What follows belongs to an exercise in optimizing a design on an open flow for small area and a short achievable clock period; a production flow would make more cautious choices.
Where RTL was checked, it was by simulation tests only, not by an equivalence proof against the original.
Not every run is shown, and edits may drop behaviour that the tests do not exercise.
Only the layout flow was run in runs 1, 2 and 7; the RTL was not checked for function there.

$ cat design/flow/config.mk
export PLATFORM = sky130hd
export DESIGN_NAME = smul_q31
export DESIGN_NICKNAME = smul_q31
export VERILOG_FILES = /design/flow/design.v
export SDC_FILE = /design/flow/constraint.sdc
export NUM_CORES = 4
export LEC_CHECK = 0
export CAP_MARGIN = 20
export CORE_MARGIN = 2
export CORE_UTILIZATION = 60
export PLACE_DENSITY = 0.75
export SETUP_SLACK_MARGIN = 2.8
export SLEW_MARGIN = 20
export SYNTH_HIERARCHICAL = 1
export SYNTH_MINIMUM_KEEP_SIZE = 0
$ cat design/flow/flow/run.sh
#!/bin/bash
# The standard synthesis and layout, with two changes to how the layout
# is made:
#  - after synthesis, the Booth selector gates (a22oi) are set to their
#    smallest drive strength (the placement's repair steps resize them again
#    where timing needs it);
#  - the input and output ports are buffered with buf_2 cells rather than
#    the flow's default choice.
set -euo pipefail
bash standard.sh synth > synth.log 2>&1
R=orfs/results/sky130hd/smul_q31/base
cat > downsize.tcl <<TCL
read_db $R/1_synth.odb
set db [ord::get_db]
set m1 [\$db findMaster sky130_fd_sc_hd__a22oi_1]
set n 0
foreach inst [[ord::get_db_block] getInsts] {
  if {[[\$inst getMaster] getName] eq "sky130_fd_sc_hd__a22oi_2"} {
    \$inst swapMaster \$m1
    incr n
  }
}
puts "downsized \$n a22oi_2 to a22oi_1"
write_db $R/1_synth.odb
TCL
openroad -no_init -exit downsize.tcl > downsize.log 2>&1
export BUFFER_PORTS_ARGS="-buffer_cell sky130_fd_sc_hd__buf_2"
bash standard.sh > layout.log 2>&1
$ cat design/flow/standard.sh
#!/bin/bash
# synth_recipe.tcl (not shown) runs the flow's synth.tcl, then flattens the netlist and writes it again
# the make line also repeats each setting of config.mk as NAME=value (left out here)
make -C /OpenROAD-flow-scripts/flow DESIGN_CONFIG=/design/flow/config.mk WORK_HOME=/design/flow/orfs CLKGATE_MAP_FILE= SYNTH_SCRIPT=/design/flow/synth_recipe.tcl "${@:-finish}"
$ cat design/flow/design.v
/*verilator lint_off MULTITOP*/
module num_rpad #(
    parameter int IN_WIDTH  = 32,
    parameter int OUT_WIDTH = 32
) (
    input  logic [ IN_WIDTH-1:0] in,
    output logic [OUT_WIDTH-1:0] out
);
  localparam int EXTEND = OUT_WIDTH - IN_WIDTH;
  assign out = {in, {EXTEND{1'b0}}};
endmodule
module num_sneg #(
    parameter int WIDTH = 32
) (
    input  logic signed [WIDTH-1:0] in,
    output logic signed [WIDTH-1:0] out
);
  assign out = -in;
endmodule
module num_sabs #(
    parameter int WIDTH = 32
) (
    input  logic signed [WIDTH-1:0] in,
    output logic signed [WIDTH-1:0] out
);
  assign out = in[WIDTH-1] ? -in : in;
endmodule
module num_min #(
    parameter int WIDTH = 32
) (
    input  logic [WIDTH-1:0] left,
    input  logic [WIDTH-1:0] right,
    output logic [WIDTH-1:0] out
);
  assign out = (left < right) ? left : right;
endmodule
module num_max #(
    parameter int WIDTH = 32
) (
    input  logic [WIDTH-1:0] left,
    input  logic [WIDTH-1:0] right,
    output logic [WIDTH-1:0] out
);
  assign out = (left > right) ? left : right;
endmodule
module num_smin #(
    parameter int WIDTH = 32
) (
    input  logic signed [WIDTH-1:0] left,
    input  logic signed [WIDTH-1:0] right,
    output logic signed [WIDTH-1:0] out
);
  assign out = (left < right) ? left : right;
endmodule
module num_smax #(
    parameter int WIDTH = 32
) (
    input  logic signed [WIDTH-1:0] left,
    input  logic signed [WIDTH-1:0] right,
    output logic signed [WIDTH-1:0] out
);
  assign out = (left > right) ? left : right;
endmodule
module num_ssignbit #(
    parameter int WIDTH = 32
) (
    input logic signed [WIDTH-1:0] in,
    output logic out
);
  assign out = in[WIDTH-1];
endmodule
module num_sadd #(
    parameter int LEFT_WIDTH = 32,
    parameter int LEFT_LSB = 0,
    parameter int RIGHT_WIDTH = 32,
    parameter int RIGHT_LSB = 0,
    parameter int OUT_WIDTH = 33
) (
    input  logic signed [ LEFT_WIDTH-1:0] left,
    input  logic signed [RIGHT_WIDTH-1:0] right,
    output logic signed [  OUT_WIDTH-1:0] out
);
  logic signed [  LEFT_LSB+LEFT_WIDTH-1:0] left_aligned;
  logic signed [RIGHT_LSB+RIGHT_WIDTH-1:0] right_aligned;
  assign left_aligned = {left, {LEFT_LSB{1'b0}}};
  assign right_aligned = {right, {RIGHT_LSB{1'b0}}};
  assign out = left_aligned + right_aligned;
endmodule
module num_smul #(
    parameter int LEFT_WIDTH = 32,
    parameter int RIGHT_WIDTH = 32,
    parameter int OUT_WIDTH = 64,
    parameter int OUT_LSB = 0
) (
    input  logic signed [ LEFT_WIDTH-1:0] left,
    input  logic signed [RIGHT_WIDTH-1:0] right,
    input  logic                          go,
    input  logic                          reset,
    input  logic                          clk,
    output logic signed [  OUT_WIDTH-1:0] out,
    output logic                          done
);
  logic [1:0] done_buffer;
  assign done = done_buffer[1];
  logic signed [       LEFT_WIDTH-1:0] left_tmp;
  logic signed [      RIGHT_WIDTH-1:0] right_tmp;
  logic signed [OUT_LSB+OUT_WIDTH-1:0] out_tmp;
  assign out = out_tmp[OUT_LSB+OUT_WIDTH-1:OUT_LSB];
  always_ff @(posedge clk) begin
    if (go) begin
      done_buffer[0] <= 1;
      done_buffer[1] <= done_buffer[0];
    end else begin
      done_buffer <= 0;
    end
  end
  always_ff @(posedge clk) begin
    if (!reset && go) begin
      left_tmp  <= left;
      right_tmp <= right;
    end else begin
      left_tmp  <= 0;
      right_tmp <= 0;
    end
  end
  always_ff @(posedge clk) begin
    if (reset) begin
      out_tmp <= 0;
    end else if (go) begin
      out_tmp <= left_tmp * right_tmp;
    end else begin
      out_tmp <= out_tmp;
    end
  end
endmodule
module smul_q31 (
    input  logic        clk,
    input  logic        reset,
    input  logic        go,
    input  logic [31:0] left,
    input  logic [31:0] right,
    output logic [31:0] out,
    output logic        done
);
  logic d0, d1;               
  logic hi;                   
  logic [39:0] sa, sb;        
  logic sl;                   
  logic qn;                   
  wire xen = go & ~d1;        
  wire cyc2 = d0 & ~d1;       
  wire hold = ~go | d1;       
  wire keep = hold & ~reset;
  wire add2 = cyc2 & ~reset;  
  assign done = d1;
  wire [16:0] bs = hi ? right[31:15] : {right[15:0], 1'b0};
  wire [31:0] x = left & {32{xen}};
  wire [55:0] rs, rc;
  sq_ha k0 (.a(sa[0]), .b(sb[0]), .s(rs[0]), .co(rc[1]));
  sq_ha k1 (.a(sa[1]), .b(sb[1]), .s(rs[1]), .co(rc[2]));
  sq_ha k2 (.a(sa[2]), .b(sb[2]), .s(rs[2]), .co(rc[3]));
  sq_ha k3 (.a(sa[3]), .b(sb[3]), .s(rs[3]), .co(rc[4]));
  sq_ha k4 (.a(sa[4]), .b(sb[4]), .s(rs[4]), .co(rc[5]));
  sq_ha k5 (.a(sa[5]), .b(sb[5]), .s(rs[5]), .co(rc[6]));
  sq_fa k6 (.a(sa[6]), .b(sb[6]), .c(qn), .s(rs[6]), .co(rc[7]));
  sq_ha k7 (.a(sa[7]), .b(sb[7]), .s(rs[7]), .co(rc[8]));
  sq_ha k8 (.a(sa[8]), .b(sb[8]), .s(rs[8]), .co(rc[9]));
  sq_ha k9 (.a(sa[9]), .b(sb[9]), .s(rs[9]), .co(rc[10]));
  sq_ha k10 (.a(sa[10]), .b(sb[10]), .s(rs[10]), .co(rc[11]));
  sq_ha k11 (.a(sa[11]), .b(sb[11]), .s(rs[11]), .co(rc[12]));
  sq_ha k12 (.a(sa[12]), .b(sb[12]), .s(rs[12]), .co(rc[13]));
  sq_ha k13 (.a(sa[13]), .b(sb[13]), .s(rs[13]), .co(rc[14]));
  sq_ha k14 (.a(sa[14]), .b(sb[14]), .s(rs[14]), .co(rc[15]));
  sq_ha k15 (.a(sa[15]), .b(sb[15]), .s(rs[15]), .co(rc[16]));
  sq_ha k16 (.a(sa[16]), .b(sb[16]), .s(rs[16]), .co(rc[17]));
  sq_ha k17 (.a(sa[17]), .b(sb[17]), .s(rs[17]), .co(rc[18]));
  sq_ha k18 (.a(sa[18]), .b(sb[18]), .s(rs[18]), .co(rc[19]));
  sq_ha k19 (.a(sa[19]), .b(sb[19]), .s(rs[19]), .co(rc[20]));
  sq_ha k20 (.a(sa[20]), .b(sb[20]), .s(rs[20]), .co(rc[21]));
  sq_ha k21 (.a(sa[21]), .b(sb[21]), .s(rs[21]), .co(rc[22]));
  sq_ha k22 (.a(sa[22]), .b(sb[22]), .s(rs[22]), .co(rc[23]));
  sq_ha k23 (.a(sa[23]), .b(sb[23]), .s(rs[23]), .co(rc[24]));
  sq_fa k24 (.a(sa[24]), .b(sb[24]), .c(hi), .s(rs[24]), .co(rc[25]));
  sq_fa k25 (.a(sa[25]), .b(sb[25]), .c(hi), .s(rs[25]), .co(rc[26]));
  sq_ha k26 (.a(sa[26]), .b(sb[26]), .s(rs[26]), .co(rc[27]));
  sq_fa k27 (.a(sa[27]), .b(sb[27]), .c(hi), .s(rs[27]), .co(rc[28]));
  sq_ha k28 (.a(sa[28]), .b(sb[28]), .s(rs[28]), .co(rc[29]));
  sq_fa k29 (.a(sa[29]), .b(sb[29]), .c(hi), .s(rs[29]), .co(rc[30]));
  sq_ha k30 (.a(sa[30]), .b(sb[30]), .s(rs[30]), .co(rc[31]));
  sq_fa k31 (.a(sa[31]), .b(sb[31]), .c(hi), .s(rs[31]), .co(rc[32]));
  sq_ha k32 (.a(sa[32]), .b(sb[32]), .s(rs[32]), .co(rc[33]));
  sq_fa k33 (.a(sa[33]), .b(sb[33]), .c(hi), .s(rs[33]), .co(rc[34]));
  sq_ha k34 (.a(sa[34]), .b(sb[34]), .s(rs[34]), .co(rc[35]));
  sq_fa k35 (.a(sa[35]), .b(sb[35]), .c(hi), .s(rs[35]), .co(rc[36]));
  sq_ha k36 (.a(sa[36]), .b(sb[36]), .s(rs[36]), .co(rc[37]));
  sq_fa k37 (.a(sa[37]), .b(sb[37]), .c(hi), .s(rs[37]), .co(rc[38]));
  sq_ha k38 (.a(sa[38]), .b(sb[38]), .s(rs[38]), .co(rc[39]));
  sq_fa k39 (.a(sa[39]), .b(sb[39]), .c(hi), .s(rs[39]), .co(rc[40]));
  assign rs[40] = 1'b0;
  assign rc[41] = 1'b0;
  assign rs[41] = hi;
  assign rc[42] = 1'b0;
  assign rs[42] = 1'b0;
  assign rc[43] = 1'b0;
  assign rs[43] = hi;
  assign rc[44] = 1'b0;
  assign rs[44] = 1'b0;
  assign rc[45] = 1'b0;
  assign rs[45] = hi;
  assign rc[46] = 1'b0;
  assign rs[46] = 1'b0;
  assign rc[47] = 1'b0;
  assign rs[47] = hi;
  assign rc[48] = 1'b0;
  assign rs[48] = 1'b0;
  assign rc[49] = 1'b0;
  assign rs[49] = hi;
  assign rc[50] = 1'b0;
  assign rs[50] = 1'b0;
  assign rc[51] = 1'b0;
  assign rs[51] = hi;
  assign rc[52] = 1'b0;
  assign rs[52] = 1'b0;
  assign rc[53] = 1'b0;
  assign rs[53] = hi;
  assign rc[54] = 1'b0;
  assign rs[54] = 1'b0;
  assign rc[55] = 1'b0;
  assign rc[0] = sl;
  wire [54:0] r = rs[54:0] + rc[54:0];
  wire [47:0] er;
  assign er[0] = (add2 & r[8]);
  assign er[1] = (add2 & r[9]);
  assign er[2] = (add2 & r[10]);
  assign er[3] = (add2 & r[11]);
  assign er[4] = (add2 & r[12]);
  assign er[5] = (add2 & r[13]);
  assign er[6] = (add2 & r[14]);
  assign er[7] = (add2 & r[15]);
  assign er[8] = (add2 & r[16]) | (keep & r[0]);
  assign er[9] = (add2 & r[17]) | (keep & r[1]);
  assign er[10] = (add2 & r[18]) | (keep & r[2]);
  assign er[11] = (add2 & r[19]) | (keep & r[3]);
  assign er[12] = (add2 & r[20]) | (keep & r[4]);
  assign er[13] = (add2 & r[21]) | (keep & r[5]);
  assign er[14] = (add2 & r[22]) | (keep & r[6]);
  assign er[15] = (add2 & r[23]) | (keep & r[7]);
  assign er[16] = (add2 & r[24]) | (keep & r[8]);
  assign er[17] = (add2 & r[25]) | (keep & r[9]);
  assign er[18] = (add2 & r[26]) | (keep & r[10]);
  assign er[19] = (add2 & r[27]) | (keep & r[11]);
  assign er[20] = (add2 & r[28]) | (keep & r[12]);
  assign er[21] = (add2 & r[29]) | (keep & r[13]);
  assign er[22] = (add2 & r[30]) | (keep & r[14]);
  assign er[23] = (add2 & r[31]) | (keep & r[15]);
  assign er[24] = (add2 & r[32]) | (keep & r[16]);
  assign er[25] = (add2 & r[33]) | (keep & r[17]);
  assign er[26] = (add2 & r[34]) | (keep & r[18]);
  assign er[27] = (add2 & r[35]) | (keep & r[19]);
  assign er[28] = (add2 & r[36]) | (keep & r[20]);
  assign er[29] = (add2 & r[37]) | (keep & r[21]);
  assign er[30] = (add2 & r[38]) | (keep & r[22]);
  assign er[31] = (add2 & r[39]) | (keep & r[23]);
  assign er[32] = (add2 & r[40]) | (keep & r[24]);
  assign er[33] = (add2 & r[41]) | (keep & r[25]);
  assign er[34] = (add2 & r[42]) | (keep & r[26]);
  assign er[35] = (add2 & r[43]) | (keep & r[27]);
  assign er[36] = (add2 & r[44]) | (keep & r[28]);
  assign er[37] = (add2 & r[45]) | (keep & r[29]);
  assign er[38] = (add2 & r[46]) | (keep & r[30]);
  assign er[39] = (add2 & r[47]) | (keep & r[31]);
  assign er[40] = (add2 & r[48]) | (keep & r[32]);
  assign er[41] = (add2 & r[49]) | (keep & r[33]);
  assign er[42] = (add2 & r[50]) | (keep & r[34]);
  assign er[43] = (add2 & r[51]) | (keep & r[35]);
  assign er[44] = (add2 & r[52]) | (keep & r[36]);
  assign er[45] = (add2 & r[53]) | (keep & r[37]);
  assign er[46] = (add2 & r[54]) | (keep & r[38]);
  assign er[47] = (keep & r[39]);
  wire [0:0] neg0, one0, two0;
  sq_benc e0 (.b(bs[2:0]), .en(xen), .neg(neg0), .one(one0), .two(two0));
  wire [0:0] neg1, one1, two1;
  sq_benc e1 (.b(bs[4:2]), .en(xen), .neg(neg1), .one(one1), .two(two1));
  wire [0:0] neg2, one2, two2;
  sq_benc e2 (.b(bs[6:4]), .en(xen), .neg(neg2), .one(one2), .two(two2));
  wire [0:0] neg3, one3, two3;
  sq_benc e3 (.b(bs[8:6]), .en(xen), .neg(neg3), .one(one3), .two(two3));
  wire [0:0] neg4, one4, two4;
  sq_benc e4 (.b(bs[10:8]), .en(xen), .neg(neg4), .one(one4), .two(two4));
  wire [0:0] neg5, one5, two5;
  sq_benc e5 (.b(bs[12:10]), .en(xen), .neg(neg5), .one(one5), .two(two5));
  wire [0:0] neg6, one6, two6;
  sq_benc e6 (.b(bs[14:12]), .en(xen), .neg(neg6), .one(one6), .two(two6));
  wire [0:0] neg7, one7, two7;
  sq_benc e7 (.b(bs[16:14]), .en(xen), .neg(neg7), .one(one7), .two(two7));
  wire [32:0] pp0, q0;
  sq_bpp b0[32:0] (.x0({x[31], x}), .x1({x, 1'b0}), .neg({{17{neg0[0]}}, {16{neg0[0]}}}), .one({{17{one0[0]}}, {16{one0[0]}}}), .two({{17{two0[0]}}, {16{two0[0]}}}), .p(q0));
  assign pp0 = {~q0[32] & xen, q0[31:0]};
  wire [32:0] pp1, q1;
  sq_bpp b1[32:0] (.x0({x[31], x}), .x1({x, 1'b0}), .neg({{17{neg1[0]}}, {16{neg1[0]}}}), .one({{17{one1[0]}}, {16{one1[0]}}}), .two({{17{two1[0]}}, {16{two1[0]}}}), .p(q1));
  assign pp1 = {~q1[32] & xen, q1[31:0]};
  wire [32:0] pp2, q2;
  sq_bpp b2[32:0] (.x0({x[31], x}), .x1({x, 1'b0}), .neg({{17{neg2[0]}}, {16{neg2[0]}}}), .one({{17{one2[0]}}, {16{one2[0]}}}), .two({{17{two2[0]}}, {16{two2[0]}}}), .p(q2));
  assign pp2 = {~q2[32] & xen, q2[31:0]};
  wire [32:0] pp3, q3;
  sq_bpp b3[32:0] (.x0({x[31], x}), .x1({x, 1'b0}), .neg({{17{neg3[0]}}, {16{neg3[0]}}}), .one({{17{one3[0]}}, {16{one3[0]}}}), .two({{17{two3[0]}}, {16{two3[0]}}}), .p(q3));
  assign pp3 = {~q3[32] & xen, q3[31:0]};
  wire [32:0] pp4, q4;
  sq_bpp b4[32:0] (.x0({x[31], x}), .x1({x, 1'b0}), .neg({{17{neg4[0]}}, {16{neg4[0]}}}), .one({{17{one4[0]}}, {16{one4[0]}}}), .two({{17{two4[0]}}, {16{two4[0]}}}), .p(q4));
  assign pp4 = {~q4[32] & xen, q4[31:0]};
  wire [32:0] pp5, q5;
  sq_bpp b5[32:0] (.x0({x[31], x}), .x1({x, 1'b0}), .neg({{17{neg5[0]}}, {16{neg5[0]}}}), .one({{17{one5[0]}}, {16{one5[0]}}}), .two({{17{two5[0]}}, {16{two5[0]}}}), .p(q5));
  assign pp5 = {~q5[32] & xen, q5[31:0]};
  wire [32:0] pp6, q6;
  sq_bpp b6[32:0] (.x0({x[31], x}), .x1({x, 1'b0}), .neg({{17{neg6[0]}}, {16{neg6[0]}}}), .one({{17{one6[0]}}, {16{one6[0]}}}), .two({{17{two6[0]}}, {16{two6[0]}}}), .p(q6));
  assign pp6 = {~q6[32] & xen, q6[31:0]};
  wire [32:0] pp7, q7;
  sq_bpp b7[32:0] (.x0({x[31], x}), .x1({x, 1'b0}), .neg({{17{neg7[0]}}, {16{neg7[0]}}}), .one({{17{one7[0]}}, {16{one7[0]}}}), .two({{17{two7[0]}}, {16{two7[0]}}}), .p(q7));
  assign pp7 = {~q7[32] & xen, q7[31:0]};
  wire s1, c2;
  sq_ha h2 (.a(er[8]), .b(neg4[0]), .s(s1), .co(c2));
  wire s3, c4;
  sq_ha h4 (.a(er[9]), .b(pp0[9]), .s(s3), .co(c4));
  wire s5, c6;
  sq_fa f6 (.a(er[10]), .b(neg5[0]), .c(pp0[10]), .s(s5), .co(c6));
  wire s7, c8;
  sq_ha h8 (.a(pp1[8]), .b(pp2[6]), .s(s7), .co(c8));
  wire s9, c10;
  sq_fa f10 (.a(er[11]), .b(pp0[11]), .c(pp1[9]), .s(s9), .co(c10));
  wire s11, c12;
  sq_ha h12 (.a(pp2[7]), .b(pp3[5]), .s(s11), .co(c12));
  wire s13, c14;
  sq_fa f14 (.a(er[12]), .b(neg6[0]), .c(pp0[12]), .s(s13), .co(c14));
  wire s15, c16;
  sq_fa f16 (.a(pp1[10]), .b(pp2[8]), .c(pp3[6]), .s(s15), .co(c16));
  wire s17, c18;
  sq_ha h18 (.a(pp4[4]), .b(pp5[2]), .s(s17), .co(c18));
  wire s19, c20;
  sq_fa f20 (.a(er[13]), .b(pp0[13]), .c(pp1[11]), .s(s19), .co(c20));
  wire s21, c22;
  sq_fa f22 (.a(pp2[9]), .b(pp3[7]), .c(pp4[5]), .s(s21), .co(c22));
  wire s23, c24;
  sq_ha h24 (.a(pp5[3]), .b(pp6[1]), .s(s23), .co(c24));
  wire s25, c26;
  sq_fa f26 (.a(er[14]), .b(pp0[14]), .c(pp1[12]), .s(s25), .co(c26));
  wire s27, c28;
  sq_fa f28 (.a(pp2[10]), .b(pp3[8]), .c(pp4[6]), .s(s27), .co(c28));
  wire s29, c30;
  sq_fa f30 (.a(pp5[4]), .b(pp6[2]), .c(pp7[0]), .s(s29), .co(c30));
  wire s31, c32;
  sq_fa f32 (.a(er[15]), .b(pp0[15]), .c(pp1[13]), .s(s31), .co(c32));
  wire s33, c34;
  sq_fa f34 (.a(pp2[11]), .b(pp3[9]), .c(pp4[7]), .s(s33), .co(c34));
  wire s35, c36;
  sq_fa f36 (.a(pp5[5]), .b(pp6[3]), .c(pp7[1]), .s(s35), .co(c36));
  wire s37, c38;
  sq_fa f38 (.a(er[16]), .b(pp0[16]), .c(pp1[14]), .s(s37), .co(c38));
  wire s39, c40;
  sq_fa f40 (.a(pp2[12]), .b(pp3[10]), .c(pp4[8]), .s(s39), .co(c40));
  wire s41, c42;
  sq_fa f42 (.a(pp5[6]), .b(pp6[4]), .c(pp7[2]), .s(s41), .co(c42));
  wire s43, c44;
  sq_fa f44 (.a(er[17]), .b(pp0[17]), .c(pp1[15]), .s(s43), .co(c44));
  wire s45, c46;
  sq_fa f46 (.a(pp2[13]), .b(pp3[11]), .c(pp4[9]), .s(s45), .co(c46));
  wire s47, c48;
  sq_fa f48 (.a(pp5[7]), .b(pp6[5]), .c(pp7[3]), .s(s47), .co(c48));
  wire s49, c50;
  sq_fa f50 (.a(er[18]), .b(pp0[18]), .c(pp1[16]), .s(s49), .co(c50));
  wire s51, c52;
  sq_fa f52 (.a(pp2[14]), .b(pp3[12]), .c(pp4[10]), .s(s51), .co(c52));
  wire s53, c54;
  sq_fa f54 (.a(pp5[8]), .b(pp6[6]), .c(pp7[4]), .s(s53), .co(c54));
  wire s55, c56;
  sq_fa f56 (.a(er[19]), .b(pp0[19]), .c(pp1[17]), .s(s55), .co(c56));
  wire s57, c58;
  sq_fa f58 (.a(pp2[15]), .b(pp3[13]), .c(pp4[11]), .s(s57), .co(c58));
  wire s59, c60;
  sq_fa f60 (.a(pp5[9]), .b(pp6[7]), .c(pp7[5]), .s(s59), .co(c60));
  wire s61, c62;
  sq_fa f62 (.a(er[20]), .b(pp0[20]), .c(pp1[18]), .s(s61), .co(c62));
  wire s63, c64;
  sq_fa f64 (.a(pp2[16]), .b(pp3[14]), .c(pp4[12]), .s(s63), .co(c64));
  wire s65, c66;
  sq_fa f66 (.a(pp5[10]), .b(pp6[8]), .c(pp7[6]), .s(s65), .co(c66));
  wire s67, c68;
  sq_fa f68 (.a(er[21]), .b(pp0[21]), .c(pp1[19]), .s(s67), .co(c68));
  wire s69, c70;
  sq_fa f70 (.a(pp2[17]), .b(pp3[15]), .c(pp4[13]), .s(s69), .co(c70));
  wire s71, c72;
  sq_fa f72 (.a(pp5[11]), .b(pp6[9]), .c(pp7[7]), .s(s71), .co(c72));
  wire s73, c74;
  sq_fa f74 (.a(er[22]), .b(pp0[22]), .c(pp1[20]), .s(s73), .co(c74));
  wire s75, c76;
  sq_fa f76 (.a(pp2[18]), .b(pp3[16]), .c(pp4[14]), .s(s75), .co(c76));
  wire s77, c78;
  sq_fa f78 (.a(pp5[12]), .b(pp6[10]), .c(pp7[8]), .s(s77), .co(c78));
  wire s79, c80;
  sq_fa f80 (.a(er[23]), .b(pp0[23]), .c(pp1[21]), .s(s79), .co(c80));
  wire s81, c82;
  sq_fa f82 (.a(pp2[19]), .b(pp3[17]), .c(pp4[15]), .s(s81), .co(c82));
  wire s83, c84;
  sq_fa f84 (.a(pp5[13]), .b(pp6[11]), .c(pp7[9]), .s(s83), .co(c84));
  wire s85, c86;
  sq_fa f86 (.a(er[24]), .b(pp0[24]), .c(pp1[22]), .s(s85), .co(c86));
  wire s87, c88;
  sq_fa f88 (.a(pp2[20]), .b(pp3[18]), .c(pp4[16]), .s(s87), .co(c88));
  wire s89, c90;
  sq_fa f90 (.a(pp5[14]), .b(pp6[12]), .c(pp7[10]), .s(s89), .co(c90));
  wire s91, c92;
  sq_fa f92 (.a(er[25]), .b(pp0[25]), .c(pp1[23]), .s(s91), .co(c92));
  wire s93, c94;
  sq_fa f94 (.a(pp2[21]), .b(pp3[19]), .c(pp4[17]), .s(s93), .co(c94));
  wire s95, c96;
  sq_fa f96 (.a(pp5[15]), .b(pp6[13]), .c(pp7[11]), .s(s95), .co(c96));
  wire s97, c98;
  sq_fa f98 (.a(er[26]), .b(pp0[26]), .c(pp1[24]), .s(s97), .co(c98));
  wire s99, c100;
  sq_fa f100 (.a(pp2[22]), .b(pp3[20]), .c(pp4[18]), .s(s99), .co(c100));
  wire s101, c102;
  sq_fa f102 (.a(pp5[16]), .b(pp6[14]), .c(pp7[12]), .s(s101), .co(c102));
  wire s103, c104;
  sq_fa f104 (.a(er[27]), .b(pp0[27]), .c(pp1[25]), .s(s103), .co(c104));
  wire s105, c106;
  sq_fa f106 (.a(pp2[23]), .b(pp3[21]), .c(pp4[19]), .s(s105), .co(c106));
  wire s107, c108;
  sq_fa f108 (.a(pp5[17]), .b(pp6[15]), .c(pp7[13]), .s(s107), .co(c108));
  wire s109, c110;
  sq_fa f110 (.a(er[28]), .b(pp0[28]), .c(pp1[26]), .s(s109), .co(c110));
  wire s111, c112;
  sq_fa f112 (.a(pp2[24]), .b(pp3[22]), .c(pp4[20]), .s(s111), .co(c112));
  wire s113, c114;
  sq_fa f114 (.a(pp5[18]), .b(pp6[16]), .c(pp7[14]), .s(s113), .co(c114));
  wire s115, c116;
  sq_fa f116 (.a(er[29]), .b(pp0[29]), .c(pp1[27]), .s(s115), .co(c116));
  wire s117, c118;
  sq_fa f118 (.a(pp2[25]), .b(pp3[23]), .c(pp4[21]), .s(s117), .co(c118));
  wire s119, c120;
  sq_fa f120 (.a(pp5[19]), .b(pp6[17]), .c(pp7[15]), .s(s119), .co(c120));
  wire s121, c122;
  sq_fa f122 (.a(er[30]), .b(pp0[30]), .c(pp1[28]), .s(s121), .co(c122));
  wire s123, c124;
  sq_fa f124 (.a(pp2[26]), .b(pp3[24]), .c(pp4[22]), .s(s123), .co(c124));
  wire s125, c126;
  sq_fa f126 (.a(pp5[20]), .b(pp6[18]), .c(pp7[16]), .s(s125), .co(c126));
  wire s127, c128;
  sq_fa f128 (.a(er[31]), .b(pp0[31]), .c(pp1[29]), .s(s127), .co(c128));
  wire s129, c130;
  sq_fa f130 (.a(pp2[27]), .b(pp3[25]), .c(pp4[23]), .s(s129), .co(c130));
  wire s131, c132;
  sq_fa f132 (.a(pp5[21]), .b(pp6[19]), .c(pp7[17]), .s(s131), .co(c132));
  wire s133, c134;
  sq_fa f134 (.a(er[32]), .b(pp0[32]), .c(pp1[30]), .s(s133), .co(c134));
  wire s135, c136;
  sq_fa f136 (.a(pp2[28]), .b(pp3[26]), .c(pp4[24]), .s(s135), .co(c136));
  wire s137, c138;
  sq_fa f138 (.a(pp5[22]), .b(pp6[20]), .c(pp7[18]), .s(s137), .co(c138));
  wire s139, c140;
  sq_fa f140 (.a(er[33]), .b(pp1[31]), .c(pp2[29]), .s(s139), .co(c140));
  wire s141, c142;
  sq_fa f142 (.a(pp3[27]), .b(pp4[25]), .c(pp5[23]), .s(s141), .co(c142));
  wire s143, c144;
  sq_ha h144 (.a(pp6[21]), .b(pp7[19]), .s(s143), .co(c144));
  wire s145, c146;
  sq_fa f146 (.a(er[34]), .b(pp1[32]), .c(pp2[30]), .s(s145), .co(c146));
  wire s147, c148;
  sq_fa f148 (.a(pp3[28]), .b(pp4[26]), .c(pp5[24]), .s(s147), .co(c148));
  wire s149, c150;
  sq_ha h150 (.a(pp6[22]), .b(pp7[20]), .s(s149), .co(c150));
  wire s151, c152;
  sq_fa f152 (.a(er[35]), .b(pp2[31]), .c(pp3[29]), .s(s151), .co(c152));
  wire s153, c154;
  sq_fa f154 (.a(pp4[27]), .b(pp5[25]), .c(pp6[23]), .s(s153), .co(c154));
  wire s155, c156;
  sq_fa f156 (.a(er[36]), .b(pp2[32]), .c(pp3[30]), .s(s155), .co(c156));
  wire s157, c158;
  sq_ha h158 (.a(pp4[28]), .b(pp5[26]), .s(s157), .co(c158));
  wire s159, c160;
  sq_fa f160 (.a(er[37]), .b(pp3[31]), .c(pp4[29]), .s(s159), .co(c160));
  wire s161, c162;
  sq_ha h162 (.a(er[38]), .b(pp3[32]), .s(s161), .co(c162));
  wire s163, c164;
  sq_ha h164 (.a(er[4]), .b(neg2[0]), .s(s163), .co(c164));
  wire s165, c166;
  sq_ha h166 (.a(er[5]), .b(pp0[5]), .s(s165), .co(c166));
  wire s167, c168;
  sq_fa f168 (.a(er[6]), .b(neg3[0]), .c(pp0[6]), .s(s167), .co(c168));
  wire s169, c170;
  sq_ha h170 (.a(pp1[4]), .b(pp2[2]), .s(s169), .co(c170));
  wire s171, c172;
  sq_fa f172 (.a(er[7]), .b(pp0[7]), .c(pp1[5]), .s(s171), .co(c172));
  wire s173, c174;
  sq_ha h174 (.a(pp2[3]), .b(pp3[1]), .s(s173), .co(c174));
  wire s175, c176;
  sq_fa f176 (.a(s1), .b(pp0[8]), .c(pp1[6]), .s(s175), .co(c176));
  wire s177, c178;
  sq_fa f178 (.a(pp2[4]), .b(pp3[2]), .c(pp4[0]), .s(s177), .co(c178));
  wire s179, c180;
  sq_fa f180 (.a(c2), .b(pp1[7]), .c(pp2[5]), .s(s179), .co(c180));
  wire s181, c182;
  sq_fa f182 (.a(pp3[3]), .b(pp4[1]), .c(s3), .s(s181), .co(c182));
  wire s183, c184;
  sq_fa f184 (.a(pp3[4]), .b(pp4[2]), .c(pp5[0]), .s(s183), .co(c184));
  wire s185, c186;
  sq_fa f186 (.a(c4), .b(s7), .c(s5), .s(s185), .co(c186));
  wire s187, c188;
  sq_fa f188 (.a(pp4[3]), .b(pp5[1]), .c(c8), .s(s187), .co(c188));
  wire s189, c190;
  sq_fa f190 (.a(s11), .b(c6), .c(s9), .s(s189), .co(c190));
  wire s191, c192;
  sq_fa f192 (.a(pp6[0]), .b(c12), .c(s17), .s(s191), .co(c192));
  wire s193, c194;
  sq_fa f194 (.a(c10), .b(s13), .c(s15), .s(s193), .co(c194));
  wire s195, c196;
  sq_fa f196 (.a(c18), .b(s23), .c(c14), .s(s195), .co(c196));
  wire s197, c198;
  sq_fa f198 (.a(c16), .b(s19), .c(s21), .s(s197), .co(c198));
  wire s199, c200;
  sq_fa f200 (.a(c24), .b(c20), .c(c22), .s(s199), .co(c200));
  wire s201, c202;
  sq_fa f202 (.a(s25), .b(s27), .c(s29), .s(s201), .co(c202));
  wire s203, c204;
  sq_fa f204 (.a(c26), .b(c28), .c(c30), .s(s203), .co(c204));
  wire s205, c206;
  sq_fa f206 (.a(s31), .b(s33), .c(s35), .s(s205), .co(c206));
  wire s207, c208;
  sq_fa f208 (.a(c32), .b(c34), .c(c36), .s(s207), .co(c208));
  wire s209, c210;
  sq_fa f210 (.a(s37), .b(s39), .c(s41), .s(s209), .co(c210));
  wire s211, c212;
  sq_fa f212 (.a(c38), .b(c40), .c(c42), .s(s211), .co(c212));
  wire s213, c214;
  sq_fa f214 (.a(s43), .b(s45), .c(s47), .s(s213), .co(c214));
  wire s215, c216;
  sq_fa f216 (.a(c44), .b(c46), .c(c48), .s(s215), .co(c216));
  wire s217, c218;
  sq_fa f218 (.a(s49), .b(s51), .c(s53), .s(s217), .co(c218));
  wire s219, c220;
  sq_fa f220 (.a(c50), .b(c52), .c(c54), .s(s219), .co(c220));
  wire s221, c222;
  sq_fa f222 (.a(s55), .b(s57), .c(s59), .s(s221), .co(c222));
  wire s223, c224;
  sq_fa f224 (.a(c56), .b(c58), .c(c60), .s(s223), .co(c224));
  wire s225, c226;
  sq_fa f226 (.a(s61), .b(s63), .c(s65), .s(s225), .co(c226));
  wire s227, c228;
  sq_fa f228 (.a(c62), .b(c64), .c(c66), .s(s227), .co(c228));
  wire s229, c230;
  sq_fa f230 (.a(s67), .b(s69), .c(s71), .s(s229), .co(c230));
  wire s231, c232;
  sq_fa f232 (.a(c68), .b(c70), .c(c72), .s(s231), .co(c232));
  wire s233, c234;
  sq_fa f234 (.a(s73), .b(s75), .c(s77), .s(s233), .co(c234));
  wire s235, c236;
  sq_fa f236 (.a(c74), .b(c76), .c(c78), .s(s235), .co(c236));
  wire s237, c238;
  sq_fa f238 (.a(s79), .b(s81), .c(s83), .s(s237), .co(c238));
  wire s239, c240;
  sq_fa f240 (.a(c80), .b(c82), .c(c84), .s(s239), .co(c240));
  wire s241, c242;
  sq_fa f242 (.a(s85), .b(s87), .c(s89), .s(s241), .co(c242));
  wire s243, c244;
  sq_fa f244 (.a(c86), .b(c88), .c(c90), .s(s243), .co(c244));
  wire s245, c246;
  sq_fa f246 (.a(s91), .b(s93), .c(s95), .s(s245), .co(c246));
  wire s247, c248;
  sq_fa f248 (.a(c92), .b(c94), .c(c96), .s(s247), .co(c248));
  wire s249, c250;
  sq_fa f250 (.a(s101), .b(s97), .c(s99), .s(s249), .co(c250));
  wire s251, c252;
  sq_fa f252 (.a(c100), .b(c102), .c(c98), .s(s251), .co(c252));
  wire s253, c254;
  sq_fa f254 (.a(s103), .b(s105), .c(s107), .s(s253), .co(c254));
  wire s255, c256;
  sq_fa f256 (.a(c104), .b(c106), .c(c108), .s(s255), .co(c256));
  wire s257, c258;
  sq_fa f258 (.a(s109), .b(s111), .c(s113), .s(s257), .co(c258));
  wire s259, c260;
  sq_fa f260 (.a(c110), .b(c112), .c(c114), .s(s259), .co(c260));
  wire s261, c262;
  sq_fa f262 (.a(s115), .b(s117), .c(s119), .s(s261), .co(c262));
  wire s263, c264;
  sq_fa f264 (.a(c116), .b(c118), .c(c120), .s(s263), .co(c264));
  wire s265, c266;
  sq_fa f266 (.a(s121), .b(s123), .c(s125), .s(s265), .co(c266));
  wire s267, c268;
  sq_fa f268 (.a(c122), .b(c124), .c(c126), .s(s267), .co(c268));
  wire s269, c270;
  sq_fa f270 (.a(s127), .b(s129), .c(s131), .s(s269), .co(c270));
  wire s271, c272;
  sq_fa f272 (.a(c128), .b(c130), .c(c132), .s(s271), .co(c272));
  wire s273, c274;
  sq_fa f274 (.a(s133), .b(s135), .c(s137), .s(s273), .co(c274));
  wire s275, c276;
  sq_fa f276 (.a(s143), .b(c134), .c(c136), .s(s275), .co(c276));
  wire s277, c278;
  sq_fa f278 (.a(c138), .b(s139), .c(s141), .s(s277), .co(c278));
  wire s279, c280;
  sq_fa f280 (.a(c144), .b(s149), .c(c140), .s(s279), .co(c280));
  wire s281, c282;
  sq_fa f282 (.a(c142), .b(s145), .c(s147), .s(s281), .co(c282));
  wire s283, c284;
  sq_fa f284 (.a(pp7[21]), .b(c150), .c(c146), .s(s283), .co(c284));
  wire s285, c286;
  sq_fa f286 (.a(c148), .b(s151), .c(s153), .s(s285), .co(c286));
  wire s287, c288;
  sq_fa f288 (.a(pp6[24]), .b(pp7[22]), .c(s157), .s(s287), .co(c288));
  wire s289, c290;
  sq_fa f290 (.a(c152), .b(c154), .c(s155), .s(s289), .co(c290));
  wire s291, c292;
  sq_fa f292 (.a(pp5[27]), .b(pp6[25]), .c(pp7[23]), .s(s291), .co(c292));
  wire s293, c294;
  sq_fa f294 (.a(c158), .b(c156), .c(s159), .s(s293), .co(c294));
  wire s295, c296;
  sq_fa f296 (.a(pp4[30]), .b(pp5[28]), .c(pp6[26]), .s(s295), .co(c296));
  wire s297, c298;
  sq_fa f298 (.a(pp7[24]), .b(s161), .c(c160), .s(s297), .co(c298));
  wire s299, c300;
  sq_fa f300 (.a(er[39]), .b(pp4[31]), .c(pp5[29]), .s(s299), .co(c300));
  wire s301, c302;
  sq_fa f302 (.a(pp6[27]), .b(pp7[25]), .c(c162), .s(s301), .co(c302));
  wire s303, c304;
  sq_fa f304 (.a(er[40]), .b(pp4[32]), .c(pp5[30]), .s(s303), .co(c304));
  wire s305, c306;
  sq_ha h306 (.a(pp6[28]), .b(pp7[26]), .s(s305), .co(c306));
  wire s307, c308;
  sq_fa f308 (.a(er[41]), .b(pp5[31]), .c(pp6[29]), .s(s307), .co(c308));
  wire s309, c310;
  sq_ha h310 (.a(er[42]), .b(pp5[32]), .s(s309), .co(c310));
  wire s311, c312;
  sq_ha h312 (.a(er[2]), .b(neg1[0]), .s(s311), .co(c312));
  wire s313, c314;
  sq_ha h314 (.a(er[3]), .b(pp0[3]), .s(s313), .co(c314));
  wire s315, c316;
  sq_fa f316 (.a(s163), .b(pp0[4]), .c(pp1[2]), .s(s315), .co(c316));
  wire s317, c318;
  sq_fa f318 (.a(c164), .b(pp1[3]), .c(pp2[1]), .s(s317), .co(c318));
  wire s319, c320;
  sq_fa f320 (.a(pp3[0]), .b(c166), .c(s169), .s(s319), .co(c320));
  wire s321, c322;
  sq_fa f322 (.a(c170), .b(s173), .c(c168), .s(s321), .co(c322));
  wire s323, c324;
  sq_fa f324 (.a(c174), .b(c172), .c(s175), .s(s323), .co(c324));
  wire s325, c326;
  sq_fa f326 (.a(c176), .b(c178), .c(s179), .s(s325), .co(c326));
  wire s327, c328;
  sq_fa f328 (.a(c180), .b(s183), .c(c182), .s(s327), .co(c328));
  wire s329, c330;
  sq_fa f330 (.a(c184), .b(s187), .c(c186), .s(s329), .co(c330));
  wire s331, c332;
  sq_fa f332 (.a(c188), .b(s191), .c(c190), .s(s331), .co(c332));
  wire s333, c334;
  sq_fa f334 (.a(c192), .b(c194), .c(s195), .s(s333), .co(c334));
  wire s335, c336;
  sq_fa f336 (.a(c196), .b(c198), .c(s199), .s(s335), .co(c336));
  wire s337, c338;
  sq_fa f338 (.a(c200), .b(c202), .c(s203), .s(s337), .co(c338));
  wire s339, c340;
  sq_fa f340 (.a(c204), .b(c206), .c(s207), .s(s339), .co(c340));
  wire s341, c342;
  sq_fa f342 (.a(c208), .b(c210), .c(s211), .s(s341), .co(c342));
  wire s343, c344;
  sq_fa f344 (.a(c212), .b(c214), .c(s215), .s(s343), .co(c344));
  wire s345, c346;
  sq_fa f346 (.a(c216), .b(c218), .c(s219), .s(s345), .co(c346));
  wire s347, c348;
  sq_fa f348 (.a(c220), .b(c222), .c(s223), .s(s347), .co(c348));
  wire s349, c350;
  sq_fa f350 (.a(c224), .b(c226), .c(s227), .s(s349), .co(c350));
  wire s351, c352;
  sq_fa f352 (.a(c228), .b(c230), .c(s231), .s(s351), .co(c352));
  wire s353, c354;
  sq_fa f354 (.a(c232), .b(c234), .c(s235), .s(s353), .co(c354));
  wire s355, c356;
  sq_fa f356 (.a(c236), .b(c238), .c(s239), .s(s355), .co(c356));
  wire s357, c358;
  sq_fa f358 (.a(c240), .b(c242), .c(s243), .s(s357), .co(c358));
  wire s359, c360;
  sq_fa f360 (.a(c244), .b(c246), .c(s247), .s(s359), .co(c360));
  wire s361, c362;
  sq_fa f362 (.a(c248), .b(c250), .c(s251), .s(s361), .co(c362));
  wire s363, c364;
  sq_fa f364 (.a(c252), .b(c254), .c(s255), .s(s363), .co(c364));
  wire s365, c366;
  sq_fa f366 (.a(c256), .b(c258), .c(s259), .s(s365), .co(c366));
  wire s367, c368;
  sq_fa f368 (.a(c260), .b(c262), .c(s263), .s(s367), .co(c368));
  wire s369, c370;
  sq_fa f370 (.a(c264), .b(c266), .c(s267), .s(s369), .co(c370));
  wire s371, c372;
  sq_fa f372 (.a(c268), .b(c270), .c(s271), .s(s371), .co(c372));
  wire s373, c374;
  sq_fa f374 (.a(c272), .b(c274), .c(s275), .s(s373), .co(c374));
  wire s375, c376;
  sq_fa f376 (.a(c276), .b(c278), .c(s279), .s(s375), .co(c376));
  wire s377, c378;
  sq_fa f378 (.a(c280), .b(c282), .c(s283), .s(s377), .co(c378));
  wire s379, c380;
  sq_fa f380 (.a(s287), .b(c284), .c(c286), .s(s379), .co(c380));
  wire s381, c382;
  sq_fa f382 (.a(s291), .b(c288), .c(c290), .s(s381), .co(c382));
  wire s383, c384;
  sq_fa f384 (.a(c292), .b(s295), .c(c294), .s(s383), .co(c384));
  wire s385, c386;
  sq_fa f386 (.a(c296), .b(s299), .c(s301), .s(s385), .co(c386));
  wire s387, c388;
  sq_fa f388 (.a(s305), .b(c300), .c(s303), .s(s387), .co(c388));
  wire s389, c390;
  sq_fa f390 (.a(pp7[27]), .b(c306), .c(c304), .s(s389), .co(c390));
  wire s391, c392;
  sq_fa f392 (.a(pp6[30]), .b(pp7[28]), .c(s309), .s(s391), .co(c392));
  wire s393, c394;
  sq_fa f394 (.a(er[43]), .b(pp6[31]), .c(pp7[29]), .s(s393), .co(c394));
  wire s395, c396;
  sq_ha h396 (.a(er[44]), .b(pp6[32]), .s(s395), .co(c396));
  wire s397, c398;
  sq_ha h398 (.a(er[0]), .b(neg0[0]), .s(s397), .co(c398));
  wire s399, c400;
  sq_ha h400 (.a(er[1]), .b(pp0[1]), .s(s399), .co(c400));
  wire s401, c402;
  sq_fa f402 (.a(s311), .b(pp0[2]), .c(pp1[0]), .s(s401), .co(c402));
  wire s403, c404;
  sq_fa f404 (.a(c312), .b(pp1[1]), .c(s313), .s(s403), .co(c404));
  wire s405, c406;
  sq_fa f406 (.a(pp2[0]), .b(c314), .c(s315), .s(s405), .co(c406));
  wire s407, c408;
  sq_fa f408 (.a(s165), .b(c316), .c(s317), .s(s407), .co(c408));
  wire s409, c410;
  sq_fa f410 (.a(c318), .b(s167), .c(s319), .s(s409), .co(c410));
  wire s411, c412;
  sq_fa f412 (.a(s171), .b(c320), .c(s321), .s(s411), .co(c412));
  wire s413, c414;
  sq_fa f414 (.a(s177), .b(c322), .c(s323), .s(s413), .co(c414));
  wire s415, c416;
  sq_fa f416 (.a(s181), .b(c324), .c(s325), .s(s415), .co(c416));
  wire s417, c418;
  sq_fa f418 (.a(c326), .b(s185), .c(s327), .s(s417), .co(c418));
  wire s419, c420;
  sq_fa f420 (.a(s189), .b(c328), .c(s329), .s(s419), .co(c420));
  wire s421, c422;
  sq_fa f422 (.a(s193), .b(c330), .c(s331), .s(s421), .co(c422));
  wire s423, c424;
  sq_fa f424 (.a(s197), .b(c332), .c(s333), .s(s423), .co(c424));
  wire s425, c426;
  sq_fa f426 (.a(s201), .b(c334), .c(s335), .s(s425), .co(c426));
  wire s427, c428;
  sq_fa f428 (.a(s205), .b(c336), .c(s337), .s(s427), .co(c428));
  wire s429, c430;
  sq_fa f430 (.a(s209), .b(c338), .c(s339), .s(s429), .co(c430));
  wire s431, c432;
  sq_fa f432 (.a(s213), .b(c340), .c(s341), .s(s431), .co(c432));
  wire s433, c434;
  sq_fa f434 (.a(s217), .b(c342), .c(s343), .s(s433), .co(c434));
  wire s435, c436;
  sq_fa f436 (.a(s221), .b(c344), .c(s345), .s(s435), .co(c436));
  wire s437, c438;
  sq_fa f438 (.a(s225), .b(c346), .c(s347), .s(s437), .co(c438));
  wire s439, c440;
  sq_fa f440 (.a(s229), .b(c348), .c(s349), .s(s439), .co(c440));
  wire s441, c442;
  sq_fa f442 (.a(s233), .b(c350), .c(s351), .s(s441), .co(c442));
  wire s443, c444;
  sq_fa f444 (.a(s237), .b(c352), .c(s353), .s(s443), .co(c444));
  wire s445, c446;
  sq_fa f446 (.a(s241), .b(c354), .c(s355), .s(s445), .co(c446));
  wire s447, c448;
  sq_fa f448 (.a(s245), .b(c356), .c(s357), .s(s447), .co(c448));
  wire s449, c450;
  sq_fa f450 (.a(s249), .b(c358), .c(s359), .s(s449), .co(c450));
  wire s451, c452;
  sq_fa f452 (.a(s253), .b(c360), .c(s361), .s(s451), .co(c452));
  wire s453, c454;
  sq_fa f454 (.a(s257), .b(c362), .c(s363), .s(s453), .co(c454));
  wire s455, c456;
  sq_fa f456 (.a(s261), .b(c364), .c(s365), .s(s455), .co(c456));
  wire s457, c458;
  sq_fa f458 (.a(s265), .b(c366), .c(s367), .s(s457), .co(c458));
  wire s459, c460;
  sq_fa f460 (.a(s269), .b(c368), .c(s369), .s(s459), .co(c460));
  wire s461, c462;
  sq_fa f462 (.a(s273), .b(c370), .c(s371), .s(s461), .co(c462));
  wire s463, c464;
  sq_fa f464 (.a(s277), .b(c372), .c(s373), .s(s463), .co(c464));
  wire s465, c466;
  sq_fa f466 (.a(s281), .b(c374), .c(s375), .s(s465), .co(c466));
  wire s467, c468;
  sq_fa f468 (.a(s285), .b(c376), .c(s377), .s(s467), .co(c468));
  wire s469, c470;
  sq_fa f470 (.a(s289), .b(c378), .c(s379), .s(s469), .co(c470));
  wire s471, c472;
  sq_fa f472 (.a(s293), .b(c380), .c(s381), .s(s471), .co(c472));
  wire s473, c474;
  sq_fa f474 (.a(s297), .b(c382), .c(s383), .s(s473), .co(c474));
  wire s475, c476;
  sq_fa f476 (.a(c298), .b(s385), .c(c384), .s(s475), .co(c476));
  wire s477, c478;
  sq_fa f478 (.a(c302), .b(s387), .c(c386), .s(s477), .co(c478));
  wire s479, c480;
  sq_fa f480 (.a(s307), .b(c388), .c(s389), .s(s479), .co(c480));
  wire s481, c482;
  sq_fa f482 (.a(c308), .b(s391), .c(c390), .s(s481), .co(c482));
  wire s483, c484;
  sq_fa f484 (.a(c310), .b(s393), .c(c392), .s(s483), .co(c484));
  wire s485, c486;
  sq_fa f486 (.a(pp7[30]), .b(s395), .c(c394), .s(s485), .co(c486));
  wire s487, c488;
  sq_fa f488 (.a(er[45]), .b(pp7[31]), .c(c396), .s(s487), .co(c488));
  wire s489, c490;
  sq_ha h490 (.a(er[46]), .b(pp7[32]), .s(s489), .co(c490));
  wire [47:0] v1 = {er[47], s489, s487, s485, s483, c480, s479, s477, s475, c472, c470, c468, c466, c464, c462, c460, c458, c456, c454, c452, c450, c448, c446, c444, c442, c440, c438, c436, c434, c432, c430, c428, c426, c424, c422, c420, c418, c416, c414, c412, c410, c408, c406, c404, c402, c400, c398, s397};
  wire [47:0] v2 = {c490, c488, c486, c484, c482, s481, c478, c476, c474, s473, s471, s469, s467, s465, s463, s461, s459, s457, s455, s453, s451, s449, s447, s445, s443, s441, s439, s437, s435, s433, s431, s429, s427, s425, s423, s421, s419, s417, s415, s413, s411, s409, s407, s405, s403, s401, s399, pp0[0]};
  wire [8:0] vlo = {1'b0, v1[7:0]} + {1'b0, v2[7:0]};
  always_ff @(posedge clk) begin
    d0 <= go;
    hi <= go & ~d0;
    d1 <= go & d0;
    sa <= v1[47:8];
    sb <= v2[47:8];
    sl <= vlo[8];
    qn <= neg7[0];
  end
  assign out = r[38:7];
endmodule
module sq_benc (
    input  logic [2:0] b,
    input  logic       en,
    output logic       neg,
    output logic       one,
    output logic       two
);
  assign neg = b[2] & ~(b[1] & b[0]) & en;    
  assign one = b[1] ^ b[0];
  assign two = (b[2] & ~b[1] & ~b[0]) | (~b[2] & b[1] & b[0]);
endmodule
module sq_bpp (
    input  logic x0,
    input  logic x1,
    input  logic neg,
    input  logic one,
    input  logic two,
    output logic p
);
  assign p = ((one & x0) | (two & x1)) ^ neg;
endmodule
module sq_fa (
    input  logic a,
    input  logic b,
    input  logic c,
    output logic s,
    output logic co
);
  assign s = a ^ b ^ c;
  assign co = (a & b) | (a & c) | (b & c);
endmodule
module sq_ha (
    input  logic a,
    input  logic b,
    output logic s,
    output logic co
);
  assign s = a ^ b;
  assign co = a & b;
endmodule
$ cat design/flow/constraint.sdc
create_clock -name core_clock -period 8.0 [get_ports {clk}]
set_input_delay 1.6000 -clock core_clock [delete_from_list [all_inputs] [get_ports {clk}]]
set_output_delay 1.6000 -clock core_clock [all_outputs]
set_load 0.01 [all_outputs]
Run 1, cells by drive strength:
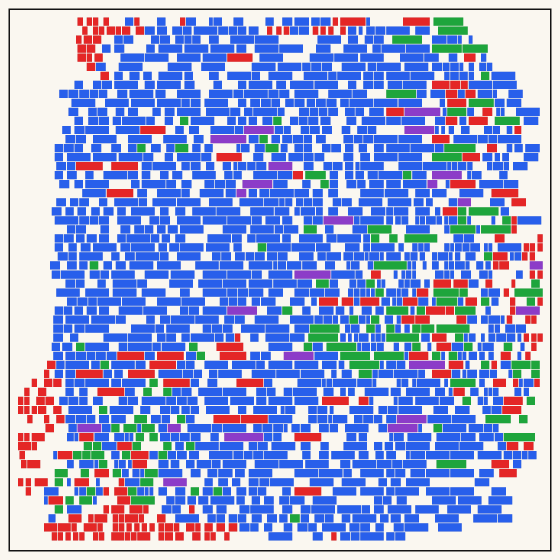
Key: purple = drive 6 and up [cells 23, most used clkbuf_16]; blue = drive 1 or less [cells 1233, most used xnor2_1]; green = drive 3 to 4 [cells 126, most used buf_4]; red = drive 2 [cells 230, most used buf_2]
cell area after layout: 0.0178 mm^2
final worst setup slack: 2.77 ns
non-clock buffer instance count of the final layout: 179
area added between synthesis and finish: 17.7%

Run 1, I/O nets highlighted:
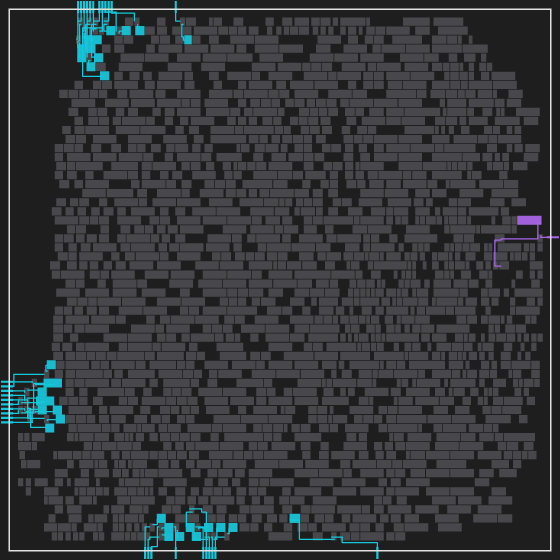
Key: cyan = left [direction input, edge 12 top, 10 left, 10 bottom, end cells 32, buffers 32, wire 439 um]; purple = done [direction output, edge right, end cells 1, buffers 1, wire 31.6 um]
Top Ports: 100
port buffer count: 99

Run 1, cells coloured by class:
Fill, decap, tap and diode cells in grey.
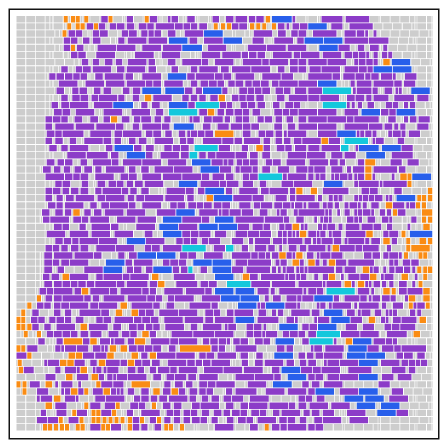
Key: purple = all other logic [cells 1332]; orange = other buffers and delay cells [cells 179]; cyan = clock drivers and dummy loads [cells 16]; blue = flip-flops [cells 85]
std cell rows: 58
Seq/total area: 0.0964
Core Area: 0.0250 mm^2

==> impl_metrics.yaml, run 1 <==
outcome:
  status: "timing/DRC/antenna clean"
layout:
  n_antenna_cell: 0
  nets: 2015
  final_layout_size_suffix_gt1_frac: 0.235
global_routing:
  antenna_found_initial: 0
  overall_global_routing_resource_usage: 0.395
  grt_max_degree: 42
  grt_pass1_vias: 13700
  overflow: 0
  first_pass_grt_wire_length_mm: 79.4
floorplan:
  initial_core_util: 0.605
  total_die_area_mm2: 0.0264
  die_w_um: 163
  floorplan.die.height_um: 163
sta:
  timing.final.crit_period_ns: 5.23
  grt_setup_unrepaired: "true"
  fmaxAchievable_ghz: 0.191
  setup_violations: 0
  slew_violations: 0
  total_neg_setup_slack_ns: 0
  worstMarginPinSlew_ns: 0.809
  period_share: 0.654
  finalHoldViolations: 0
  timing.max_slew.rel_slack: 0.461
  timing.clock.skew_ns: 0.0131
routing:
  detail_route.vias_per_cell: 6.89
  drc: 0
  drtIter0Drc: 1850
  wl_per_cell_um: 26.7
  via_count: 13400
  finalWirelength_mm: 51.8
  drtAntennaViolNets: 0
  initial_drt_pass_iterations: 6
job:
  max-cap-violations: 0
setup_path:
  worst_ep_required_time_ns: 6.40
  crit_buf_inv: 5
  setup.worst_path.end_class: "output pin"
  timing.critical_path.cells: "buf_12, fa_1, ha_4, nand4_1, or3_4, a311oi_2, a211oi_2, buf_4, a21oi_4, a21boi_2, xor2_2, buf_4, inv_2, buf_6"
  crit-reg2reg-launch: "hi$_DFF_P_"
  cp_common_cell: "sky130_fd_sc_hd__buf_4"
  timing.reg2reg.worst_path_depth: 14
  crit-reg2reg-capture: "sb[17]$_DFF_P_"
  critical_path_class: "flop to output pin"
  crit_family: "adder cells"
  critical-path-slowest-cell: "sky130_fd_sc_hd__fa_1"
  top_fanout_value_on_the_critical_path: 6
  regToRegSetupSlack_ns: 2.80
  slowest_delay_ns: 0.50
  critical_path.startpoint_type: "flop"
  data_arrival_time_of_the_worst_path_ns: 3.63
synth:
  mappedNetlistArea_mm2: 0.0151
  syn-instance-count: 1431
  syn-mean-instance-area_um2: 10.5
  synth.yosys.warnings: 7
place:
  detailedPlace.worstSlack_ns: 1.76
  routability_driven_placement_congestion_ratio: 0.928
  dp_hpwl_mm: 34.9
clock_network:
  clock_insertion_delay_worst_skew_ns: 0.36
  tritoncts: "done"
  cts-htree-levels: 3
  cts_sinks: 85
  cts_max_path_bufs: 2
  clock-root-buffer: "sky130_fd_sc_hd__clkbuf_16"
  numCtsBuffers: 9
  postCtsHoldBufs: 0
  post_cts_clock_slew_at_the_launch_and_capture_registers_of_the_worst_setup_and_hold_paths_ns: 0.07
min_path:
  timing.hold.worst_path_depth: 1
  holdPathEnd: "hi$_DFF_P_"
  worstHoldPathType: "flop to flop"
  hold_start: "d0$_DFF_P_"
-- run 1: per-layer routing --
layer  wire (um)  GRT usage  share of wire
met5           0          0              0
met1       20000      0.543           0.39
met4        1960      0.152          0.038
met2       22900      0.597           0.44
met3        6970      0.109           0.13
-- run 1: worst reg2reg max path: stages, from the launching register on --
cell and delay, ns:
sky130_fd_sc_hd__dfxtp_4 0.35, sky130_fd_sc_hd__buf_12 0.14, sky130_fd_sc_hd__fa_1 0.50, sky130_fd_sc_hd__ha_4 0.32
sky130_fd_sc_hd__nand4_1 0.16, sky130_fd_sc_hd__or3_4 0.41, sky130_fd_sc_hd__a311oi_2 0.30, sky130_fd_sc_hd__a211oi_2 0.08
sky130_fd_sc_hd__buf_4 0.17, sky130_fd_sc_hd__xnor2_1 0.42, sky130_fd_sc_hd__a22o_1 0.35, sky130_fd_sc_hd__fa_1 0.47
sky130_fd_sc_hd__fa_1 0.46, sky130_fd_sc_hd__fa_1 0.54, sky130_fd_sc_hd__fa_1 0.41
-- run 1: registers in the layout, summed over array words and instances, names as in the netlist --
signal and count:
sa 40, hi 1, qn 1, sb 40, sl 1, d1 1, d0 1
-- run 1: placed cells by master, fill, tap and decap left out, types with 14 or more instances in the layout --
cell,n
sky130_fd_sc_hd__xnor2_1,283
sky130_fd_sc_hd__a22oi_1,264
sky130_fd_sc_hd__fa_1,214
sky130_fd_sc_hd__buf_2,98
sky130_fd_sc_hd__ha_1,87
sky130_fd_sc_hd__dfxtp_1,79
sky130_fd_sc_hd__buf_4,72
sky130_fd_sc_hd__nand2_1,55
sky130_fd_sc_hd__a21oi_1,36
sky130_fd_sc_hd__nor2_1,31
sky130_fd_sc_hd__and2_2,31
sky130_fd_sc_hd__a21o_1,23
sky130_fd_sc_hd__fa_2,20
sky130_fd_sc_hd__o21ai_0,16
sky130_fd_sc_hd__inv_1,16
sky130_fd_sc_hd__mux2_2,16
sky130_fd_sc_hd__ha_4,15
sky130_fd_sc_hd__and2_1,14
-- run 1: stage by stage --
step                      hold slack, ns  cell area (um^2)   util  cells
after floorplan                    0.413             15200      -   1438
after global placement             0.438             16200  0.648   1870
after detailed placement           0.446             16200  0.648   1870
after CTS                          0.443             17200  0.690   1919
after global routing               0.468             17800  0.712   1942
final                              0.450             17800  0.712   1942
-- run 1: worst max-delay path by stage --
stage,slack [ns],end,cells after the start,start
finish,2.77,out[31],14,hi$_DFF_P_
detailed placement,1.76,sb[20]$_DFF_P_,11,go
global route,2.68,sb[22]$_DFF_P_,16,sa[6]$_DFF_P_
floorplan,2.82,sb[25]$_DFF_P_,10,right[16]
global placement,1.90,sb[25]$_DFF_P_,11,go
CTS,2.80,sb[29]$_DFF_P_,18,sa[0]$_DFF_P_
-- run 1: layout make-up --
type / count / area, um^2
multi-input cells: 1314 / 14000
fillers: 1814 / 7200
flip-flops and latches: 85 / 1710
repair buffers: 179 / 1180
well taps: 330 / 413
clock buffers: 9 / 225
clock inverters: 7 / 121
inverters: 18 / 93.8
-- run 1: what timing repair did --
item,CTS,global route
setup buffers,29,23
gates resized for setup,87,91
cloned,4,0
pin swaps,30,55
setup endpoints to repair,84,63
Run 1, the worst timing path:
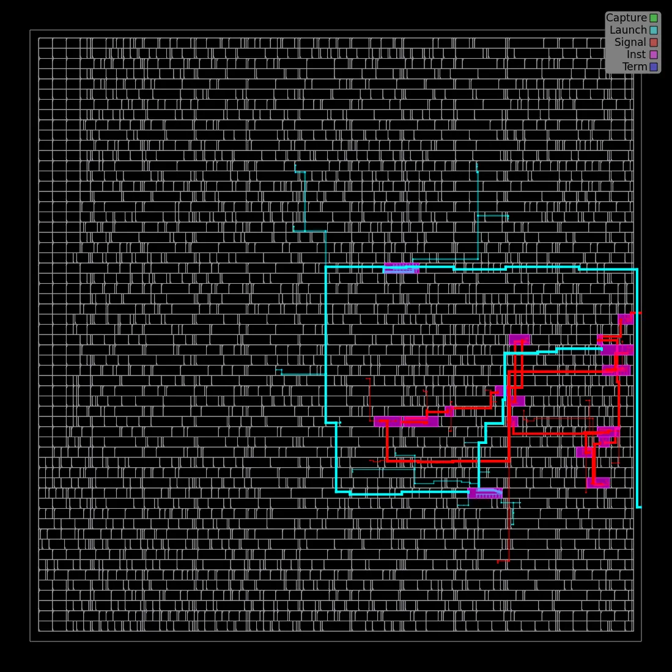

==> run 2: changes to the inputs <==
--- a/design/flow/config.mk
+++ b/design/flow/config.mk
@@ -9,7 +9,7 @@
 export CORE_MARGIN = 2
 export CORE_UTILIZATION = 60
 export PLACE_DENSITY = 0.75
-export SETUP_SLACK_MARGIN = 2.8
+export SETUP_SLACK_MARGIN = 3.1
 export SLEW_MARGIN = 20
 export SYNTH_HIERARCHICAL = 1
 export SYNTH_MINIMUM_KEEP_SIZE = 0
Run 2, the worst timing path:
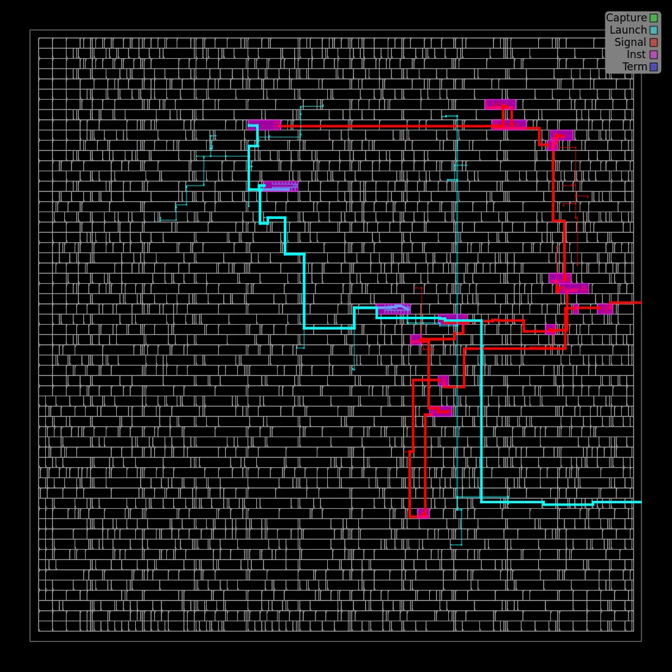
final worst setup slack: 2.80 ns
post-layout min period: 5.20 ns
final cell count without fillers: 2016
core utilization of the finished layout: 0.781
Total Neg Setup Slack: 0 ns

==> run 2 against run 1 <==
  * Sequential share of layout area fell by 0.78 points
  * Critical path depth unchanged
  * Global-route usage increased by 3.7 points
  * Critical path type unchanged
==> impl_metrics.yaml, run 2 <==
routing:
  drc: 0
  wl_per_cell_um: 29.3
  drtIter0Drc: 2308
  detail_route.vias_per_cell: 7.09
  finalWirelength_mm: 59.0
  drtAntennaViolNets: 0
  via_count: 14300
  initial_drt_pass_iterations: 7
layout:
  layout.cells.most_common_list: "264 x sky130_fd_sc_hd__a22oi_1, 259 x sky130_fd_sc_hd__xnor2_1, 147 x sky130_fd_sc_hd__fa_1, 125 x sky130_fd_sc_hd__buf_4, 92 x sky130_fd_sc_hd__buf_2"
  postLayoutCellArea_mm2: 0.0195
  final_layout_size_suffix_gt1_frac: 0.368
  most_common_cell_after_layout_fill_and_taps_aside: "sky130_fd_sc_hd__a22oi_1"
  biggestRegsByFlops: "sa (40), sb (40)"
  nets: 2090
  area.growth.synth_to_final_pct: 29.1
synth:
  syn-instance-count: 1431
  synth.yosys.warnings: 7
  mappedNetlistArea_mm2: 0.0151
setup_path:
  worst_ep_required_time_ns: 6.40
  critical_path.startpoint_type: "flop"
  cp_common_cell: "sky130_fd_sc_hd__buf_4"
  slowest_delay_ns: 0.36
  critical_path_class: "flop to output pin"
  critical-path-slowest-cell: "sky130_fd_sc_hd__dfxtp_4"
  timing.critical_path.cells: "fa_2, ha_4, buf_4, a21oi_4, nor3_4, o31ai_4, nand3b_1, a31oi_4, o21a_1, o41ai_2, xnor2_1, buf_4, inv_2, buf_6"
  top_fanout_value_on_the_critical_path: 6
  crit_buf_inv: 4
  crit_family: "compound AO/OA/AOI/OAI gates"
  data_arrival_time_of_the_worst_path_ns: 3.60
global_routing:
  overall_global_routing_resource_usage: 0.432
  grt_pass1_vias: 14300
  first_pass_grt_wire_length_mm: 85.5
  antenna_found_initial: 0
  grt_max_degree: 42
floorplan:
  fp-row-count: 58
  core_area_mm2: 0.0250
  die_w_um: 163
  floorplan.die.height_um: 163
  initial_core_util: 0.605
  boundaryPins: 100
  total_die_area_mm2: 0.0264
job:
  max-cap-violations: 0
sta:
  finalHoldViolations: 0
  slew_violations: 0
  setup_violations: 0
  timing.clock.skew_ns: 0.0110
  timing.max_slew.rel_slack: 0.498
  worstMarginPinSlew_ns: 0.752
clock_network:
  cts_sinks: 85
  cts-htree-levels: 3
  tritoncts: "done"
  cts_max_path_bufs: 2
  postCtsHoldBufs: 0
  clock_insertion_delay_worst_skew_ns: 0.36
  numCtsBuffers: 9
  post_cts_clock_slew_at_the_launch_and_capture_registers_of_the_worst_setup_and_hold_paths_ns: 0.07
place:
  detailedPlace.worstSlack_ns: 1.94
  port-buffer-count: 99
  numPlacedInstances: 1859
  routability_driven_placement_congestion_ratio: 0.977
  dp_hpwl_mm: 35.4
outcome:
  status: "timing/DRC/antenna clean"
Run 2, I/O nets highlighted:
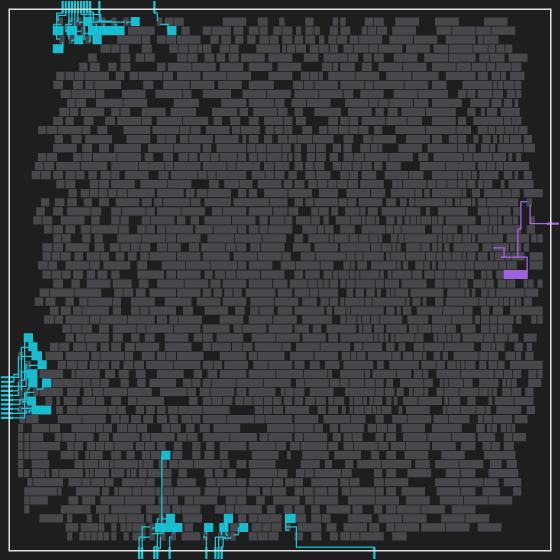
Key: purple = done [direction output, edge right, end cells 1, buffers 1, wire 49.0 um]; cyan = left [direction input, edge 12 top, 10 left, 10 bottom, end cells 32, buffers 32, wire 381 um]

[run 2: changes by cell type in the layout (fill, tap and decap cells not counted), sizes merged, moves of 2 or more]
cell      previous run  this run
buf                177       247
bufinv               4         1
clkinv               2         0
clkinvlp             0         4
nor2                45        47
o22ai               10        15
[run 2: layer usage]
layer  vias to the layer above  track usage  wire, um
met5                         -            0         0
met4                         0        0.213      3660
met3                       272        0.145      8840
met2                      1260        0.647     25500
met1                      6989        0.564     21000
li1                       5771            -         -
[run 2: final cells by class]
type	count	area [um^2]
clock buffer	9	225
fill	1553	5470
multi-input combinational	1321	15100
sequential	85	1730
timing repair buffer	247	1880
clock inverter	6	70.1
inverter	18	87.6
tap	330	413
[run 2: repair_timing]
action,in CTS,in global routing
setup buffers,95,37
gates cloned,10,0
resized for setup,218,150
endpoints found under the setup margin,97,78
pin swaps,78,115
[run 2: metrics by stage]
stage | hold slack [ns]
floorplan | 0.405
CTS | 0.446
global placement | 0.436
detailed placement | 0.441
global route | 0.462
finish | 0.452
[run 2: final timing paths]
check                           slack (ns)            from  depth (start not counted)        endpoint
worst min register to register        0.45      d0$_DFF_P_                          1      hi$_DFF_P_
worst min-delay path                  0.45      d0$_DFF_P_                          1      hi$_DFF_P_
worst max-delay path                  2.80      qn$_DFF_P_                         14         out[21]
worst max register to register        2.86  sa[13]$_DFF_P_                         16  sb[13]$_DFF_P_
Run 2, signal wires by layer:
Two of the layers only.
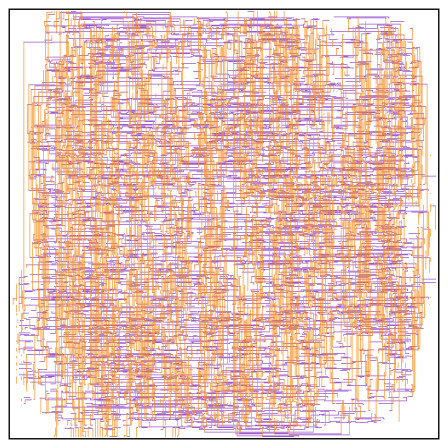

==> run 3: changes to the inputs <==
--- a/design/flow/design.v
+++ b/design/flow/design.v
@@ -149,13 +149,14 @@
   logic qn;                   
   wire xen = go & ~d1;        
   wire cyc2 = d0 & ~d1;       
+  wire cyc1 = go & ~d0;       
   wire hold = ~go | d1;       
   wire keep = hold & ~reset;
   wire add2 = cyc2 & ~reset;  
   assign done = d1;
   wire [16:0] bs = hi ? right[31:15] : {right[15:0], 1'b0};
   wire [31:0] x = left & {32{xen}};
-  wire [55:0] rs, rc;
+  wire [40:0] rs, rc;
   sq_ha k0 (.a(sa[0]), .b(sb[0]), .s(rs[0]), .co(rc[1]));
   sq_ha k1 (.a(sa[1]), .b(sb[1]), .s(rs[1]), .co(rc[2]));
   sq_ha k2 (.a(sa[2]), .b(sb[2]), .s(rs[2]), .co(rc[3]));
@@ -180,54 +181,24 @@
   sq_ha k21 (.a(sa[21]), .b(sb[21]), .s(rs[21]), .co(rc[22]));
   sq_ha k22 (.a(sa[22]), .b(sb[22]), .s(rs[22]), .co(rc[23]));
   sq_ha k23 (.a(sa[23]), .b(sb[23]), .s(rs[23]), .co(rc[24]));
-  sq_fa k24 (.a(sa[24]), .b(sb[24]), .c(hi), .s(rs[24]), .co(rc[25]));
-  sq_fa k25 (.a(sa[25]), .b(sb[25]), .c(hi), .s(rs[25]), .co(rc[26]));
+  sq_ha k24 (.a(sa[24]), .b(sb[24]), .s(rs[24]), .co(rc[25]));
+  sq_ha k25 (.a(sa[25]), .b(sb[25]), .s(rs[25]), .co(rc[26]));
   sq_ha k26 (.a(sa[26]), .b(sb[26]), .s(rs[26]), .co(rc[27]));
-  sq_fa k27 (.a(sa[27]), .b(sb[27]), .c(hi), .s(rs[27]), .co(rc[28]));
+  sq_ha k27 (.a(sa[27]), .b(sb[27]), .s(rs[27]), .co(rc[28]));
   sq_ha k28 (.a(sa[28]), .b(sb[28]), .s(rs[28]), .co(rc[29]));
-  sq_fa k29 (.a(sa[29]), .b(sb[29]), .c(hi), .s(rs[29]), .co(rc[30]));
+  sq_ha k29 (.a(sa[29]), .b(sb[29]), .s(rs[29]), .co(rc[30]));
   sq_ha k30 (.a(sa[30]), .b(sb[30]), .s(rs[30]), .co(rc[31]));
-  sq_fa k31 (.a(sa[31]), .b(sb[31]), .c(hi), .s(rs[31]), .co(rc[32]));
+  sq_ha k31 (.a(sa[31]), .b(sb[31]), .s(rs[31]), .co(rc[32]));
   sq_ha k32 (.a(sa[32]), .b(sb[32]), .s(rs[32]), .co(rc[33]));
-  sq_fa k33 (.a(sa[33]), .b(sb[33]), .c(hi), .s(rs[33]), .co(rc[34]));
+  sq_ha k33 (.a(sa[33]), .b(sb[33]), .s(rs[33]), .co(rc[34]));
   sq_ha k34 (.a(sa[34]), .b(sb[34]), .s(rs[34]), .co(rc[35]));
-  sq_fa k35 (.a(sa[35]), .b(sb[35]), .c(hi), .s(rs[35]), .co(rc[36]));
+  sq_ha k35 (.a(sa[35]), .b(sb[35]), .s(rs[35]), .co(rc[36]));
   sq_ha k36 (.a(sa[36]), .b(sb[36]), .s(rs[36]), .co(rc[37]));
-  sq_fa k37 (.a(sa[37]), .b(sb[37]), .c(hi), .s(rs[37]), .co(rc[38]));
+  sq_ha k37 (.a(sa[37]), .b(sb[37]), .s(rs[37]), .co(rc[38]));
   sq_ha k38 (.a(sa[38]), .b(sb[38]), .s(rs[38]), .co(rc[39]));
-  sq_fa k39 (.a(sa[39]), .b(sb[39]), .c(hi), .s(rs[39]), .co(rc[40]));
-  assign rs[40] = 1'b0;
-  assign rc[41] = 1'b0;
-  assign rs[41] = hi;
-  assign rc[42] = 1'b0;
-  assign rs[42] = 1'b0;
-  assign rc[43] = 1'b0;
-  assign rs[43] = hi;
-  assign rc[44] = 1'b0;
-  assign rs[44] = 1'b0;
-  assign rc[45] = 1'b0;
-  assign rs[45] = hi;
-  assign rc[46] = 1'b0;
-  assign rs[46] = 1'b0;
-  assign rc[47] = 1'b0;
-  assign rs[47] = hi;
-  assign rc[48] = 1'b0;
-  assign rs[48] = 1'b0;
-  assign rc[49] = 1'b0;
-  assign rs[49] = hi;
-  assign rc[50] = 1'b0;
-  assign rs[50] = 1'b0;
-  assign rc[51] = 1'b0;
-  assign rs[51] = hi;
-  assign rc[52] = 1'b0;
-  assign rs[52] = 1'b0;
-  assign rc[53] = 1'b0;
-  assign rs[53] = hi;
-  assign rc[54] = 1'b0;
-  assign rs[54] = 1'b0;
-  assign rc[55] = 1'b0;
+  sq_ha k39 (.a(sa[39]), .b(sb[39]), .s(rs[39]), .co(rc[40]));
   assign rc[0] = sl;
-  wire [54:0] r = rs[54:0] + rc[54:0];
+  wire [39:0] r = rs[39:0] + rc[39:0];
   wire [47:0] er;
   assign er[0] = (add2 & r[8]);
   assign er[1] = (add2 & r[9]);
@@ -261,22 +232,22 @@
   assign er[29] = (add2 & r[37]) | (keep & r[21]);
   assign er[30] = (add2 & r[38]) | (keep & r[22]);
   assign er[31] = (add2 & r[39]) | (keep & r[23]);
-  assign er[32] = (add2 & r[40]) | (keep & r[24]);
-  assign er[33] = (add2 & r[41]) | (keep & r[25]);
-  assign er[34] = (add2 & r[42]) | (keep & r[26]);
-  assign er[35] = (add2 & r[43]) | (keep & r[27]);
-  assign er[36] = (add2 & r[44]) | (keep & r[28]);
-  assign er[37] = (add2 & r[45]) | (keep & r[29]);
-  assign er[38] = (add2 & r[46]) | (keep & r[30]);
-  assign er[39] = (add2 & r[47]) | (keep & r[31]);
-  assign er[40] = (add2 & r[48]) | (keep & r[32]);
-  assign er[41] = (add2 & r[49]) | (keep & r[33]);
-  assign er[42] = (add2 & r[50]) | (keep & r[34]);
-  assign er[43] = (add2 & r[51]) | (keep & r[35]);
-  assign er[44] = (add2 & r[52]) | (keep & r[36]);
-  assign er[45] = (add2 & r[53]) | (keep & r[37]);
-  assign er[46] = (add2 & r[54]) | (keep & r[38]);
-  assign er[47] = (keep & r[39]);
+  assign er[32] = (add2 & ~r[39]) | (keep & r[24]) | cyc1;
+  assign er[33] = add2 | (keep & r[25]) | cyc1;
+  assign er[34] = (keep & r[26]);
+  assign er[35] = add2 | (keep & r[27]) | cyc1;
+  assign er[36] = (keep & r[28]);
+  assign er[37] = add2 | (keep & r[29]) | cyc1;
+  assign er[38] = (keep & r[30]);
+  assign er[39] = add2 | (keep & r[31]) | cyc1;
+  assign er[40] = (keep & r[32]);
+  assign er[41] = add2 | (keep & r[33]) | cyc1;
+  assign er[42] = (keep & r[34]);
+  assign er[43] = add2 | (keep & r[35]) | cyc1;
+  assign er[44] = (keep & r[36]);
+  assign er[45] = add2 | (keep & r[37]) | cyc1;
+  assign er[46] = (keep & r[38]);
+  assign er[47] = (keep & r[39]) | cyc1;
   wire [0:0] neg0, one0, two0;
   sq_benc e0 (.b(bs[2:0]), .en(xen), .neg(neg0), .one(one0), .two(two0));
   wire [0:0] neg1, one1, two1;
--- a/design/flow/config.mk
+++ b/design/flow/config.mk
@@ -9,7 +9,7 @@
 export CORE_MARGIN = 2
 export CORE_UTILIZATION = 60
 export PLACE_DENSITY = 0.75
-export SETUP_SLACK_MARGIN = 3.1
+export SETUP_SLACK_MARGIN = 3.0
 export SLEW_MARGIN = 20
 export SYNTH_HIERARCHICAL = 1
 export SYNTH_MINIMUM_KEEP_SIZE = 0
Run 3, signal wires by layer:
Two of the layers only.
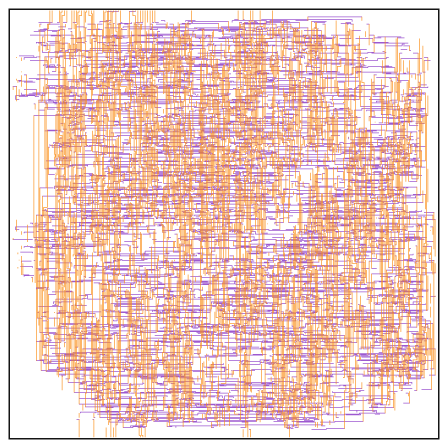
Key: orange = met2 [wire length 23.5 mm]; purple = met1 [wire length 19400 um]
total number of vias: 13600
overall routed net length: 53.5 mm
overall global routing resource usage: 0.406

==> run 3 against run 2 <==
  * Still clean
  * Utilization is 3.2 points lower
  * Final cell count decreased by 4.3%
  * Global-route usage fell by 2.6 points
  * Synthesized cell count down 1.7%
  * Sequential share of layout area is 0.56 points higher
  * Clock skew shrank 0.00097 ns
  * Highest routed layer is now met5
==> impl_metrics.yaml, run 3 <==
floorplan:
  total_die_area_mm2: 0.0259
  floorplan.die.height_um: 161
  die_w_um: 161
  core_area_mm2: 0.0242
  initial_core_util: 0.609
  fp-row-count: 57
  boundaryPins: 100
clock_network:
  numCtsBuffers: 9
  clock-root-buffer: "sky130_fd_sc_hd__clkbuf_16"
  cts-htree-levels: 3
  post_cts_clock_slew_at_the_launch_and_capture_registers_of_the_worst_setup_and_hold_paths_ns: 0.07
  clock_insertion_delay_worst_skew_ns: 0.36
  cts_max_path_bufs: 2
  cts_sinks: 85
  tritoncts: "done"
  postCtsHoldBufs: 0
global_routing:
  antenna_found_initial: 2
  overflow: 0
  grt_pass1_vias: 13700
  first_pass_grt_wire_length_mm: 79.9
  grt_max_degree: 42
layout:
  nets: 2007
  final_cell_count_without_fillers: 1929
  n_antenna_cell: 0
  layout.cells.most_common_list: "264 x sky130_fd_sc_hd__xnor2_1, 264 x sky130_fd_sc_hd__a22oi_1, 150 x sky130_fd_sc_hd__fa_1, 98 x sky130_fd_sc_hd__ha_1, 93 x sky130_fd_sc_hd__buf_2"
  biggestRegsByFlops: "sa (40), sb (40)"
  final_layout_size_suffix_gt1_frac: 0.295
setup_path:
  crit_buf_inv: 2
  critical_path.startpoint_type: "flop"
  setup.worst_path.end_class: "flop"
  critical_path_class: "flop to flop"
  regToRegSetupSlack_ns: 2.78
  timing.reg2reg.worst_path_depth: 18
  crit-reg2reg-capture: "sb[23]$_DFF_P_"
  crit_family: "adder cells"
  top_fanout_value_on_the_critical_path: 2
  worst_ep_required_time_ns: 8.31
  crit-reg2reg-launch: "sb[0]$_DFF_P_"
  slowest_delay_ns: 0.56
  data_arrival_time_of_the_worst_path_ns: 5.53
  crit_path_start: "sb[0]$_DFF_P_"
  setup.worst_path.end: "sb[23]$_DFF_P_"
  cp_common_cell: "sky130_fd_sc_hd__fa_2"
  timing.critical_path.cells: "ha_4, ha_4, fa_2, a21o_1, a311o_1, a31oi_4, a21oi_4, a211oi_2, buf_4, o31ai_4, a221oi_2, xor2_2, buf_4, o21ai_4, fa_2, fa_2, fa_2, fa_2"
  critical-path-slowest-cell: "sky130_fd_sc_hd__fa_2"
  critical_path_cell_count: 18
sta:
  timing.max_slew.rel_slack: 0.405
  finalHoldViolations: 0
  grt_setup_unrepaired: "true"
  worstMarginPinSlew_ns: 0.892
  setup_violations: 0
  total_neg_setup_slack_ns: 0
  timing.clock.skew_ns: 0.00999
  period_share: 0.653
  slew_violations: 0
  fmaxAchievable_ghz: 0.191
  timing.final.crit_period_ns: 5.22
job:
  max-cap-violations: 0
routing:
  initial_drt_pass_iterations: 7
  drc: 0
  detail_route.vias_per_cell: 7.04
  drtIter0Drc: 1869
  drtAntennaViolNets: 0
  wl_per_cell_um: 27.7
place:
  placement.cell_area_mm2: 0.0159
  port-buffer-count: 99
  detailedPlace.worstSlack_ns: 1.93
  routability_driven_placement_congestion_ratio: 0.973
  dp_hpwl_mm: 33.9
  numPlacedInstances: 1833
synth:
  syn-mean-instance-area_um2: 10.5
  syn-instance-count: 1406
  mappedNetlistArea_mm2: 0.0148
  synth.yosys.warnings: 7
outcome:
  status: "timing/DRC/antenna clean"
min_path:
  worstHoldPathType: "flop to flop"
Run 3, cells by drive strength:
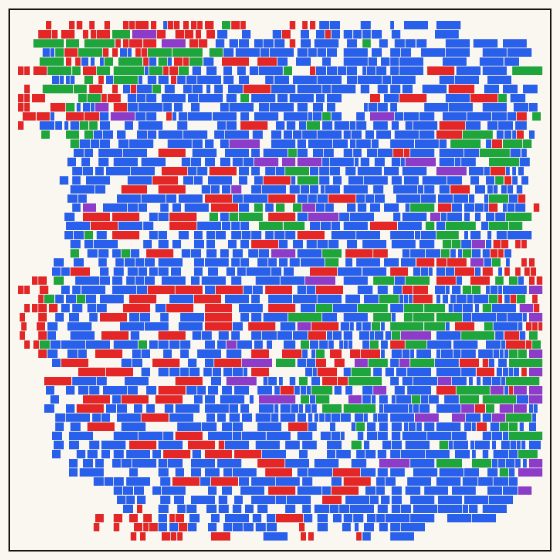
Key: blue = drive 1 or less [cells 1131]; green = drive 3 to 4 [cells 146, most used buf_4]; red = drive 2 [cells 278, most used buf_2]; purple = drive 6 and up [cells 50, most used buf_6]
non-clock buffer instance count of the final layout: 194
final worst setup slack: 2.78 ns
area added between synthesis and finish: 23.0%
cell area after layout: 0.0182 mm^2

## run 3: what timing repair did
item / 4_1_cts / 5_1_grt
pin swaps: 77 / 89
cloned: 4 / 0
setup endpoints to repair: 87 / 81
resized for setup: 153 / 140
buffers inserted: 46 / 30
## run 3: metal layers
| metal | vias up | wire length, um | track usage | share of wire |
|---|---|---|---|---|
| met1 | 6605 | 19400 | 0.540 | 0.36 |
| met3 | 269 | 7890 | 0.143 | 0.15 |
| met2 | 1160 | 23500 | 0.606 | 0.44 |
| met5 | - | 26 | 0 | 0.00049 |
| li1 | 5548 | - | - | - |
| met4 | 4 | 2710 | 0.169 | 0.051 |
## run 3: final cells by class
type	instances	area [um^2]
well taps	324	405
fillers	1600	6080
repair buffers	194	1430
flip-flops and latches	85	1710
multi-input cells	1293	14200
clock buffers	9	225
clock inverters	7	56.3
inverters	17	90.1
## run 3: stage by stage
step | util | hold slack (ns)
after floorplan | - | 0.471
after global placement | 0.656 | 0.488
after detailed placement | 0.656 | 0.498
after CTS | 0.712 | 0.516
after global routing | 0.749 | 0.556
final | 0.749 | 0.542
## run 3: how the worst min path moves through the flow
| stage | cells past startpoint | endpoint | from | slack (ns) |
|---|---|---|---|---|
| 2_1_floorplan | 1 | d1$_DFF_P_ | d0$_DFF_P_ | 0.47 |
| 3_3_place_gp | 1 | d1$_DFF_P_ | d0$_DFF_P_ | 0.49 |
| 4_1_cts | 1 | d1$_DFF_P_ | d0$_DFF_P_ | 0.52 |
| 5_1_grt | 1 | d1$_DFF_P_ | d0$_DFF_P_ | 0.56 |
| 3_5_place_dp | 1 | d1$_DFF_P_ | d0$_DFF_P_ | 0.50 |
| 6_report | 1 | d1$_DFF_P_ | d0$_DFF_P_ | 0.54 |
Run 3, cells coloured by class:
Fill, decap, tap and diode cells in grey.
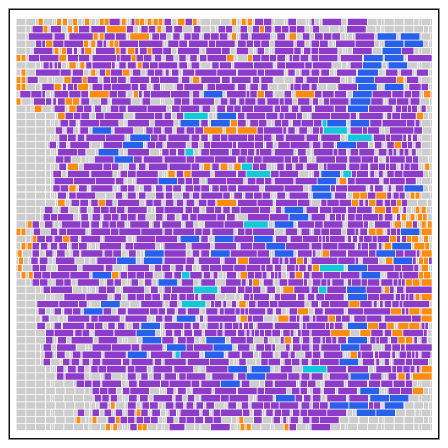

==> run 4: changes to the inputs <==
--- a/design/flow/config.mk
+++ b/design/flow/config.mk
@@ -9,7 +9,7 @@
 export CORE_MARGIN = 2
 export CORE_UTILIZATION = 60
 export PLACE_DENSITY = 0.75
-export SETUP_SLACK_MARGIN = 3.0
+export SETUP_SLACK_MARGIN = 2.8
 export SLEW_MARGIN = 20
 export SYNTH_HIERARCHICAL = 1
 export SYNTH_MINIMUM_KEEP_SIZE = 0
Run 4, cells coloured by class:
Fill, decap, tap and diode cells in grey.
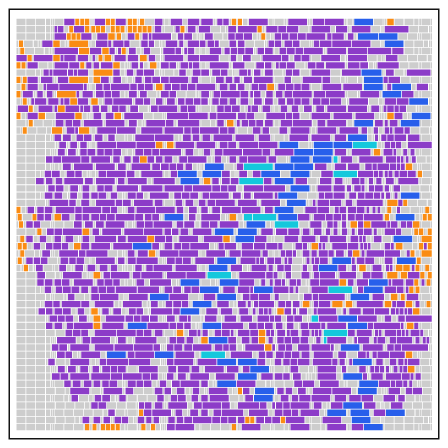
Key: orange = other buffers and delay cells [cells 172]; purple = all other logic [cells 1309]; blue = flip-flops [cells 85]; cyan = clock drivers and dummy loads [cells 14]
cell area after layout: 0.0172 mm^2
Core Area: 0.0242 mm^2
std cell rows: 57

==> run 4 against run 3 <==
  * Still clean on timing, DRC and antenna
  * Final area shrank 5.2%
  * Worst hold slack lost 0.021 ns
  * Area after synthesis is the same
  * Setup slack lost 0.13 ns
  * Sequential share of layout area grew 0.49 points
  * Register-to-register slack lost 0.13 ns
  * Via count shrank 4.1%
  * Non-clock buffer count shrank 22
  * Count of clock-buffer cells in the layout grew 1
  * Critical path type unchanged
  * Critical endpoint is now sb[21]$_DFF_P_
==> impl_metrics.yaml, run 4 <==
setup_path:
  critical_path_class: "flop to flop"
  crit-reg2reg-launch: "sb[0]$_DFF_P_"
  critical_path.startpoint_type: "flop"
  setup.worst_path.end_class: "flop"
  top_fanout_value_on_the_critical_path: 3
  worst_ep_required_time_ns: 8.29
  data_arrival_time_of_the_worst_path_ns: 5.64
  crit_path_start: "sb[0]$_DFF_P_"
clock_network:
  cts_sinks: 85
  tritoncts: "done"
  clock_insertion_delay_worst_skew_ns: 0.35
  post_cts_clock_slew_at_the_launch_and_capture_registers_of_the_worst_setup_and_hold_paths_ns: 0.07
  numCtsBuffers: 9
  cts-htree-levels: 3
  cts_max_path_bufs: 2
  clock-root-buffer: "sky130_fd_sc_hd__clkbuf_16"
layout:
  final_layout_size_suffix_gt1_frac: 0.217
  biggestRegsByFlops: "sa (40), sb (40)"
  n_antenna_cell: 0
  nets: 1984
  final_cell_count_without_fillers: 1904
  multi_input_comb_area_mm2: 0.0136
  layout.cells.most_common_list: "273 x sky130_fd_sc_hd__xnor2_1, 264 x sky130_fd_sc_hd__a22oi_1, 196 x sky130_fd_sc_hd__fa_1, 102 x sky130_fd_sc_hd__ha_1, 97 x sky130_fd_sc_hd__buf_2"
  area.growth.synth_to_final_pct: 16.6
  final.fill_count: 1796
  most_common_cell_after_layout_fill_and_taps_aside: "sky130_fd_sc_hd__xnor2_1"
  final-seq-area_mm2: 0.00170
job:
  max-cap-violations: 0
routing:
  detail_route.vias_per_cell: 6.84
  finalWirelength_mm: 50.2
  drtAntennaViolNets: 0
  wl_per_cell_um: 26.4
  initial_drt_pass_iterations: 7
  via_count: 13000
  drc: 0
  drtIter0Drc: 1827
sta:
  timing.clock.skew_ns: 0.0123
  grt_setup_unrepaired: "true"
  setup_violations: 0
  worstMarginPinSlew_ns: 1.10
  timing.final.crit_period_ns: 5.35
  finalHoldViolations: 0
  slew_violations: 0
  period_share: 0.669
  timing.max_slew.rel_slack: 0.267
  fmaxAchievable_ghz: 0.187
  total_neg_setup_slack_ns: 0
synth:
  syn-instance-count: 1406
  syn-mean-instance-area_um2: 10.5
  mappedNetlistArea_mm2: 0.0148
  synth.yosys.warnings: 7
place:
  port-buffer-count: 99
  numPlacedInstances: 1841
  routability_driven_placement_congestion_ratio: 0.938
  dp_hpwl_mm: 34.6
global_routing:
  overall_global_routing_resource_usage: 0.384
  grt_pass1_vias: 13000
  antenna_found_initial: 0
  grt_max_degree: 42
  overflow: 0
  first_pass_grt_wire_length_mm: 76.5
min_path:
  worstHoldPathType: "flop to flop"
  hold_start: "d0$_DFF_P_"
floorplan:
  boundaryPins: 100
  die_w_um: 161
  floorplan.die.height_um: 161
  total_die_area_mm2: 0.0259
  initial_core_util: 0.609
outcome:
  status: "timing/DRC/antenna clean"
Run 4, I/O nets highlighted:
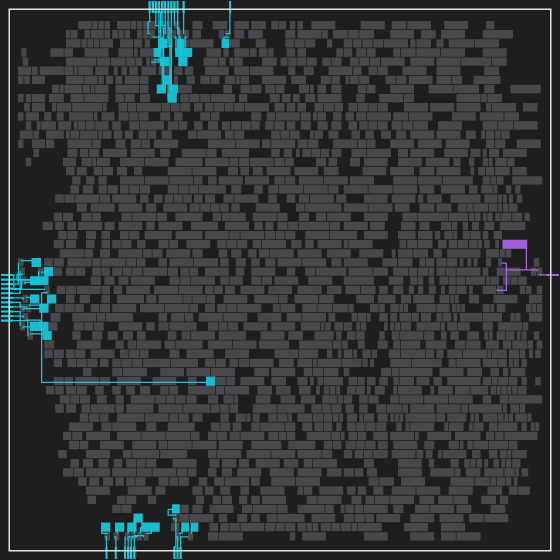
Key: purple = done [direction output, edge right, end cells 1, buffers 1, wire 31.7 um]; cyan = left [direction input, edge 12 top, 11 left, 9 bottom, end cells 32, buffers 32, wire 487 um]

-- run 4: cell types whose count changed in the layout (fill, tap and decap cells not counted), moves of 8 or more --
cell | previous run | this run
sky130_fd_sc_hd__xnor2_2 | 14 | 5
sky130_fd_sc_hd__o22ai_4 | 11 | 2
sky130_fd_sc_hd__fa_1 | 150 | 196
sky130_fd_sc_hd__fa_2 | 75 | 29
sky130_fd_sc_hd__buf_6 | 26 | 8
sky130_fd_sc_hd__xnor2_1 | 264 | 273
sky130_fd_sc_hd__o21ai_0 | 15 | 23
-- run 4: cell type report --
| class | instances | share of cell area |
|---|---|---|
| Multi-Input combinational cell | 1292 | 0.792 |
| Sequential cell | 85 | 0.0990 |
| Timing Repair Buffer | 172 | 0.0655 |
| Tap cell | 324 | 0.0235 |
| Clock buffer | 10 | 0.0133 |
| Inverter | 17 | 0.00385 |
| Clock inverter | 4 | 0.00298 |
-- run 4: path summary, 6_finish.rpt --
path | to | cells after the start | slack, ns
min | d1$_DFF_P_ | 1 | 0.52
max | sb[21]$_DFF_P_ | 17 | 2.65
max reg2reg | sb[21]$_DFF_P_ | 17 | 2.65
min reg2reg | d1$_DFF_P_ | 1 | 0.52
-- run 4: timing repair --
| action | 4_1_cts | 5_1_grt |
|---|---|---|
| pin swaps | 21 | 60 |
| gates cloned | 3 | 0 |
| gates resized for setup | 45 | 102 |
| hold buffers | 0 | 0 |
| setup endpoints to repair | 70 | 63 |
| buffers inserted | 13 | 33 |
-- run 4: metrics by stage --
step,setup WS (ns),hold slack [ns],util,area [um^2]
floorplan,2.82,0.471,-,14900
finish,2.65,0.521,0.710,17200
CTS,2.77,0.521,0.682,16500
global route,2.54,0.548,0.710,17200
detailed placement,2.05,0.506,0.655,15900
global placement,2.10,0.496,0.655,15900
-- run 4: metal layers --
| layer | vias up | share of wire | global-route usage |
|---|---|---|---|
| met2 | 1066 | 0.43 | 0.565 |
| met3 | 162 | 0.15 | 0.114 |
| li1 | 5485 | - | - |
| met1 | 6319 | 0.39 | 0.546 |
| met4 | 0 | 0.034 | 0.124 |
| met5 | - | 0 | 0 |
-- run 4: worst max-delay path: stages, from the launching register on --
cell and delay (ns):
sky130_fd_sc_hd__dfxtp_2 0.33, sky130_fd_sc_hd__ha_4 0.24, sky130_fd_sc_hd__ha_4 0.16, sky130_fd_sc_hd__fa_2 0.37, sky130_fd_sc_hd__a21o_1 0.20, sky130_fd_sc_hd__a311o_1 0.37
sky130_fd_sc_hd__a31oi_4 0.27, sky130_fd_sc_hd__buf_6 0.14, sky130_fd_sc_hd__nand2_4 0.05, sky130_fd_sc_hd__a221o_1 0.37, sky130_fd_sc_hd__a31o_4 0.28, sky130_fd_sc_hd__a21oi_4 0.18
sky130_fd_sc_hd__xnor2_4 0.11, sky130_fd_sc_hd__a22o_4 0.29, sky130_fd_sc_hd__fa_2 0.39, sky130_fd_sc_hd__fa_2 0.55, sky130_fd_sc_hd__fa_2 0.46, sky130_fd_sc_hd__fa_2 0.54
Run 4, signal wires by layer:
Two of the layers only.
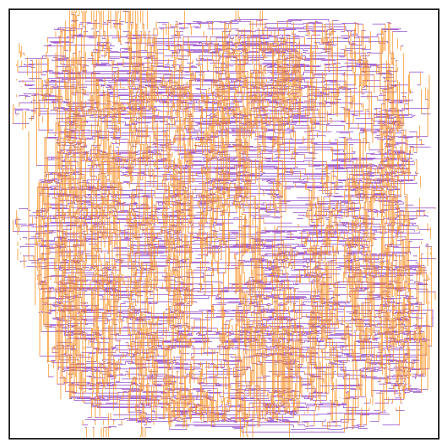

--- run 5: outline of the changes from run 4 ---
design/flow/design.v: 834 -> 1095 lines; modules unchanged: 14
  smul_q31: edited, 659 -> 901 lines
  sq_g: new, 8 lines
  sq_gp: new, 11 lines
==> module sq_gp as of run 5 <==
module sq_gp (
    input  logic gh,
    input  logic ph,
    input  logic gl,
    input  logic pl,
    output logic g,
    output logic p
);
  assign g = gh | (ph & gl);
  assign p = ph & pl;
endmodule
==> module sq_g as of run 5 <==
module sq_g (
    input  logic gh,
    input  logic ph,
    input  logic gl,
    output logic g
);
  assign g = gh | (ph & gl);
endmodule
Run 5, signal wires by layer:
Two of the layers only.
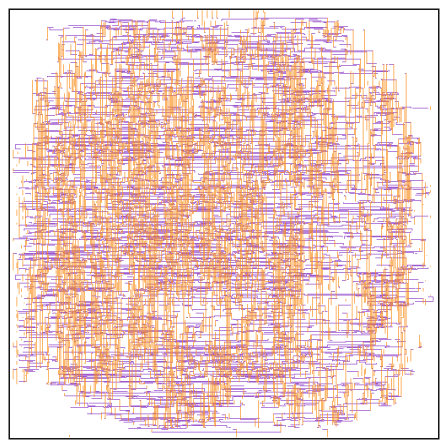
Key: purple = met1 [wire length 18100 um]; orange = met2 [wire length 19800 um]
overall routed net length: 48.4 mm
overall global routing resource usage: 0.376
total number of vias: 12600

Run 5, cells by drive strength:
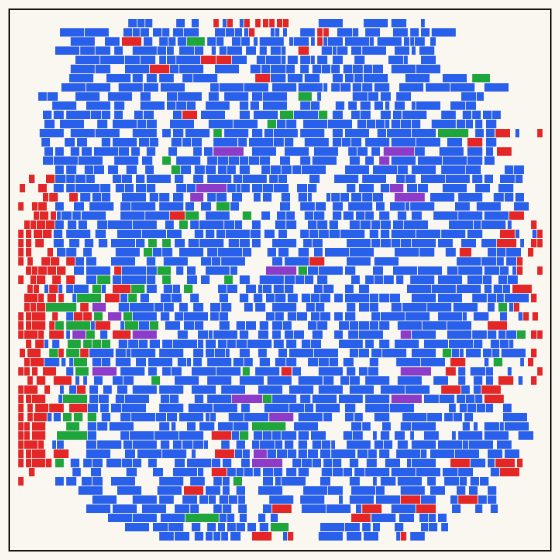
Key: purple = drive 6 and up [cells 20, most used clkbuf_16]; blue = drive 1 or less [cells 1236, most used xnor2_1]; green = drive 3 to 4 [cells 62, most used buf_4]; red = drive 2 [cells 194, most used buf_2]
area added between synthesis and finish: 13.5%
final worst setup slack: 2.77 ns

==> run 5 against run 4 <==
  * First-iteration DRC count decreased by 11%
  * Register-to-register slack better by 0.28 ns
  * Maximum frequency rose by 2.4%
  * Sequential cell count did not move
  * Global-route usage down 0.78 points
  * Utilization down 2.2 points
  * Routed wire length decreased by 3.6%
  * Critical endpoint is now sa[17]$_DFF_P_
==> impl_metrics.yaml, run 5 <==
clock_network:
  post_cts_clock_slew_at_the_launch_and_capture_registers_of_the_worst_setup_and_hold_paths_ns: 0.07
  cts_max_path_bufs: 2
  tritoncts: "done"
  numCtsBuffers: 9
  cts-htree-levels: 3
  clock_insertion_delay_worst_skew_ns: 0.37
  cts_sinks: 85
  clock-root-buffer: "sky130_fd_sc_hd__clkbuf_16"
  postCtsHoldBufs: 0
synth:
  syn-instance-count: 1355
  mappedNetlistArea_mm2: 0.0147
  syn-mean-instance-area_um2: 10.8
  synth.yosys.warnings: 7
floorplan:
  core_area_mm2: 0.0242
  boundaryPins: 100
  floorplan.die.height_um: 160
  die_w_um: 160
  initial_core_util: 0.606
  total_die_area_mm2: 0.0257
  fp-row-count: 57
min_path:
  worstHoldPathType: "flop to flop"
setup_path:
  data_arrival_time_of_the_worst_path_ns: 5.43
  worst_ep_required_time_ns: 8.20
  regToRegSetupSlack_ns: 2.93
  top_fanout_value_on_the_critical_path: 18
  setup.worst_path.end_class: "flop"
  critical_path.startpoint_type: "input pin"
  critical_path_class: "input pin to flop"
place:
  dp_hpwl_mm: 32.4
  port-buffer-count: 99
  numPlacedInstances: 1799
  routability_driven_placement_congestion_ratio: 1.01
job:
  max-cap-violations: 0
layout:
  multi_input_comb_area_mm2: 0.0133
  n_antenna_cell: 0
  nets: 1914
  final_layout_size_suffix_gt1_frac: 0.183
  layout.cells.most_common_list: "278 x sky130_fd_sc_hd__xnor2_1, 264 x sky130_fd_sc_hd__a22oi_1, 224 x sky130_fd_sc_hd__fa_1, 109 x sky130_fd_sc_hd__ha_1, 99 x sky130_fd_sc_hd__buf_2"
  most_common_cell_after_layout_fill_and_taps_aside: "sky130_fd_sc_hd__xnor2_1"
  biggestRegsByFlops: "sa (40), sb (40)"
  final-seq-area_mm2: 0.00170
  final.fill_count: 1861
  final_cell_count_without_fillers: 1836
sta:
  total_neg_setup_slack_ns: 0
  timing.final.crit_period_ns: 5.23
  timing.clock.skew_ns: 0.0147
  period_share: 0.653
  fmaxAchievable_ghz: 0.191
  setup_violations: 0
  slew_violations: 0
  finalHoldViolations: 0
  timing.max_slew.rel_slack: 0.477
  grt_setup_unrepaired: "true"
  worstMarginPinSlew_ns: 0.782
global_routing:
  grt_pass1_vias: 13000
  grt_max_degree: 42
  antenna_found_initial: 0
  first_pass_grt_wire_length_mm: 73.4
  overflow: 0
routing:
  drc: 0
  initial_drt_pass_iterations: 10
  drtAntennaViolNets: 0
  detail_route.vias_per_cell: 6.85
  drtIter0Drc: 1623
  wl_per_cell_um: 26.4
outcome:
  status: "timing/DRC/antenna clean"
run 5: cell type report:
cell class                      count  area share
Clock buffer                        9      0.0135
Tap cell                          324      0.0244
Timing Repair Buffer              140      0.0512
Multi-Input combinational cell   1240       0.798
Inverter                           31     0.00714
Clock inverter                      7     0.00399
Sequential cell                    85       0.102
run 5: path summary, 6_finish.rpt:
| check | cells after the start | end | startpoint |
|---|---|---|---|
| worst min register to register | 1 | d1$_DFF_P_ | d0$_DFF_P_ |
| worst max register to register | 13 | sb[17]$_DFF_P_ | sa[6]$_DFF_P_ |
| worst min-delay path | 1 | d1$_DFF_P_ | d0$_DFF_P_ |
| worst max-delay path | 10 | sa[17]$_DFF_P_ | right[17] |
run 5: critical path, stage by stage:
cell and delay, ns:
sky130_fd_sc_hd__buf_2 0.09, sky130_fd_sc_hd__mux2_2 0.39, sky130_fd_sc_hd__ha_2 0.62, sky130_fd_sc_hd__buf_4 0.34
sky130_fd_sc_hd__a22oi_1 0.14, sky130_fd_sc_hd__xnor2_1 0.27, sky130_fd_sc_hd__fa_1 0.51, sky130_fd_sc_hd__fa_1 0.48
sky130_fd_sc_hd__fa_1 0.46, sky130_fd_sc_hd__fa_1 0.51
run 5: what timing repair did:
item / in CTS / in global routing
endpoints found under the setup margin: 77 / 68
setup buffers: 12 / 2
cloned: 5 / 2
pin swaps: 9 / 6
gates resized for setup: 56 / 33
run 5: layer usage:
metal / part of all wire / track usage
met2: 0.41 / 0.537
met5: 0.0014 / 0
met1: 0.37 / 0.493
met4: 0.062 / 0.221
met3: 0.15 / 0.135
run 5: stage by stage:
stage	area [um^2]	setup WS (ns)	util	hold slack [ns]
floorplan	14700	2.80	-	0.454
global placement	15800	2.16	0.652	0.477
detailed placement	15800	2.04	0.652	0.497
CTS	16400	2.78	0.679	0.513
global route	16600	2.76	0.688	0.548
finish	16600	2.77	0.688	0.514
Run 5, the worst timing path:
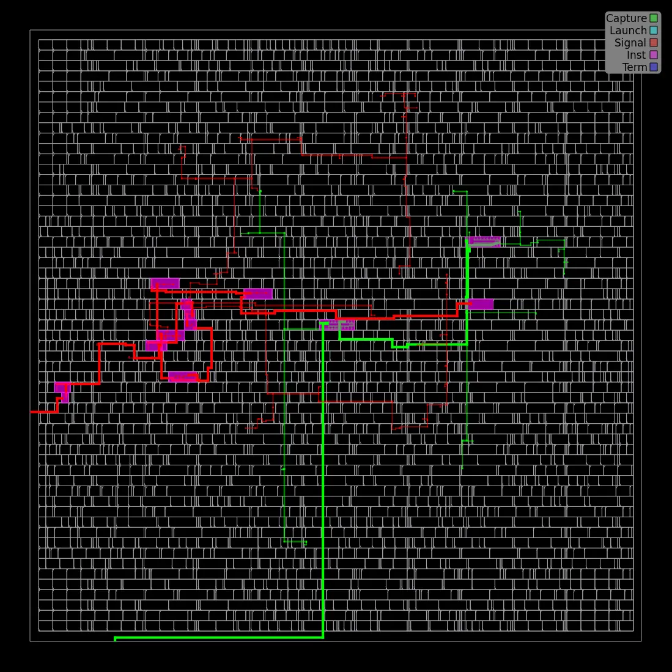

==> run 6: changes to the inputs <==
--- a/design/flow/design.v
+++ b/design/flow/design.v
@@ -1041,7 +1041,7 @@
     output logic       one,
     output logic       two
 );
-  assign neg = b[2] & ~(b[1] & b[0]) & en;    
+  assign neg = b[2] & en;
   assign one = b[1] ^ b[0];
   assign two = (b[2] & ~b[1] & ~b[0]) | (~b[2] & b[1] & b[0]);
 endmodule
Run 6, the worst timing path:
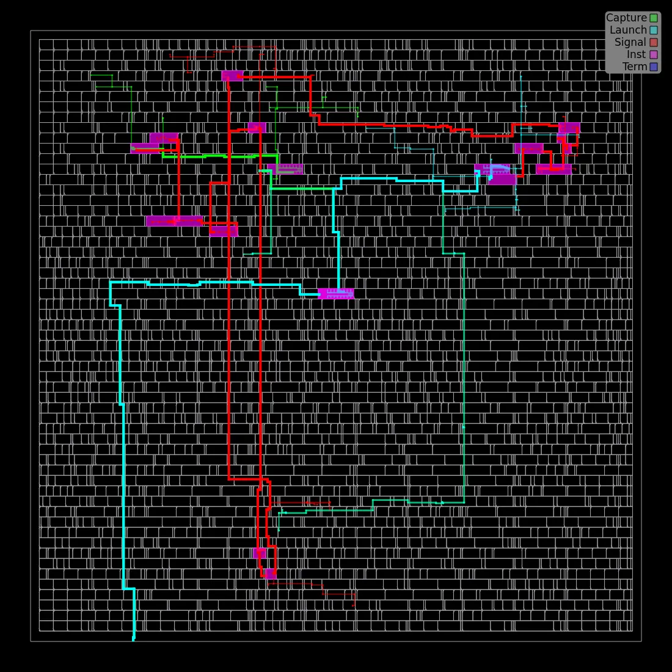
final cell count without fillers: 1813
post-layout min period: 5.10 ns
final worst setup slack: 2.90 ns
core utilization of the finished layout: 0.680

==> run 6 against run 5 <==
  * Final area fell by 1.4%
  * Final cell count fell by 1.3%
  * Die area fell by 0.27%
  * Routed wire length fell by 5.6%
  * Register-to-register slack got worse by 0.03 ns
  * Clock skew barely moved
  * Worst hold slack got worse by 0.0039 ns
  * Critical path depth rose by 3
  * Global-route usage fell by 1.4 points
  * Via count fell by 4.6%
==> impl_metrics.yaml, run 6 <==
synth:
  mappedNetlistArea_mm2: 0.0146
  syn-instance-count: 1347
  syn-mean-instance-area_um2: 10.9
  synth.yosys.warnings: 7
sta:
  grt_setup_unrepaired: "true"
  finalHoldViolations: 0
  worstMarginPinSlew_ns: 0.829
  timing.max_slew.rel_slack: 0.447
  fmaxAchievable_ghz: 0.196
  slew_violations: 0
  timing.clock.skew_ns: 0.0152
  period_share: 0.638
  setup_violations: 0
  hold_ws_ns: 0.510
  total_neg_setup_slack_ns: 0
routing:
  wl_per_cell_um: 25.2
  drc: 0
  detail_route.vias_per_cell: 6.62
  drtIter0Drc: 1600
  drtAntennaViolNets: 0
  finalWirelength_mm: 45.7
  initial_drt_pass_iterations: 8
  via_count: 12000
setup_path:
  setup.worst_path.end_class: "flop"
  regToRegSetupSlack_ns: 2.90
  data_arrival_time_of_the_worst_path_ns: 5.35
  crit-reg2reg-launch: "sa[6]$_DFF_P_"
  crit-reg2reg-capture: "sb[13]$_DFF_P_"
  worst_ep_required_time_ns: 8.24
  top_fanout_value_on_the_critical_path: 9
  timing.reg2reg.worst_path_depth: 13
  critical_path_class: "flop to flop"
  critical_path.startpoint_type: "flop"
layout:
  final-seq-area_mm2: 0.00170
  most_common_cell_after_layout_fill_and_taps_aside: "sky130_fd_sc_hd__xnor2_1"
  layout.cells.most_common_list: "279 x sky130_fd_sc_hd__xnor2_1, 264 x sky130_fd_sc_hd__a22oi_1, 224 x sky130_fd_sc_hd__fa_1, 107 x sky130_fd_sc_hd__ha_1, 99 x sky130_fd_sc_hd__buf_2"
  nets: 1882
  final.fill_count: 1933
  multi_input_comb_area_mm2: 0.0131
  biggestRegsByFlops: "sa (40), sb (40)"
  final_layout_size_suffix_gt1_frac: 0.173
place:
  detailedPlace.worstSlack_ns: 2.02
  routability_driven_placement_congestion_ratio: 0.995
  dp_hpwl_mm: 31.9
  port-buffer-count: 99
floorplan:
  core_area_mm2: 0.0241
  fp-row-count: 57
  die_w_um: 160
  total_die_area_mm2: 0.0256
  floorplan.die.height_um: 160
  initial_core_util: 0.607
  boundaryPins: 100
clock_network:
  tritoncts: "done"
  cts_sinks: 85
  postCtsHoldBufs: 0
  cts_max_path_bufs: 2
  clock-root-buffer: "sky130_fd_sc_hd__clkbuf_16"
  cts-htree-levels: 3
  post_cts_clock_slew_at_the_launch_and_capture_registers_of_the_worst_setup_and_hold_paths_ns: 0.07
  clock_insertion_delay_worst_skew_ns: 0.37
  numCtsBuffers: 9
global_routing:
  overflow: 0
  antenna_found_initial: 2
  grt_pass1_vias: 12500
  grt_max_degree: 42
  first_pass_grt_wire_length_mm: 71.1
  overall_global_routing_resource_usage: 0.362
outcome:
  status: "timing/DRC/antenna clean"
job:
  max-cap-violations: 0
min_path:
  holdPathEnd: "d1$_DFF_P_"
  timing.hold.worst_path_depth: 1
  hold_start: "d0$_DFF_P_"
  worstHoldPathType: "flop to flop"
Run 6, cells by drive strength:
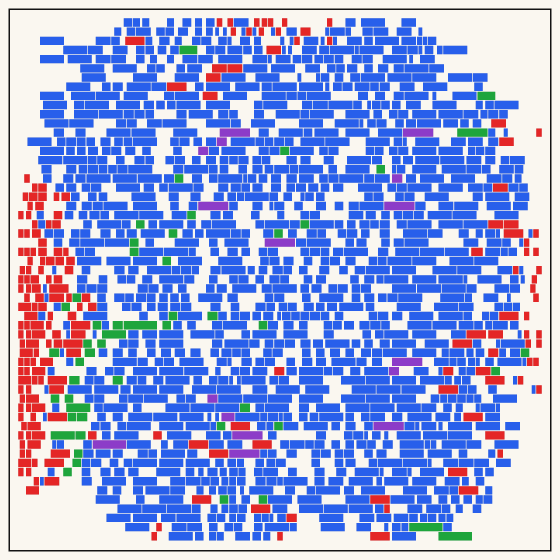
Key: red = drive 2 [cells 192, most used buf_2]; green = drive 3 to 4 [cells 50, most used buf_4]; purple = drive 6 and up [cells 16, most used clkbuf_16]; blue = drive 1 or less [cells 1230, most used xnor2_1]
non-clock buffer instance count of the final layout: 131
area added between synthesis and finish: 12.2%
cell area after layout: 0.0164 mm^2

[run 6: cell count changes in the layout (fill, tap and decap cells not counted), moves of 4 or more]
| cell | delta |
|---|---|
| sky130_fd_sc_hd__and2_4 | +8 |
| sky130_fd_sc_hd__ha_2 | -4 |
| sky130_fd_sc_hd__buf_4 | -4 |
| sky130_fd_sc_hd__xor2_2 | +7 |
| sky130_fd_sc_hd__nand2_1 | -7 |
| sky130_fd_sc_hd__nor2_4 | -13 |
[run 6: stage by stage]
stage | instance area [um^2] | cells | utilization
2_1_floorplan | 14700 | 1354 | -
3_3_place_gp | 15700 | 1789 | 0.652
3_5_place_dp | 15700 | 1789 | 0.652
4_1_cts | 16200 | 1808 | 0.672
5_1_grt | 16400 | 1812 | 0.680
6_report | 16400 | 1813 | 0.680
[run 6: worst max-delay path by stage]
stage	startpoint	slack, ns	to
after global routing	sa[6]$_DFF_P_	2.80	sb[25]$_DFF_P_
after floorplan	right[16]	2.78	sb[25]$_DFF_P_
after global placement	go	2.15	sb[13]$_DFF_P_
after detailed placement	go	2.02	sb[19]$_DFF_P_
after CTS	sa[6]$_DFF_P_	2.76	sb[25]$_DFF_P_
final	sa[6]$_DFF_P_	2.90	sb[13]$_DFF_P_
[run 6: final cells by class]
cell class / count / area share
clock inverters: 7 / 0.00381
clock buffers: 9 / 0.0137
flip-flops and latches: 85 / 0.104
multi-input cells: 1225 / 0.800
diodes: 1 / 0.000153
inverters: 31 / 0.00740
well taps: 324 / 0.0247
repair buffers: 131 / 0.0461
[run 6: repair_timing]
action	CTS	global route
setup buffers	3	3
gates cloned	0	0
pin swaps	2	6
setup endpoints to repair	81	62
resized for setup	50	27
[run 6: per-layer routing]
metal | wire, um | share of wire | GRT usage
met5 | 0 | 0 | 0
met2 | 19800 | 0.43 | 0.546
met3 | 5850 | 0.13 | 0.0909
met4 | 2180 | 0.048 | 0.161
met1 | 17900 | 0.39 | 0.498
[run 6: worst max-delay path: stages (launching register included)]
cell and delay (ns):
sky130_fd_sc_hd__dfxtp_1 0.32, sky130_fd_sc_hd__fa_1 0.59, sky130_fd_sc_hd__ha_4 0.23, sky130_fd_sc_hd__and2_1 0.15
sky130_fd_sc_hd__and2_1 0.16, sky130_fd_sc_hd__a21o_4 0.27, sky130_fd_sc_hd__a21o_4 0.28, sky130_fd_sc_hd__a21o_1 0.18
sky130_fd_sc_hd__xnor2_1 0.60, sky130_fd_sc_hd__o22ai_2 0.20, sky130_fd_sc_hd__fa_1 0.55, sky130_fd_sc_hd__fa_1 0.46
sky130_fd_sc_hd__fa_1 0.56, sky130_fd_sc_hd__fa_1 0.43
Run 6, cells coloured by class:
Fill, decap, tap and diode cells in grey.
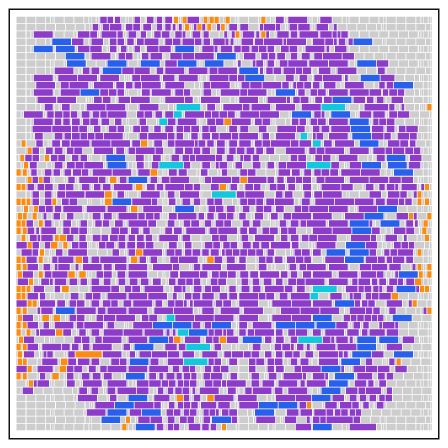

==> run 7: too many edits to list; what changed since run 6 <==
design/flow/design.v: 1095 -> 1092 lines; modules unchanged: 10
  smul_q31: edited, 901 -> 957 lines
  removed: sq_benc, sq_bpp, sq_g, sq_gp, sq_fa, sq_ha
==> design/flow/run.sh (new file) <==
#!/bin/bash
# synth_recipe.tcl (not shown) runs the flow's synth.tcl, then flattens the netlist and writes it again
# the make line also repeats each setting of config.mk as NAME=value (left out here)
make -C /OpenROAD-flow-scripts/flow DESIGN_CONFIG=/design/flow/config.mk WORK_HOME=/design/flow/orfs CLKGATE_MAP_FILE= SYNTH_SCRIPT=/design/flow/synth_recipe.tcl finish
==> design/flow/config.mk (replaced) <==
export PLATFORM = sky130hd
export DESIGN_NAME = smul_q31
export DESIGN_NICKNAME = smul_q31
export VERILOG_FILES = /design/flow/design.v
export SDC_FILE = /design/flow/constraint.sdc
export NUM_CORES = 4
export LEC_CHECK = 0
export CAP_MARGIN = 20
export CORE_MARGIN = 2
export CORE_UTILIZATION = 45
export SETUP_SLACK_MARGIN = 2.5
export SLEW_MARGIN = 20
removed: design/flow/flow/run.sh
removed: design/flow/standard.sh
Run 7, cells coloured by class:
Fill, decap, tap and diode cells in grey.
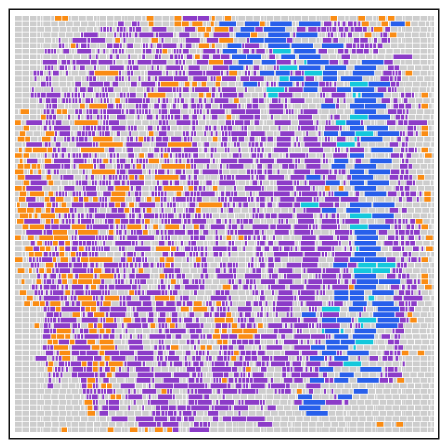
Key: blue = flip-flops [cells 131]; cyan = clock drivers and dummy loads [cells 32]; purple = all other logic [cells 2150]; orange = other buffers and delay cells [cells 331]
Core Area: 0.0430 mm^2
std cell rows: 76

==> run 7 against run 6 <==
  * Global-route usage is 4.0 points lower
  * Die area rose by 76%
  * Register-to-register slack got worse by 0.47 ns
  * First-iteration DRC count is 67% higher
  * Synthesized cell count is 88% higher
  * Non-clock buffer count rose by 200
==> impl_metrics.yaml, run 7 <==
outcome:
  status: "timing/DRC/antenna clean"
place:
  detailedPlace.worstSlack_ns: 0.635
  dp_hpwl_mm: 51.1
  routability_driven_placement_congestion_ratio: 0.941
  port-buffer-count: 99
synth:
  ys_ff_latch: 131
  synth_top_area_frac: 0.258
  seq_area_frac_synth: 0.168
  synth.cells.most_frequent: "352 x sky130_fd_sc_hd__nor2_1, 317 x sky130_fd_sc_hd__nand2_1, 265 x sky130_fd_sc_hd__inv_1, 251 x sky130_fd_sc_hd__fa_1, 226 x sky130_fd_sc_hd__clkbuf_1"
  synth_top_cells_by_area: "sky130_fd_sc_hd__fa_1 26%, sky130_fd_sc_hd__edfxtp_1 10%, sky130_fd_sc_hd__dfxtp_1 6.8%, sky130_fd_sc_hd__nor2_1 6.8%, sky130_fd_sc_hd__nand2_1 6.1%"
  ys_dominant_reg_cell: "sky130_fd_sc_hd__dfxtp_1"
  mappedNetlistArea_mm2: 0.0195
  ys_async_sr_fraction: 0
  syn-mean-instance-area_um2: 7.71
  synth-edff-count: 65
  post_synth_num_cell_types: 65
  synth_most_common_cell: "sky130_fd_sc_hd__nor2_1"
  synth.yosys.warnings: 1
  synth.largest_area_cell: "sky130_fd_sc_hd__fa_1"
  syn-instance-count: 2530
sta:
  fmaxAchievable_ghz: 0.169
  slew_violations: 0
  period_share: 0.739
  timing.max_slew.rel_slack: 0.326
  setup_violations: 0
  worstMarginPinSlew_ns: 1.01
  hold_ws_ns: 0.833
  timing.clock.skew_ns: 0.0173
  grt_setup_unrepaired: "true"
  finalHoldViolations: 0
  total_neg_setup_slack_ns: 0
routing:
  wl_per_cell_um: 23.1
  drtIter0Drc: 2679
  drtAntennaViolNets: 0
  finalWirelength_mm: 74.5
  via_count: 19600
  drc: 0
  detail_route.vias_per_cell: 6.07
  initial_drt_pass_iterations: 7
floorplan:
  die_w_um: 212
  floorplan.die.height_um: 212
  total_die_area_mm2: 0.0450
  boundaryPins: 100
  initial_core_util: 0.454
clock_network:
  clock_insertion_delay_worst_skew_ns: 0.41
  cts-htree-levels: 4
  postCtsHoldBufs: 0
  numCtsBuffers: 17
  clock-root-buffer: "sky130_fd_sc_hd__clkbuf_16"
  tritoncts: "done"
  cts_sinks: 131
  post_cts_clock_slew_at_the_launch_and_capture_registers_of_the_worst_setup_and_hold_paths_ns: 0.06
  cts_max_path_bufs: 2
global_routing:
  overall_global_routing_resource_usage: 0.322
  overflow: 0
  grt_pass1_vias: 17700
  grt_max_degree: 67
  antenna_found_initial: 2
  first_pass_grt_wire_length_mm: 110
setup_path:
  critical-path-slowest-cell: "sky130_fd_sc_hd__fa_2"
  crit_family: "adder cells"
  worst_ep_required_time_ns: 8.30
  slowest_delay_ns: 0.69
  setup.worst_path.end_class: "flop"
  data_arrival_time_of_the_worst_path_ns: 6.21
  crit_path_start: "right[31]"
  crit_buf_inv: 3
  critical_path.startpoint_type: "input pin"
  timing.critical_path.cells: "clkdlybuf4s50_1, mux2_4, clkinvlp_4, fa_2, fa_1, fa_2, inv_1, fa_1, ha_4, o22ai_1, nor2_2, o221ai_1, o21ai_1, a41o_1, maj3_2"
  crit-reg2reg-launch: "d0$_DFF_P_"
  top_fanout_value_on_the_critical_path: 14
  critical_path_class: "input pin to flop"
min_path:
  worstHoldPathType: "flop to flop"
  hold_start: "zero$_SDFFE_PP1P_"
layout:
  most_common_cell_after_layout_fill_and_taps_aside: "sky130_fd_sc_hd__nor2_1"
  biggestRegsByFlops: "a1 (32), a2 (32)"
  nets: 3010
  area.growth.synth_to_final_pct: 27.2
  final_layout_size_suffix_gt1_frac: 0.221
  layout.cells.most_common_list: "336 x sky130_fd_sc_hd__nor2_1, 308 x sky130_fd_sc_hd__nand2_1, 236 x sky130_fd_sc_hd__inv_1, 171 x sky130_fd_sc_hd__fa_1, 159 x sky130_fd_sc_hd__o21ai_0"
job:
  max-cap-violations: 0
Run 7, the worst timing path:
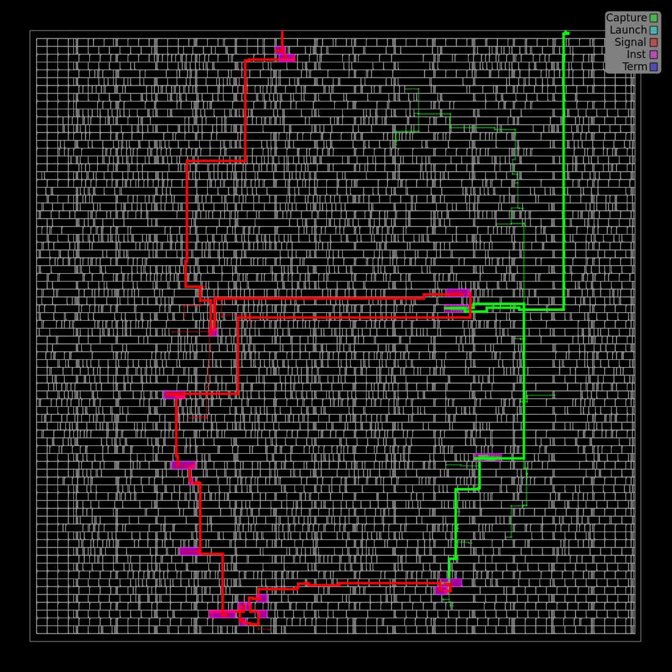
final cell count without fillers: 3230
post-layout min period: 5.91 ns
core utilization of the finished layout: 0.577
final worst setup slack: 2.09 ns

==> run 7: metal layers <==
metal,vias to the layer above,wire length (um),GRT usage
li1,8680,-,-
met1,9438,30400,0.464
met2,1266,31500,0.471
met3,235,9340,0.0888
met4,2,3200,0.0965
met5,-,13,0
==> run 7: cells by family (layout without fill, tap and decap cells) <==
kind of cell / count (synthesis) / in the layout / synth area share
AOI/OAI and AO/OA: 686 / 686 / 0.226
xor gates and xnor gates: 72 / 72 / 0.0323
adders and majority gates: 315 / 315 / 0.298
buffers and inverters: 528 / 634 / 0.103
DFF: 131 / 131 / 0.168
muxes: 18 / 18 / 0.0102
other: 0 / 1 / 0
and+or+nand+nor: 780 / 788 / 0.162
==> run 7: timing repair <==
action	in CTS	in global routing
buffers inserted	99	39
setup endpoints to repair	98	66
gates resized for setup	356	203
cloned	18	6
pin swaps	98	102
==> run 7: cell type report <==
class	count	area, um^2
diodes	1	2.50
clock buffers	28	518
clock inverters	4	48.8
fillers	3827	18200
inverters	271	1050
multi-input cells	1879	15600
flip-flops and latches	131	3280
well taps	585	732
repair buffers	331	3600
==> run 7: worst paths after layout <==
check	endpoint	slack (ns)	cells past startpoint
hold reg to reg	zero$_SDFFE_PP1P_	0.83	3
setup reg to reg	pc$_DFF_P_	2.43	16
setup / recovery	pc$_DFF_P_	2.09	15
hold / removal	zero$_SDFFE_PP1P_	0.83	3
==> run 7: stage by stage <==
stage | instances | area, um^2 | utilization
6_report | 3230 | 24800 | 0.577
5_1_grt | 3230 | 24800 | 0.577
4_1_cts | 3184 | 23800 | 0.553
3_5_place_dp | 3035 | 21000 | 0.489
3_3_place_gp | 3035 | 21000 | 0.489
2_1_floorplan | 2530 | 19800 | -
==> run 7: worst min-delay path: stages, from the launching register on <==
cell and delay [ns]:
sky130_fd_sc_hd__dfxtp_1 0.29, sky130_fd_sc_hd__buf_4 0.23, sky130_fd_sc_hd__inv_1 0.16, sky130_fd_sc_hd__o21bai_1 0.09

==> layout pictures side by side <==
Cells by drive strength.
Plate I
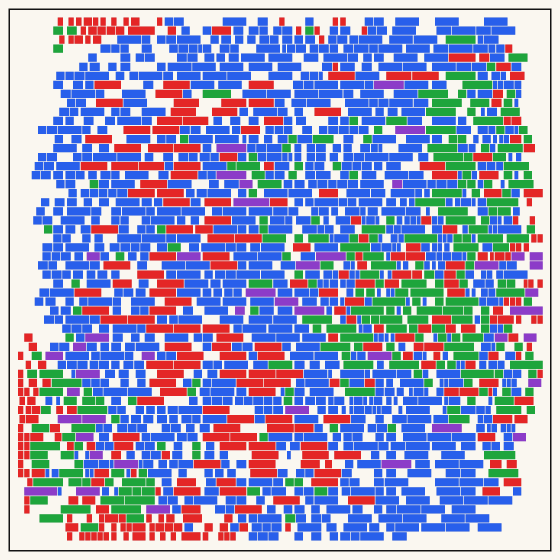
Plate II
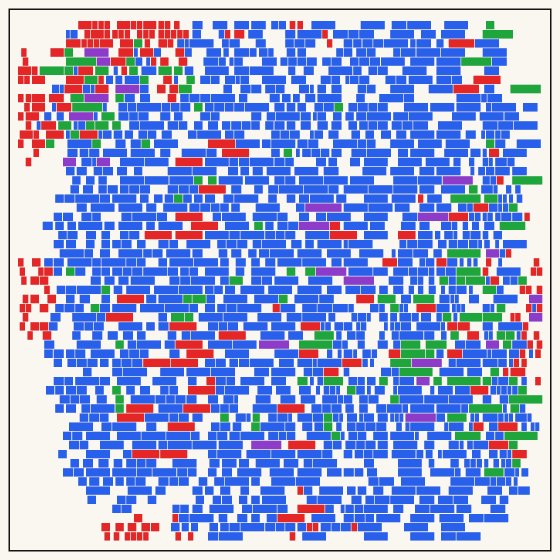
Plate III
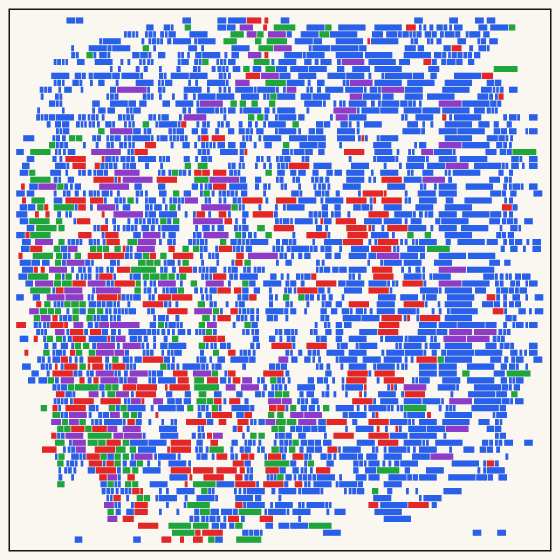
| picture | from |
|---|---|
| Plate II | run 4 |
| Plate I | run 2 |
| Plate III | run 7 |

Key to Plate I:
Key: blue = drive 1 or less [cells 1066, most used a22oi_1]; red = drive 2 [cells 331, most used buf_2]; green = drive 3 to 4 [cells 246, most used buf_4]; purple = drive 6 and up [cells 43, most used buf_6]


## Gallery

I/O nets highlighted.
shot_01.png
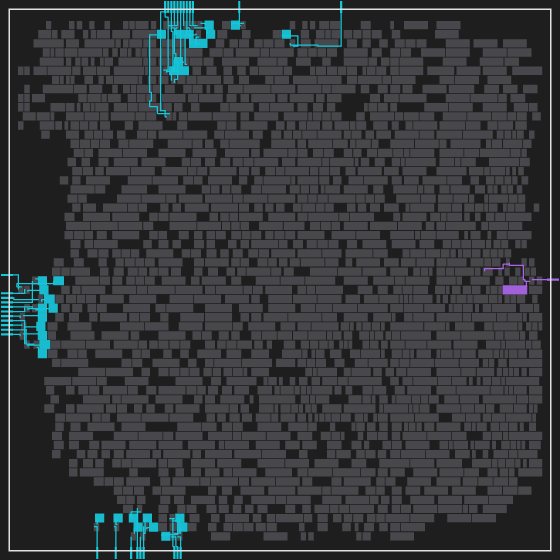
shot_02.png
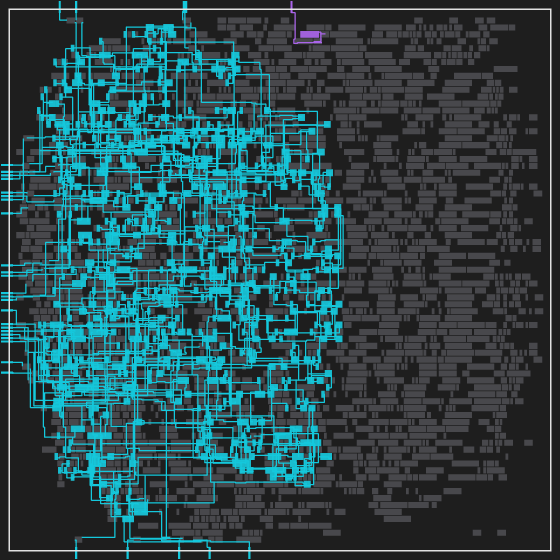
shot_03.png
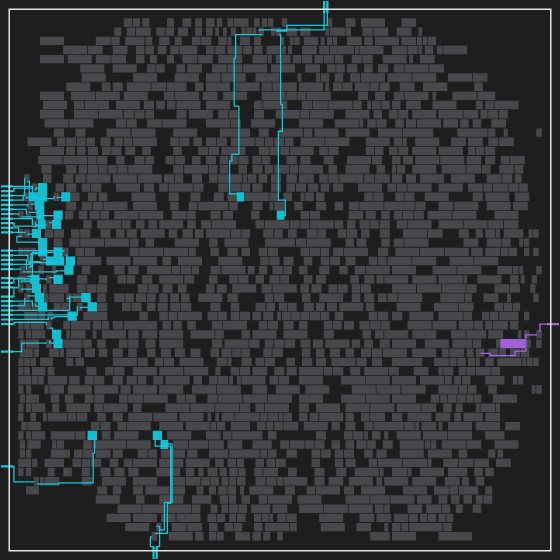
| picture | from |
|---|---|
| shot_02.png | run 7 |
| shot_03.png | run 6 |
| shot_01.png | run 3 |
Of these, most cells: shot_02.png

static timing again, ports no longer ideal:
No port has a modelled driver above. Below, the same layouts with a new extraction and two added sets of constraints.
Step 1: set_driving_cell puts a clkbuf_16 on clk and a buf_2 on each other input, an assumption about the parent block.
Step 2 times the ports against the registers' clock, not the clock port: input delays grow and output delays shrink by t, the midpoint of the rising clock arrivals with the driver on.
a / b / c = ideal / step 1 / step 2; a / b = the first two.
run | t (ns) | setup slack, ns | slew at the worst register clock pin (ns) | worst slew at a driven data input, ns
run 1 | 0.395 | 2.769 / 2.723 / 2.554 | 0.07 / 0.07 | 0.04
run 2 | 0.401 | 2.800 / 2.754 / 2.648 | 0.07 / 0.07 | 0.05
run 3 | 0.406 | 2.776 / 2.729 / 2.483 | 0.07 / 0.07 | 0.05
run 4 | 0.388 | 2.650 / 2.618 / 2.351 | 0.07 / 0.07 | 0.04
run 5 | 0.406 | 2.773 / 2.795 / 2.389 | 0.08 / 0.08 | 0.03
run 6 | 0.419 | 2.896 / 2.896 / 2.531 | 0.08 / 0.08 | 0.04
run 7 | 0.453 | 2.089 / 2.109 / 1.656 | 0.06 / 0.06 | 0.06
After both steps every run listed still meets setup and hold. The setup slack of run 7, which loses most, moves by +0.020 ns with the drivers and by -0.433 ns with both steps.
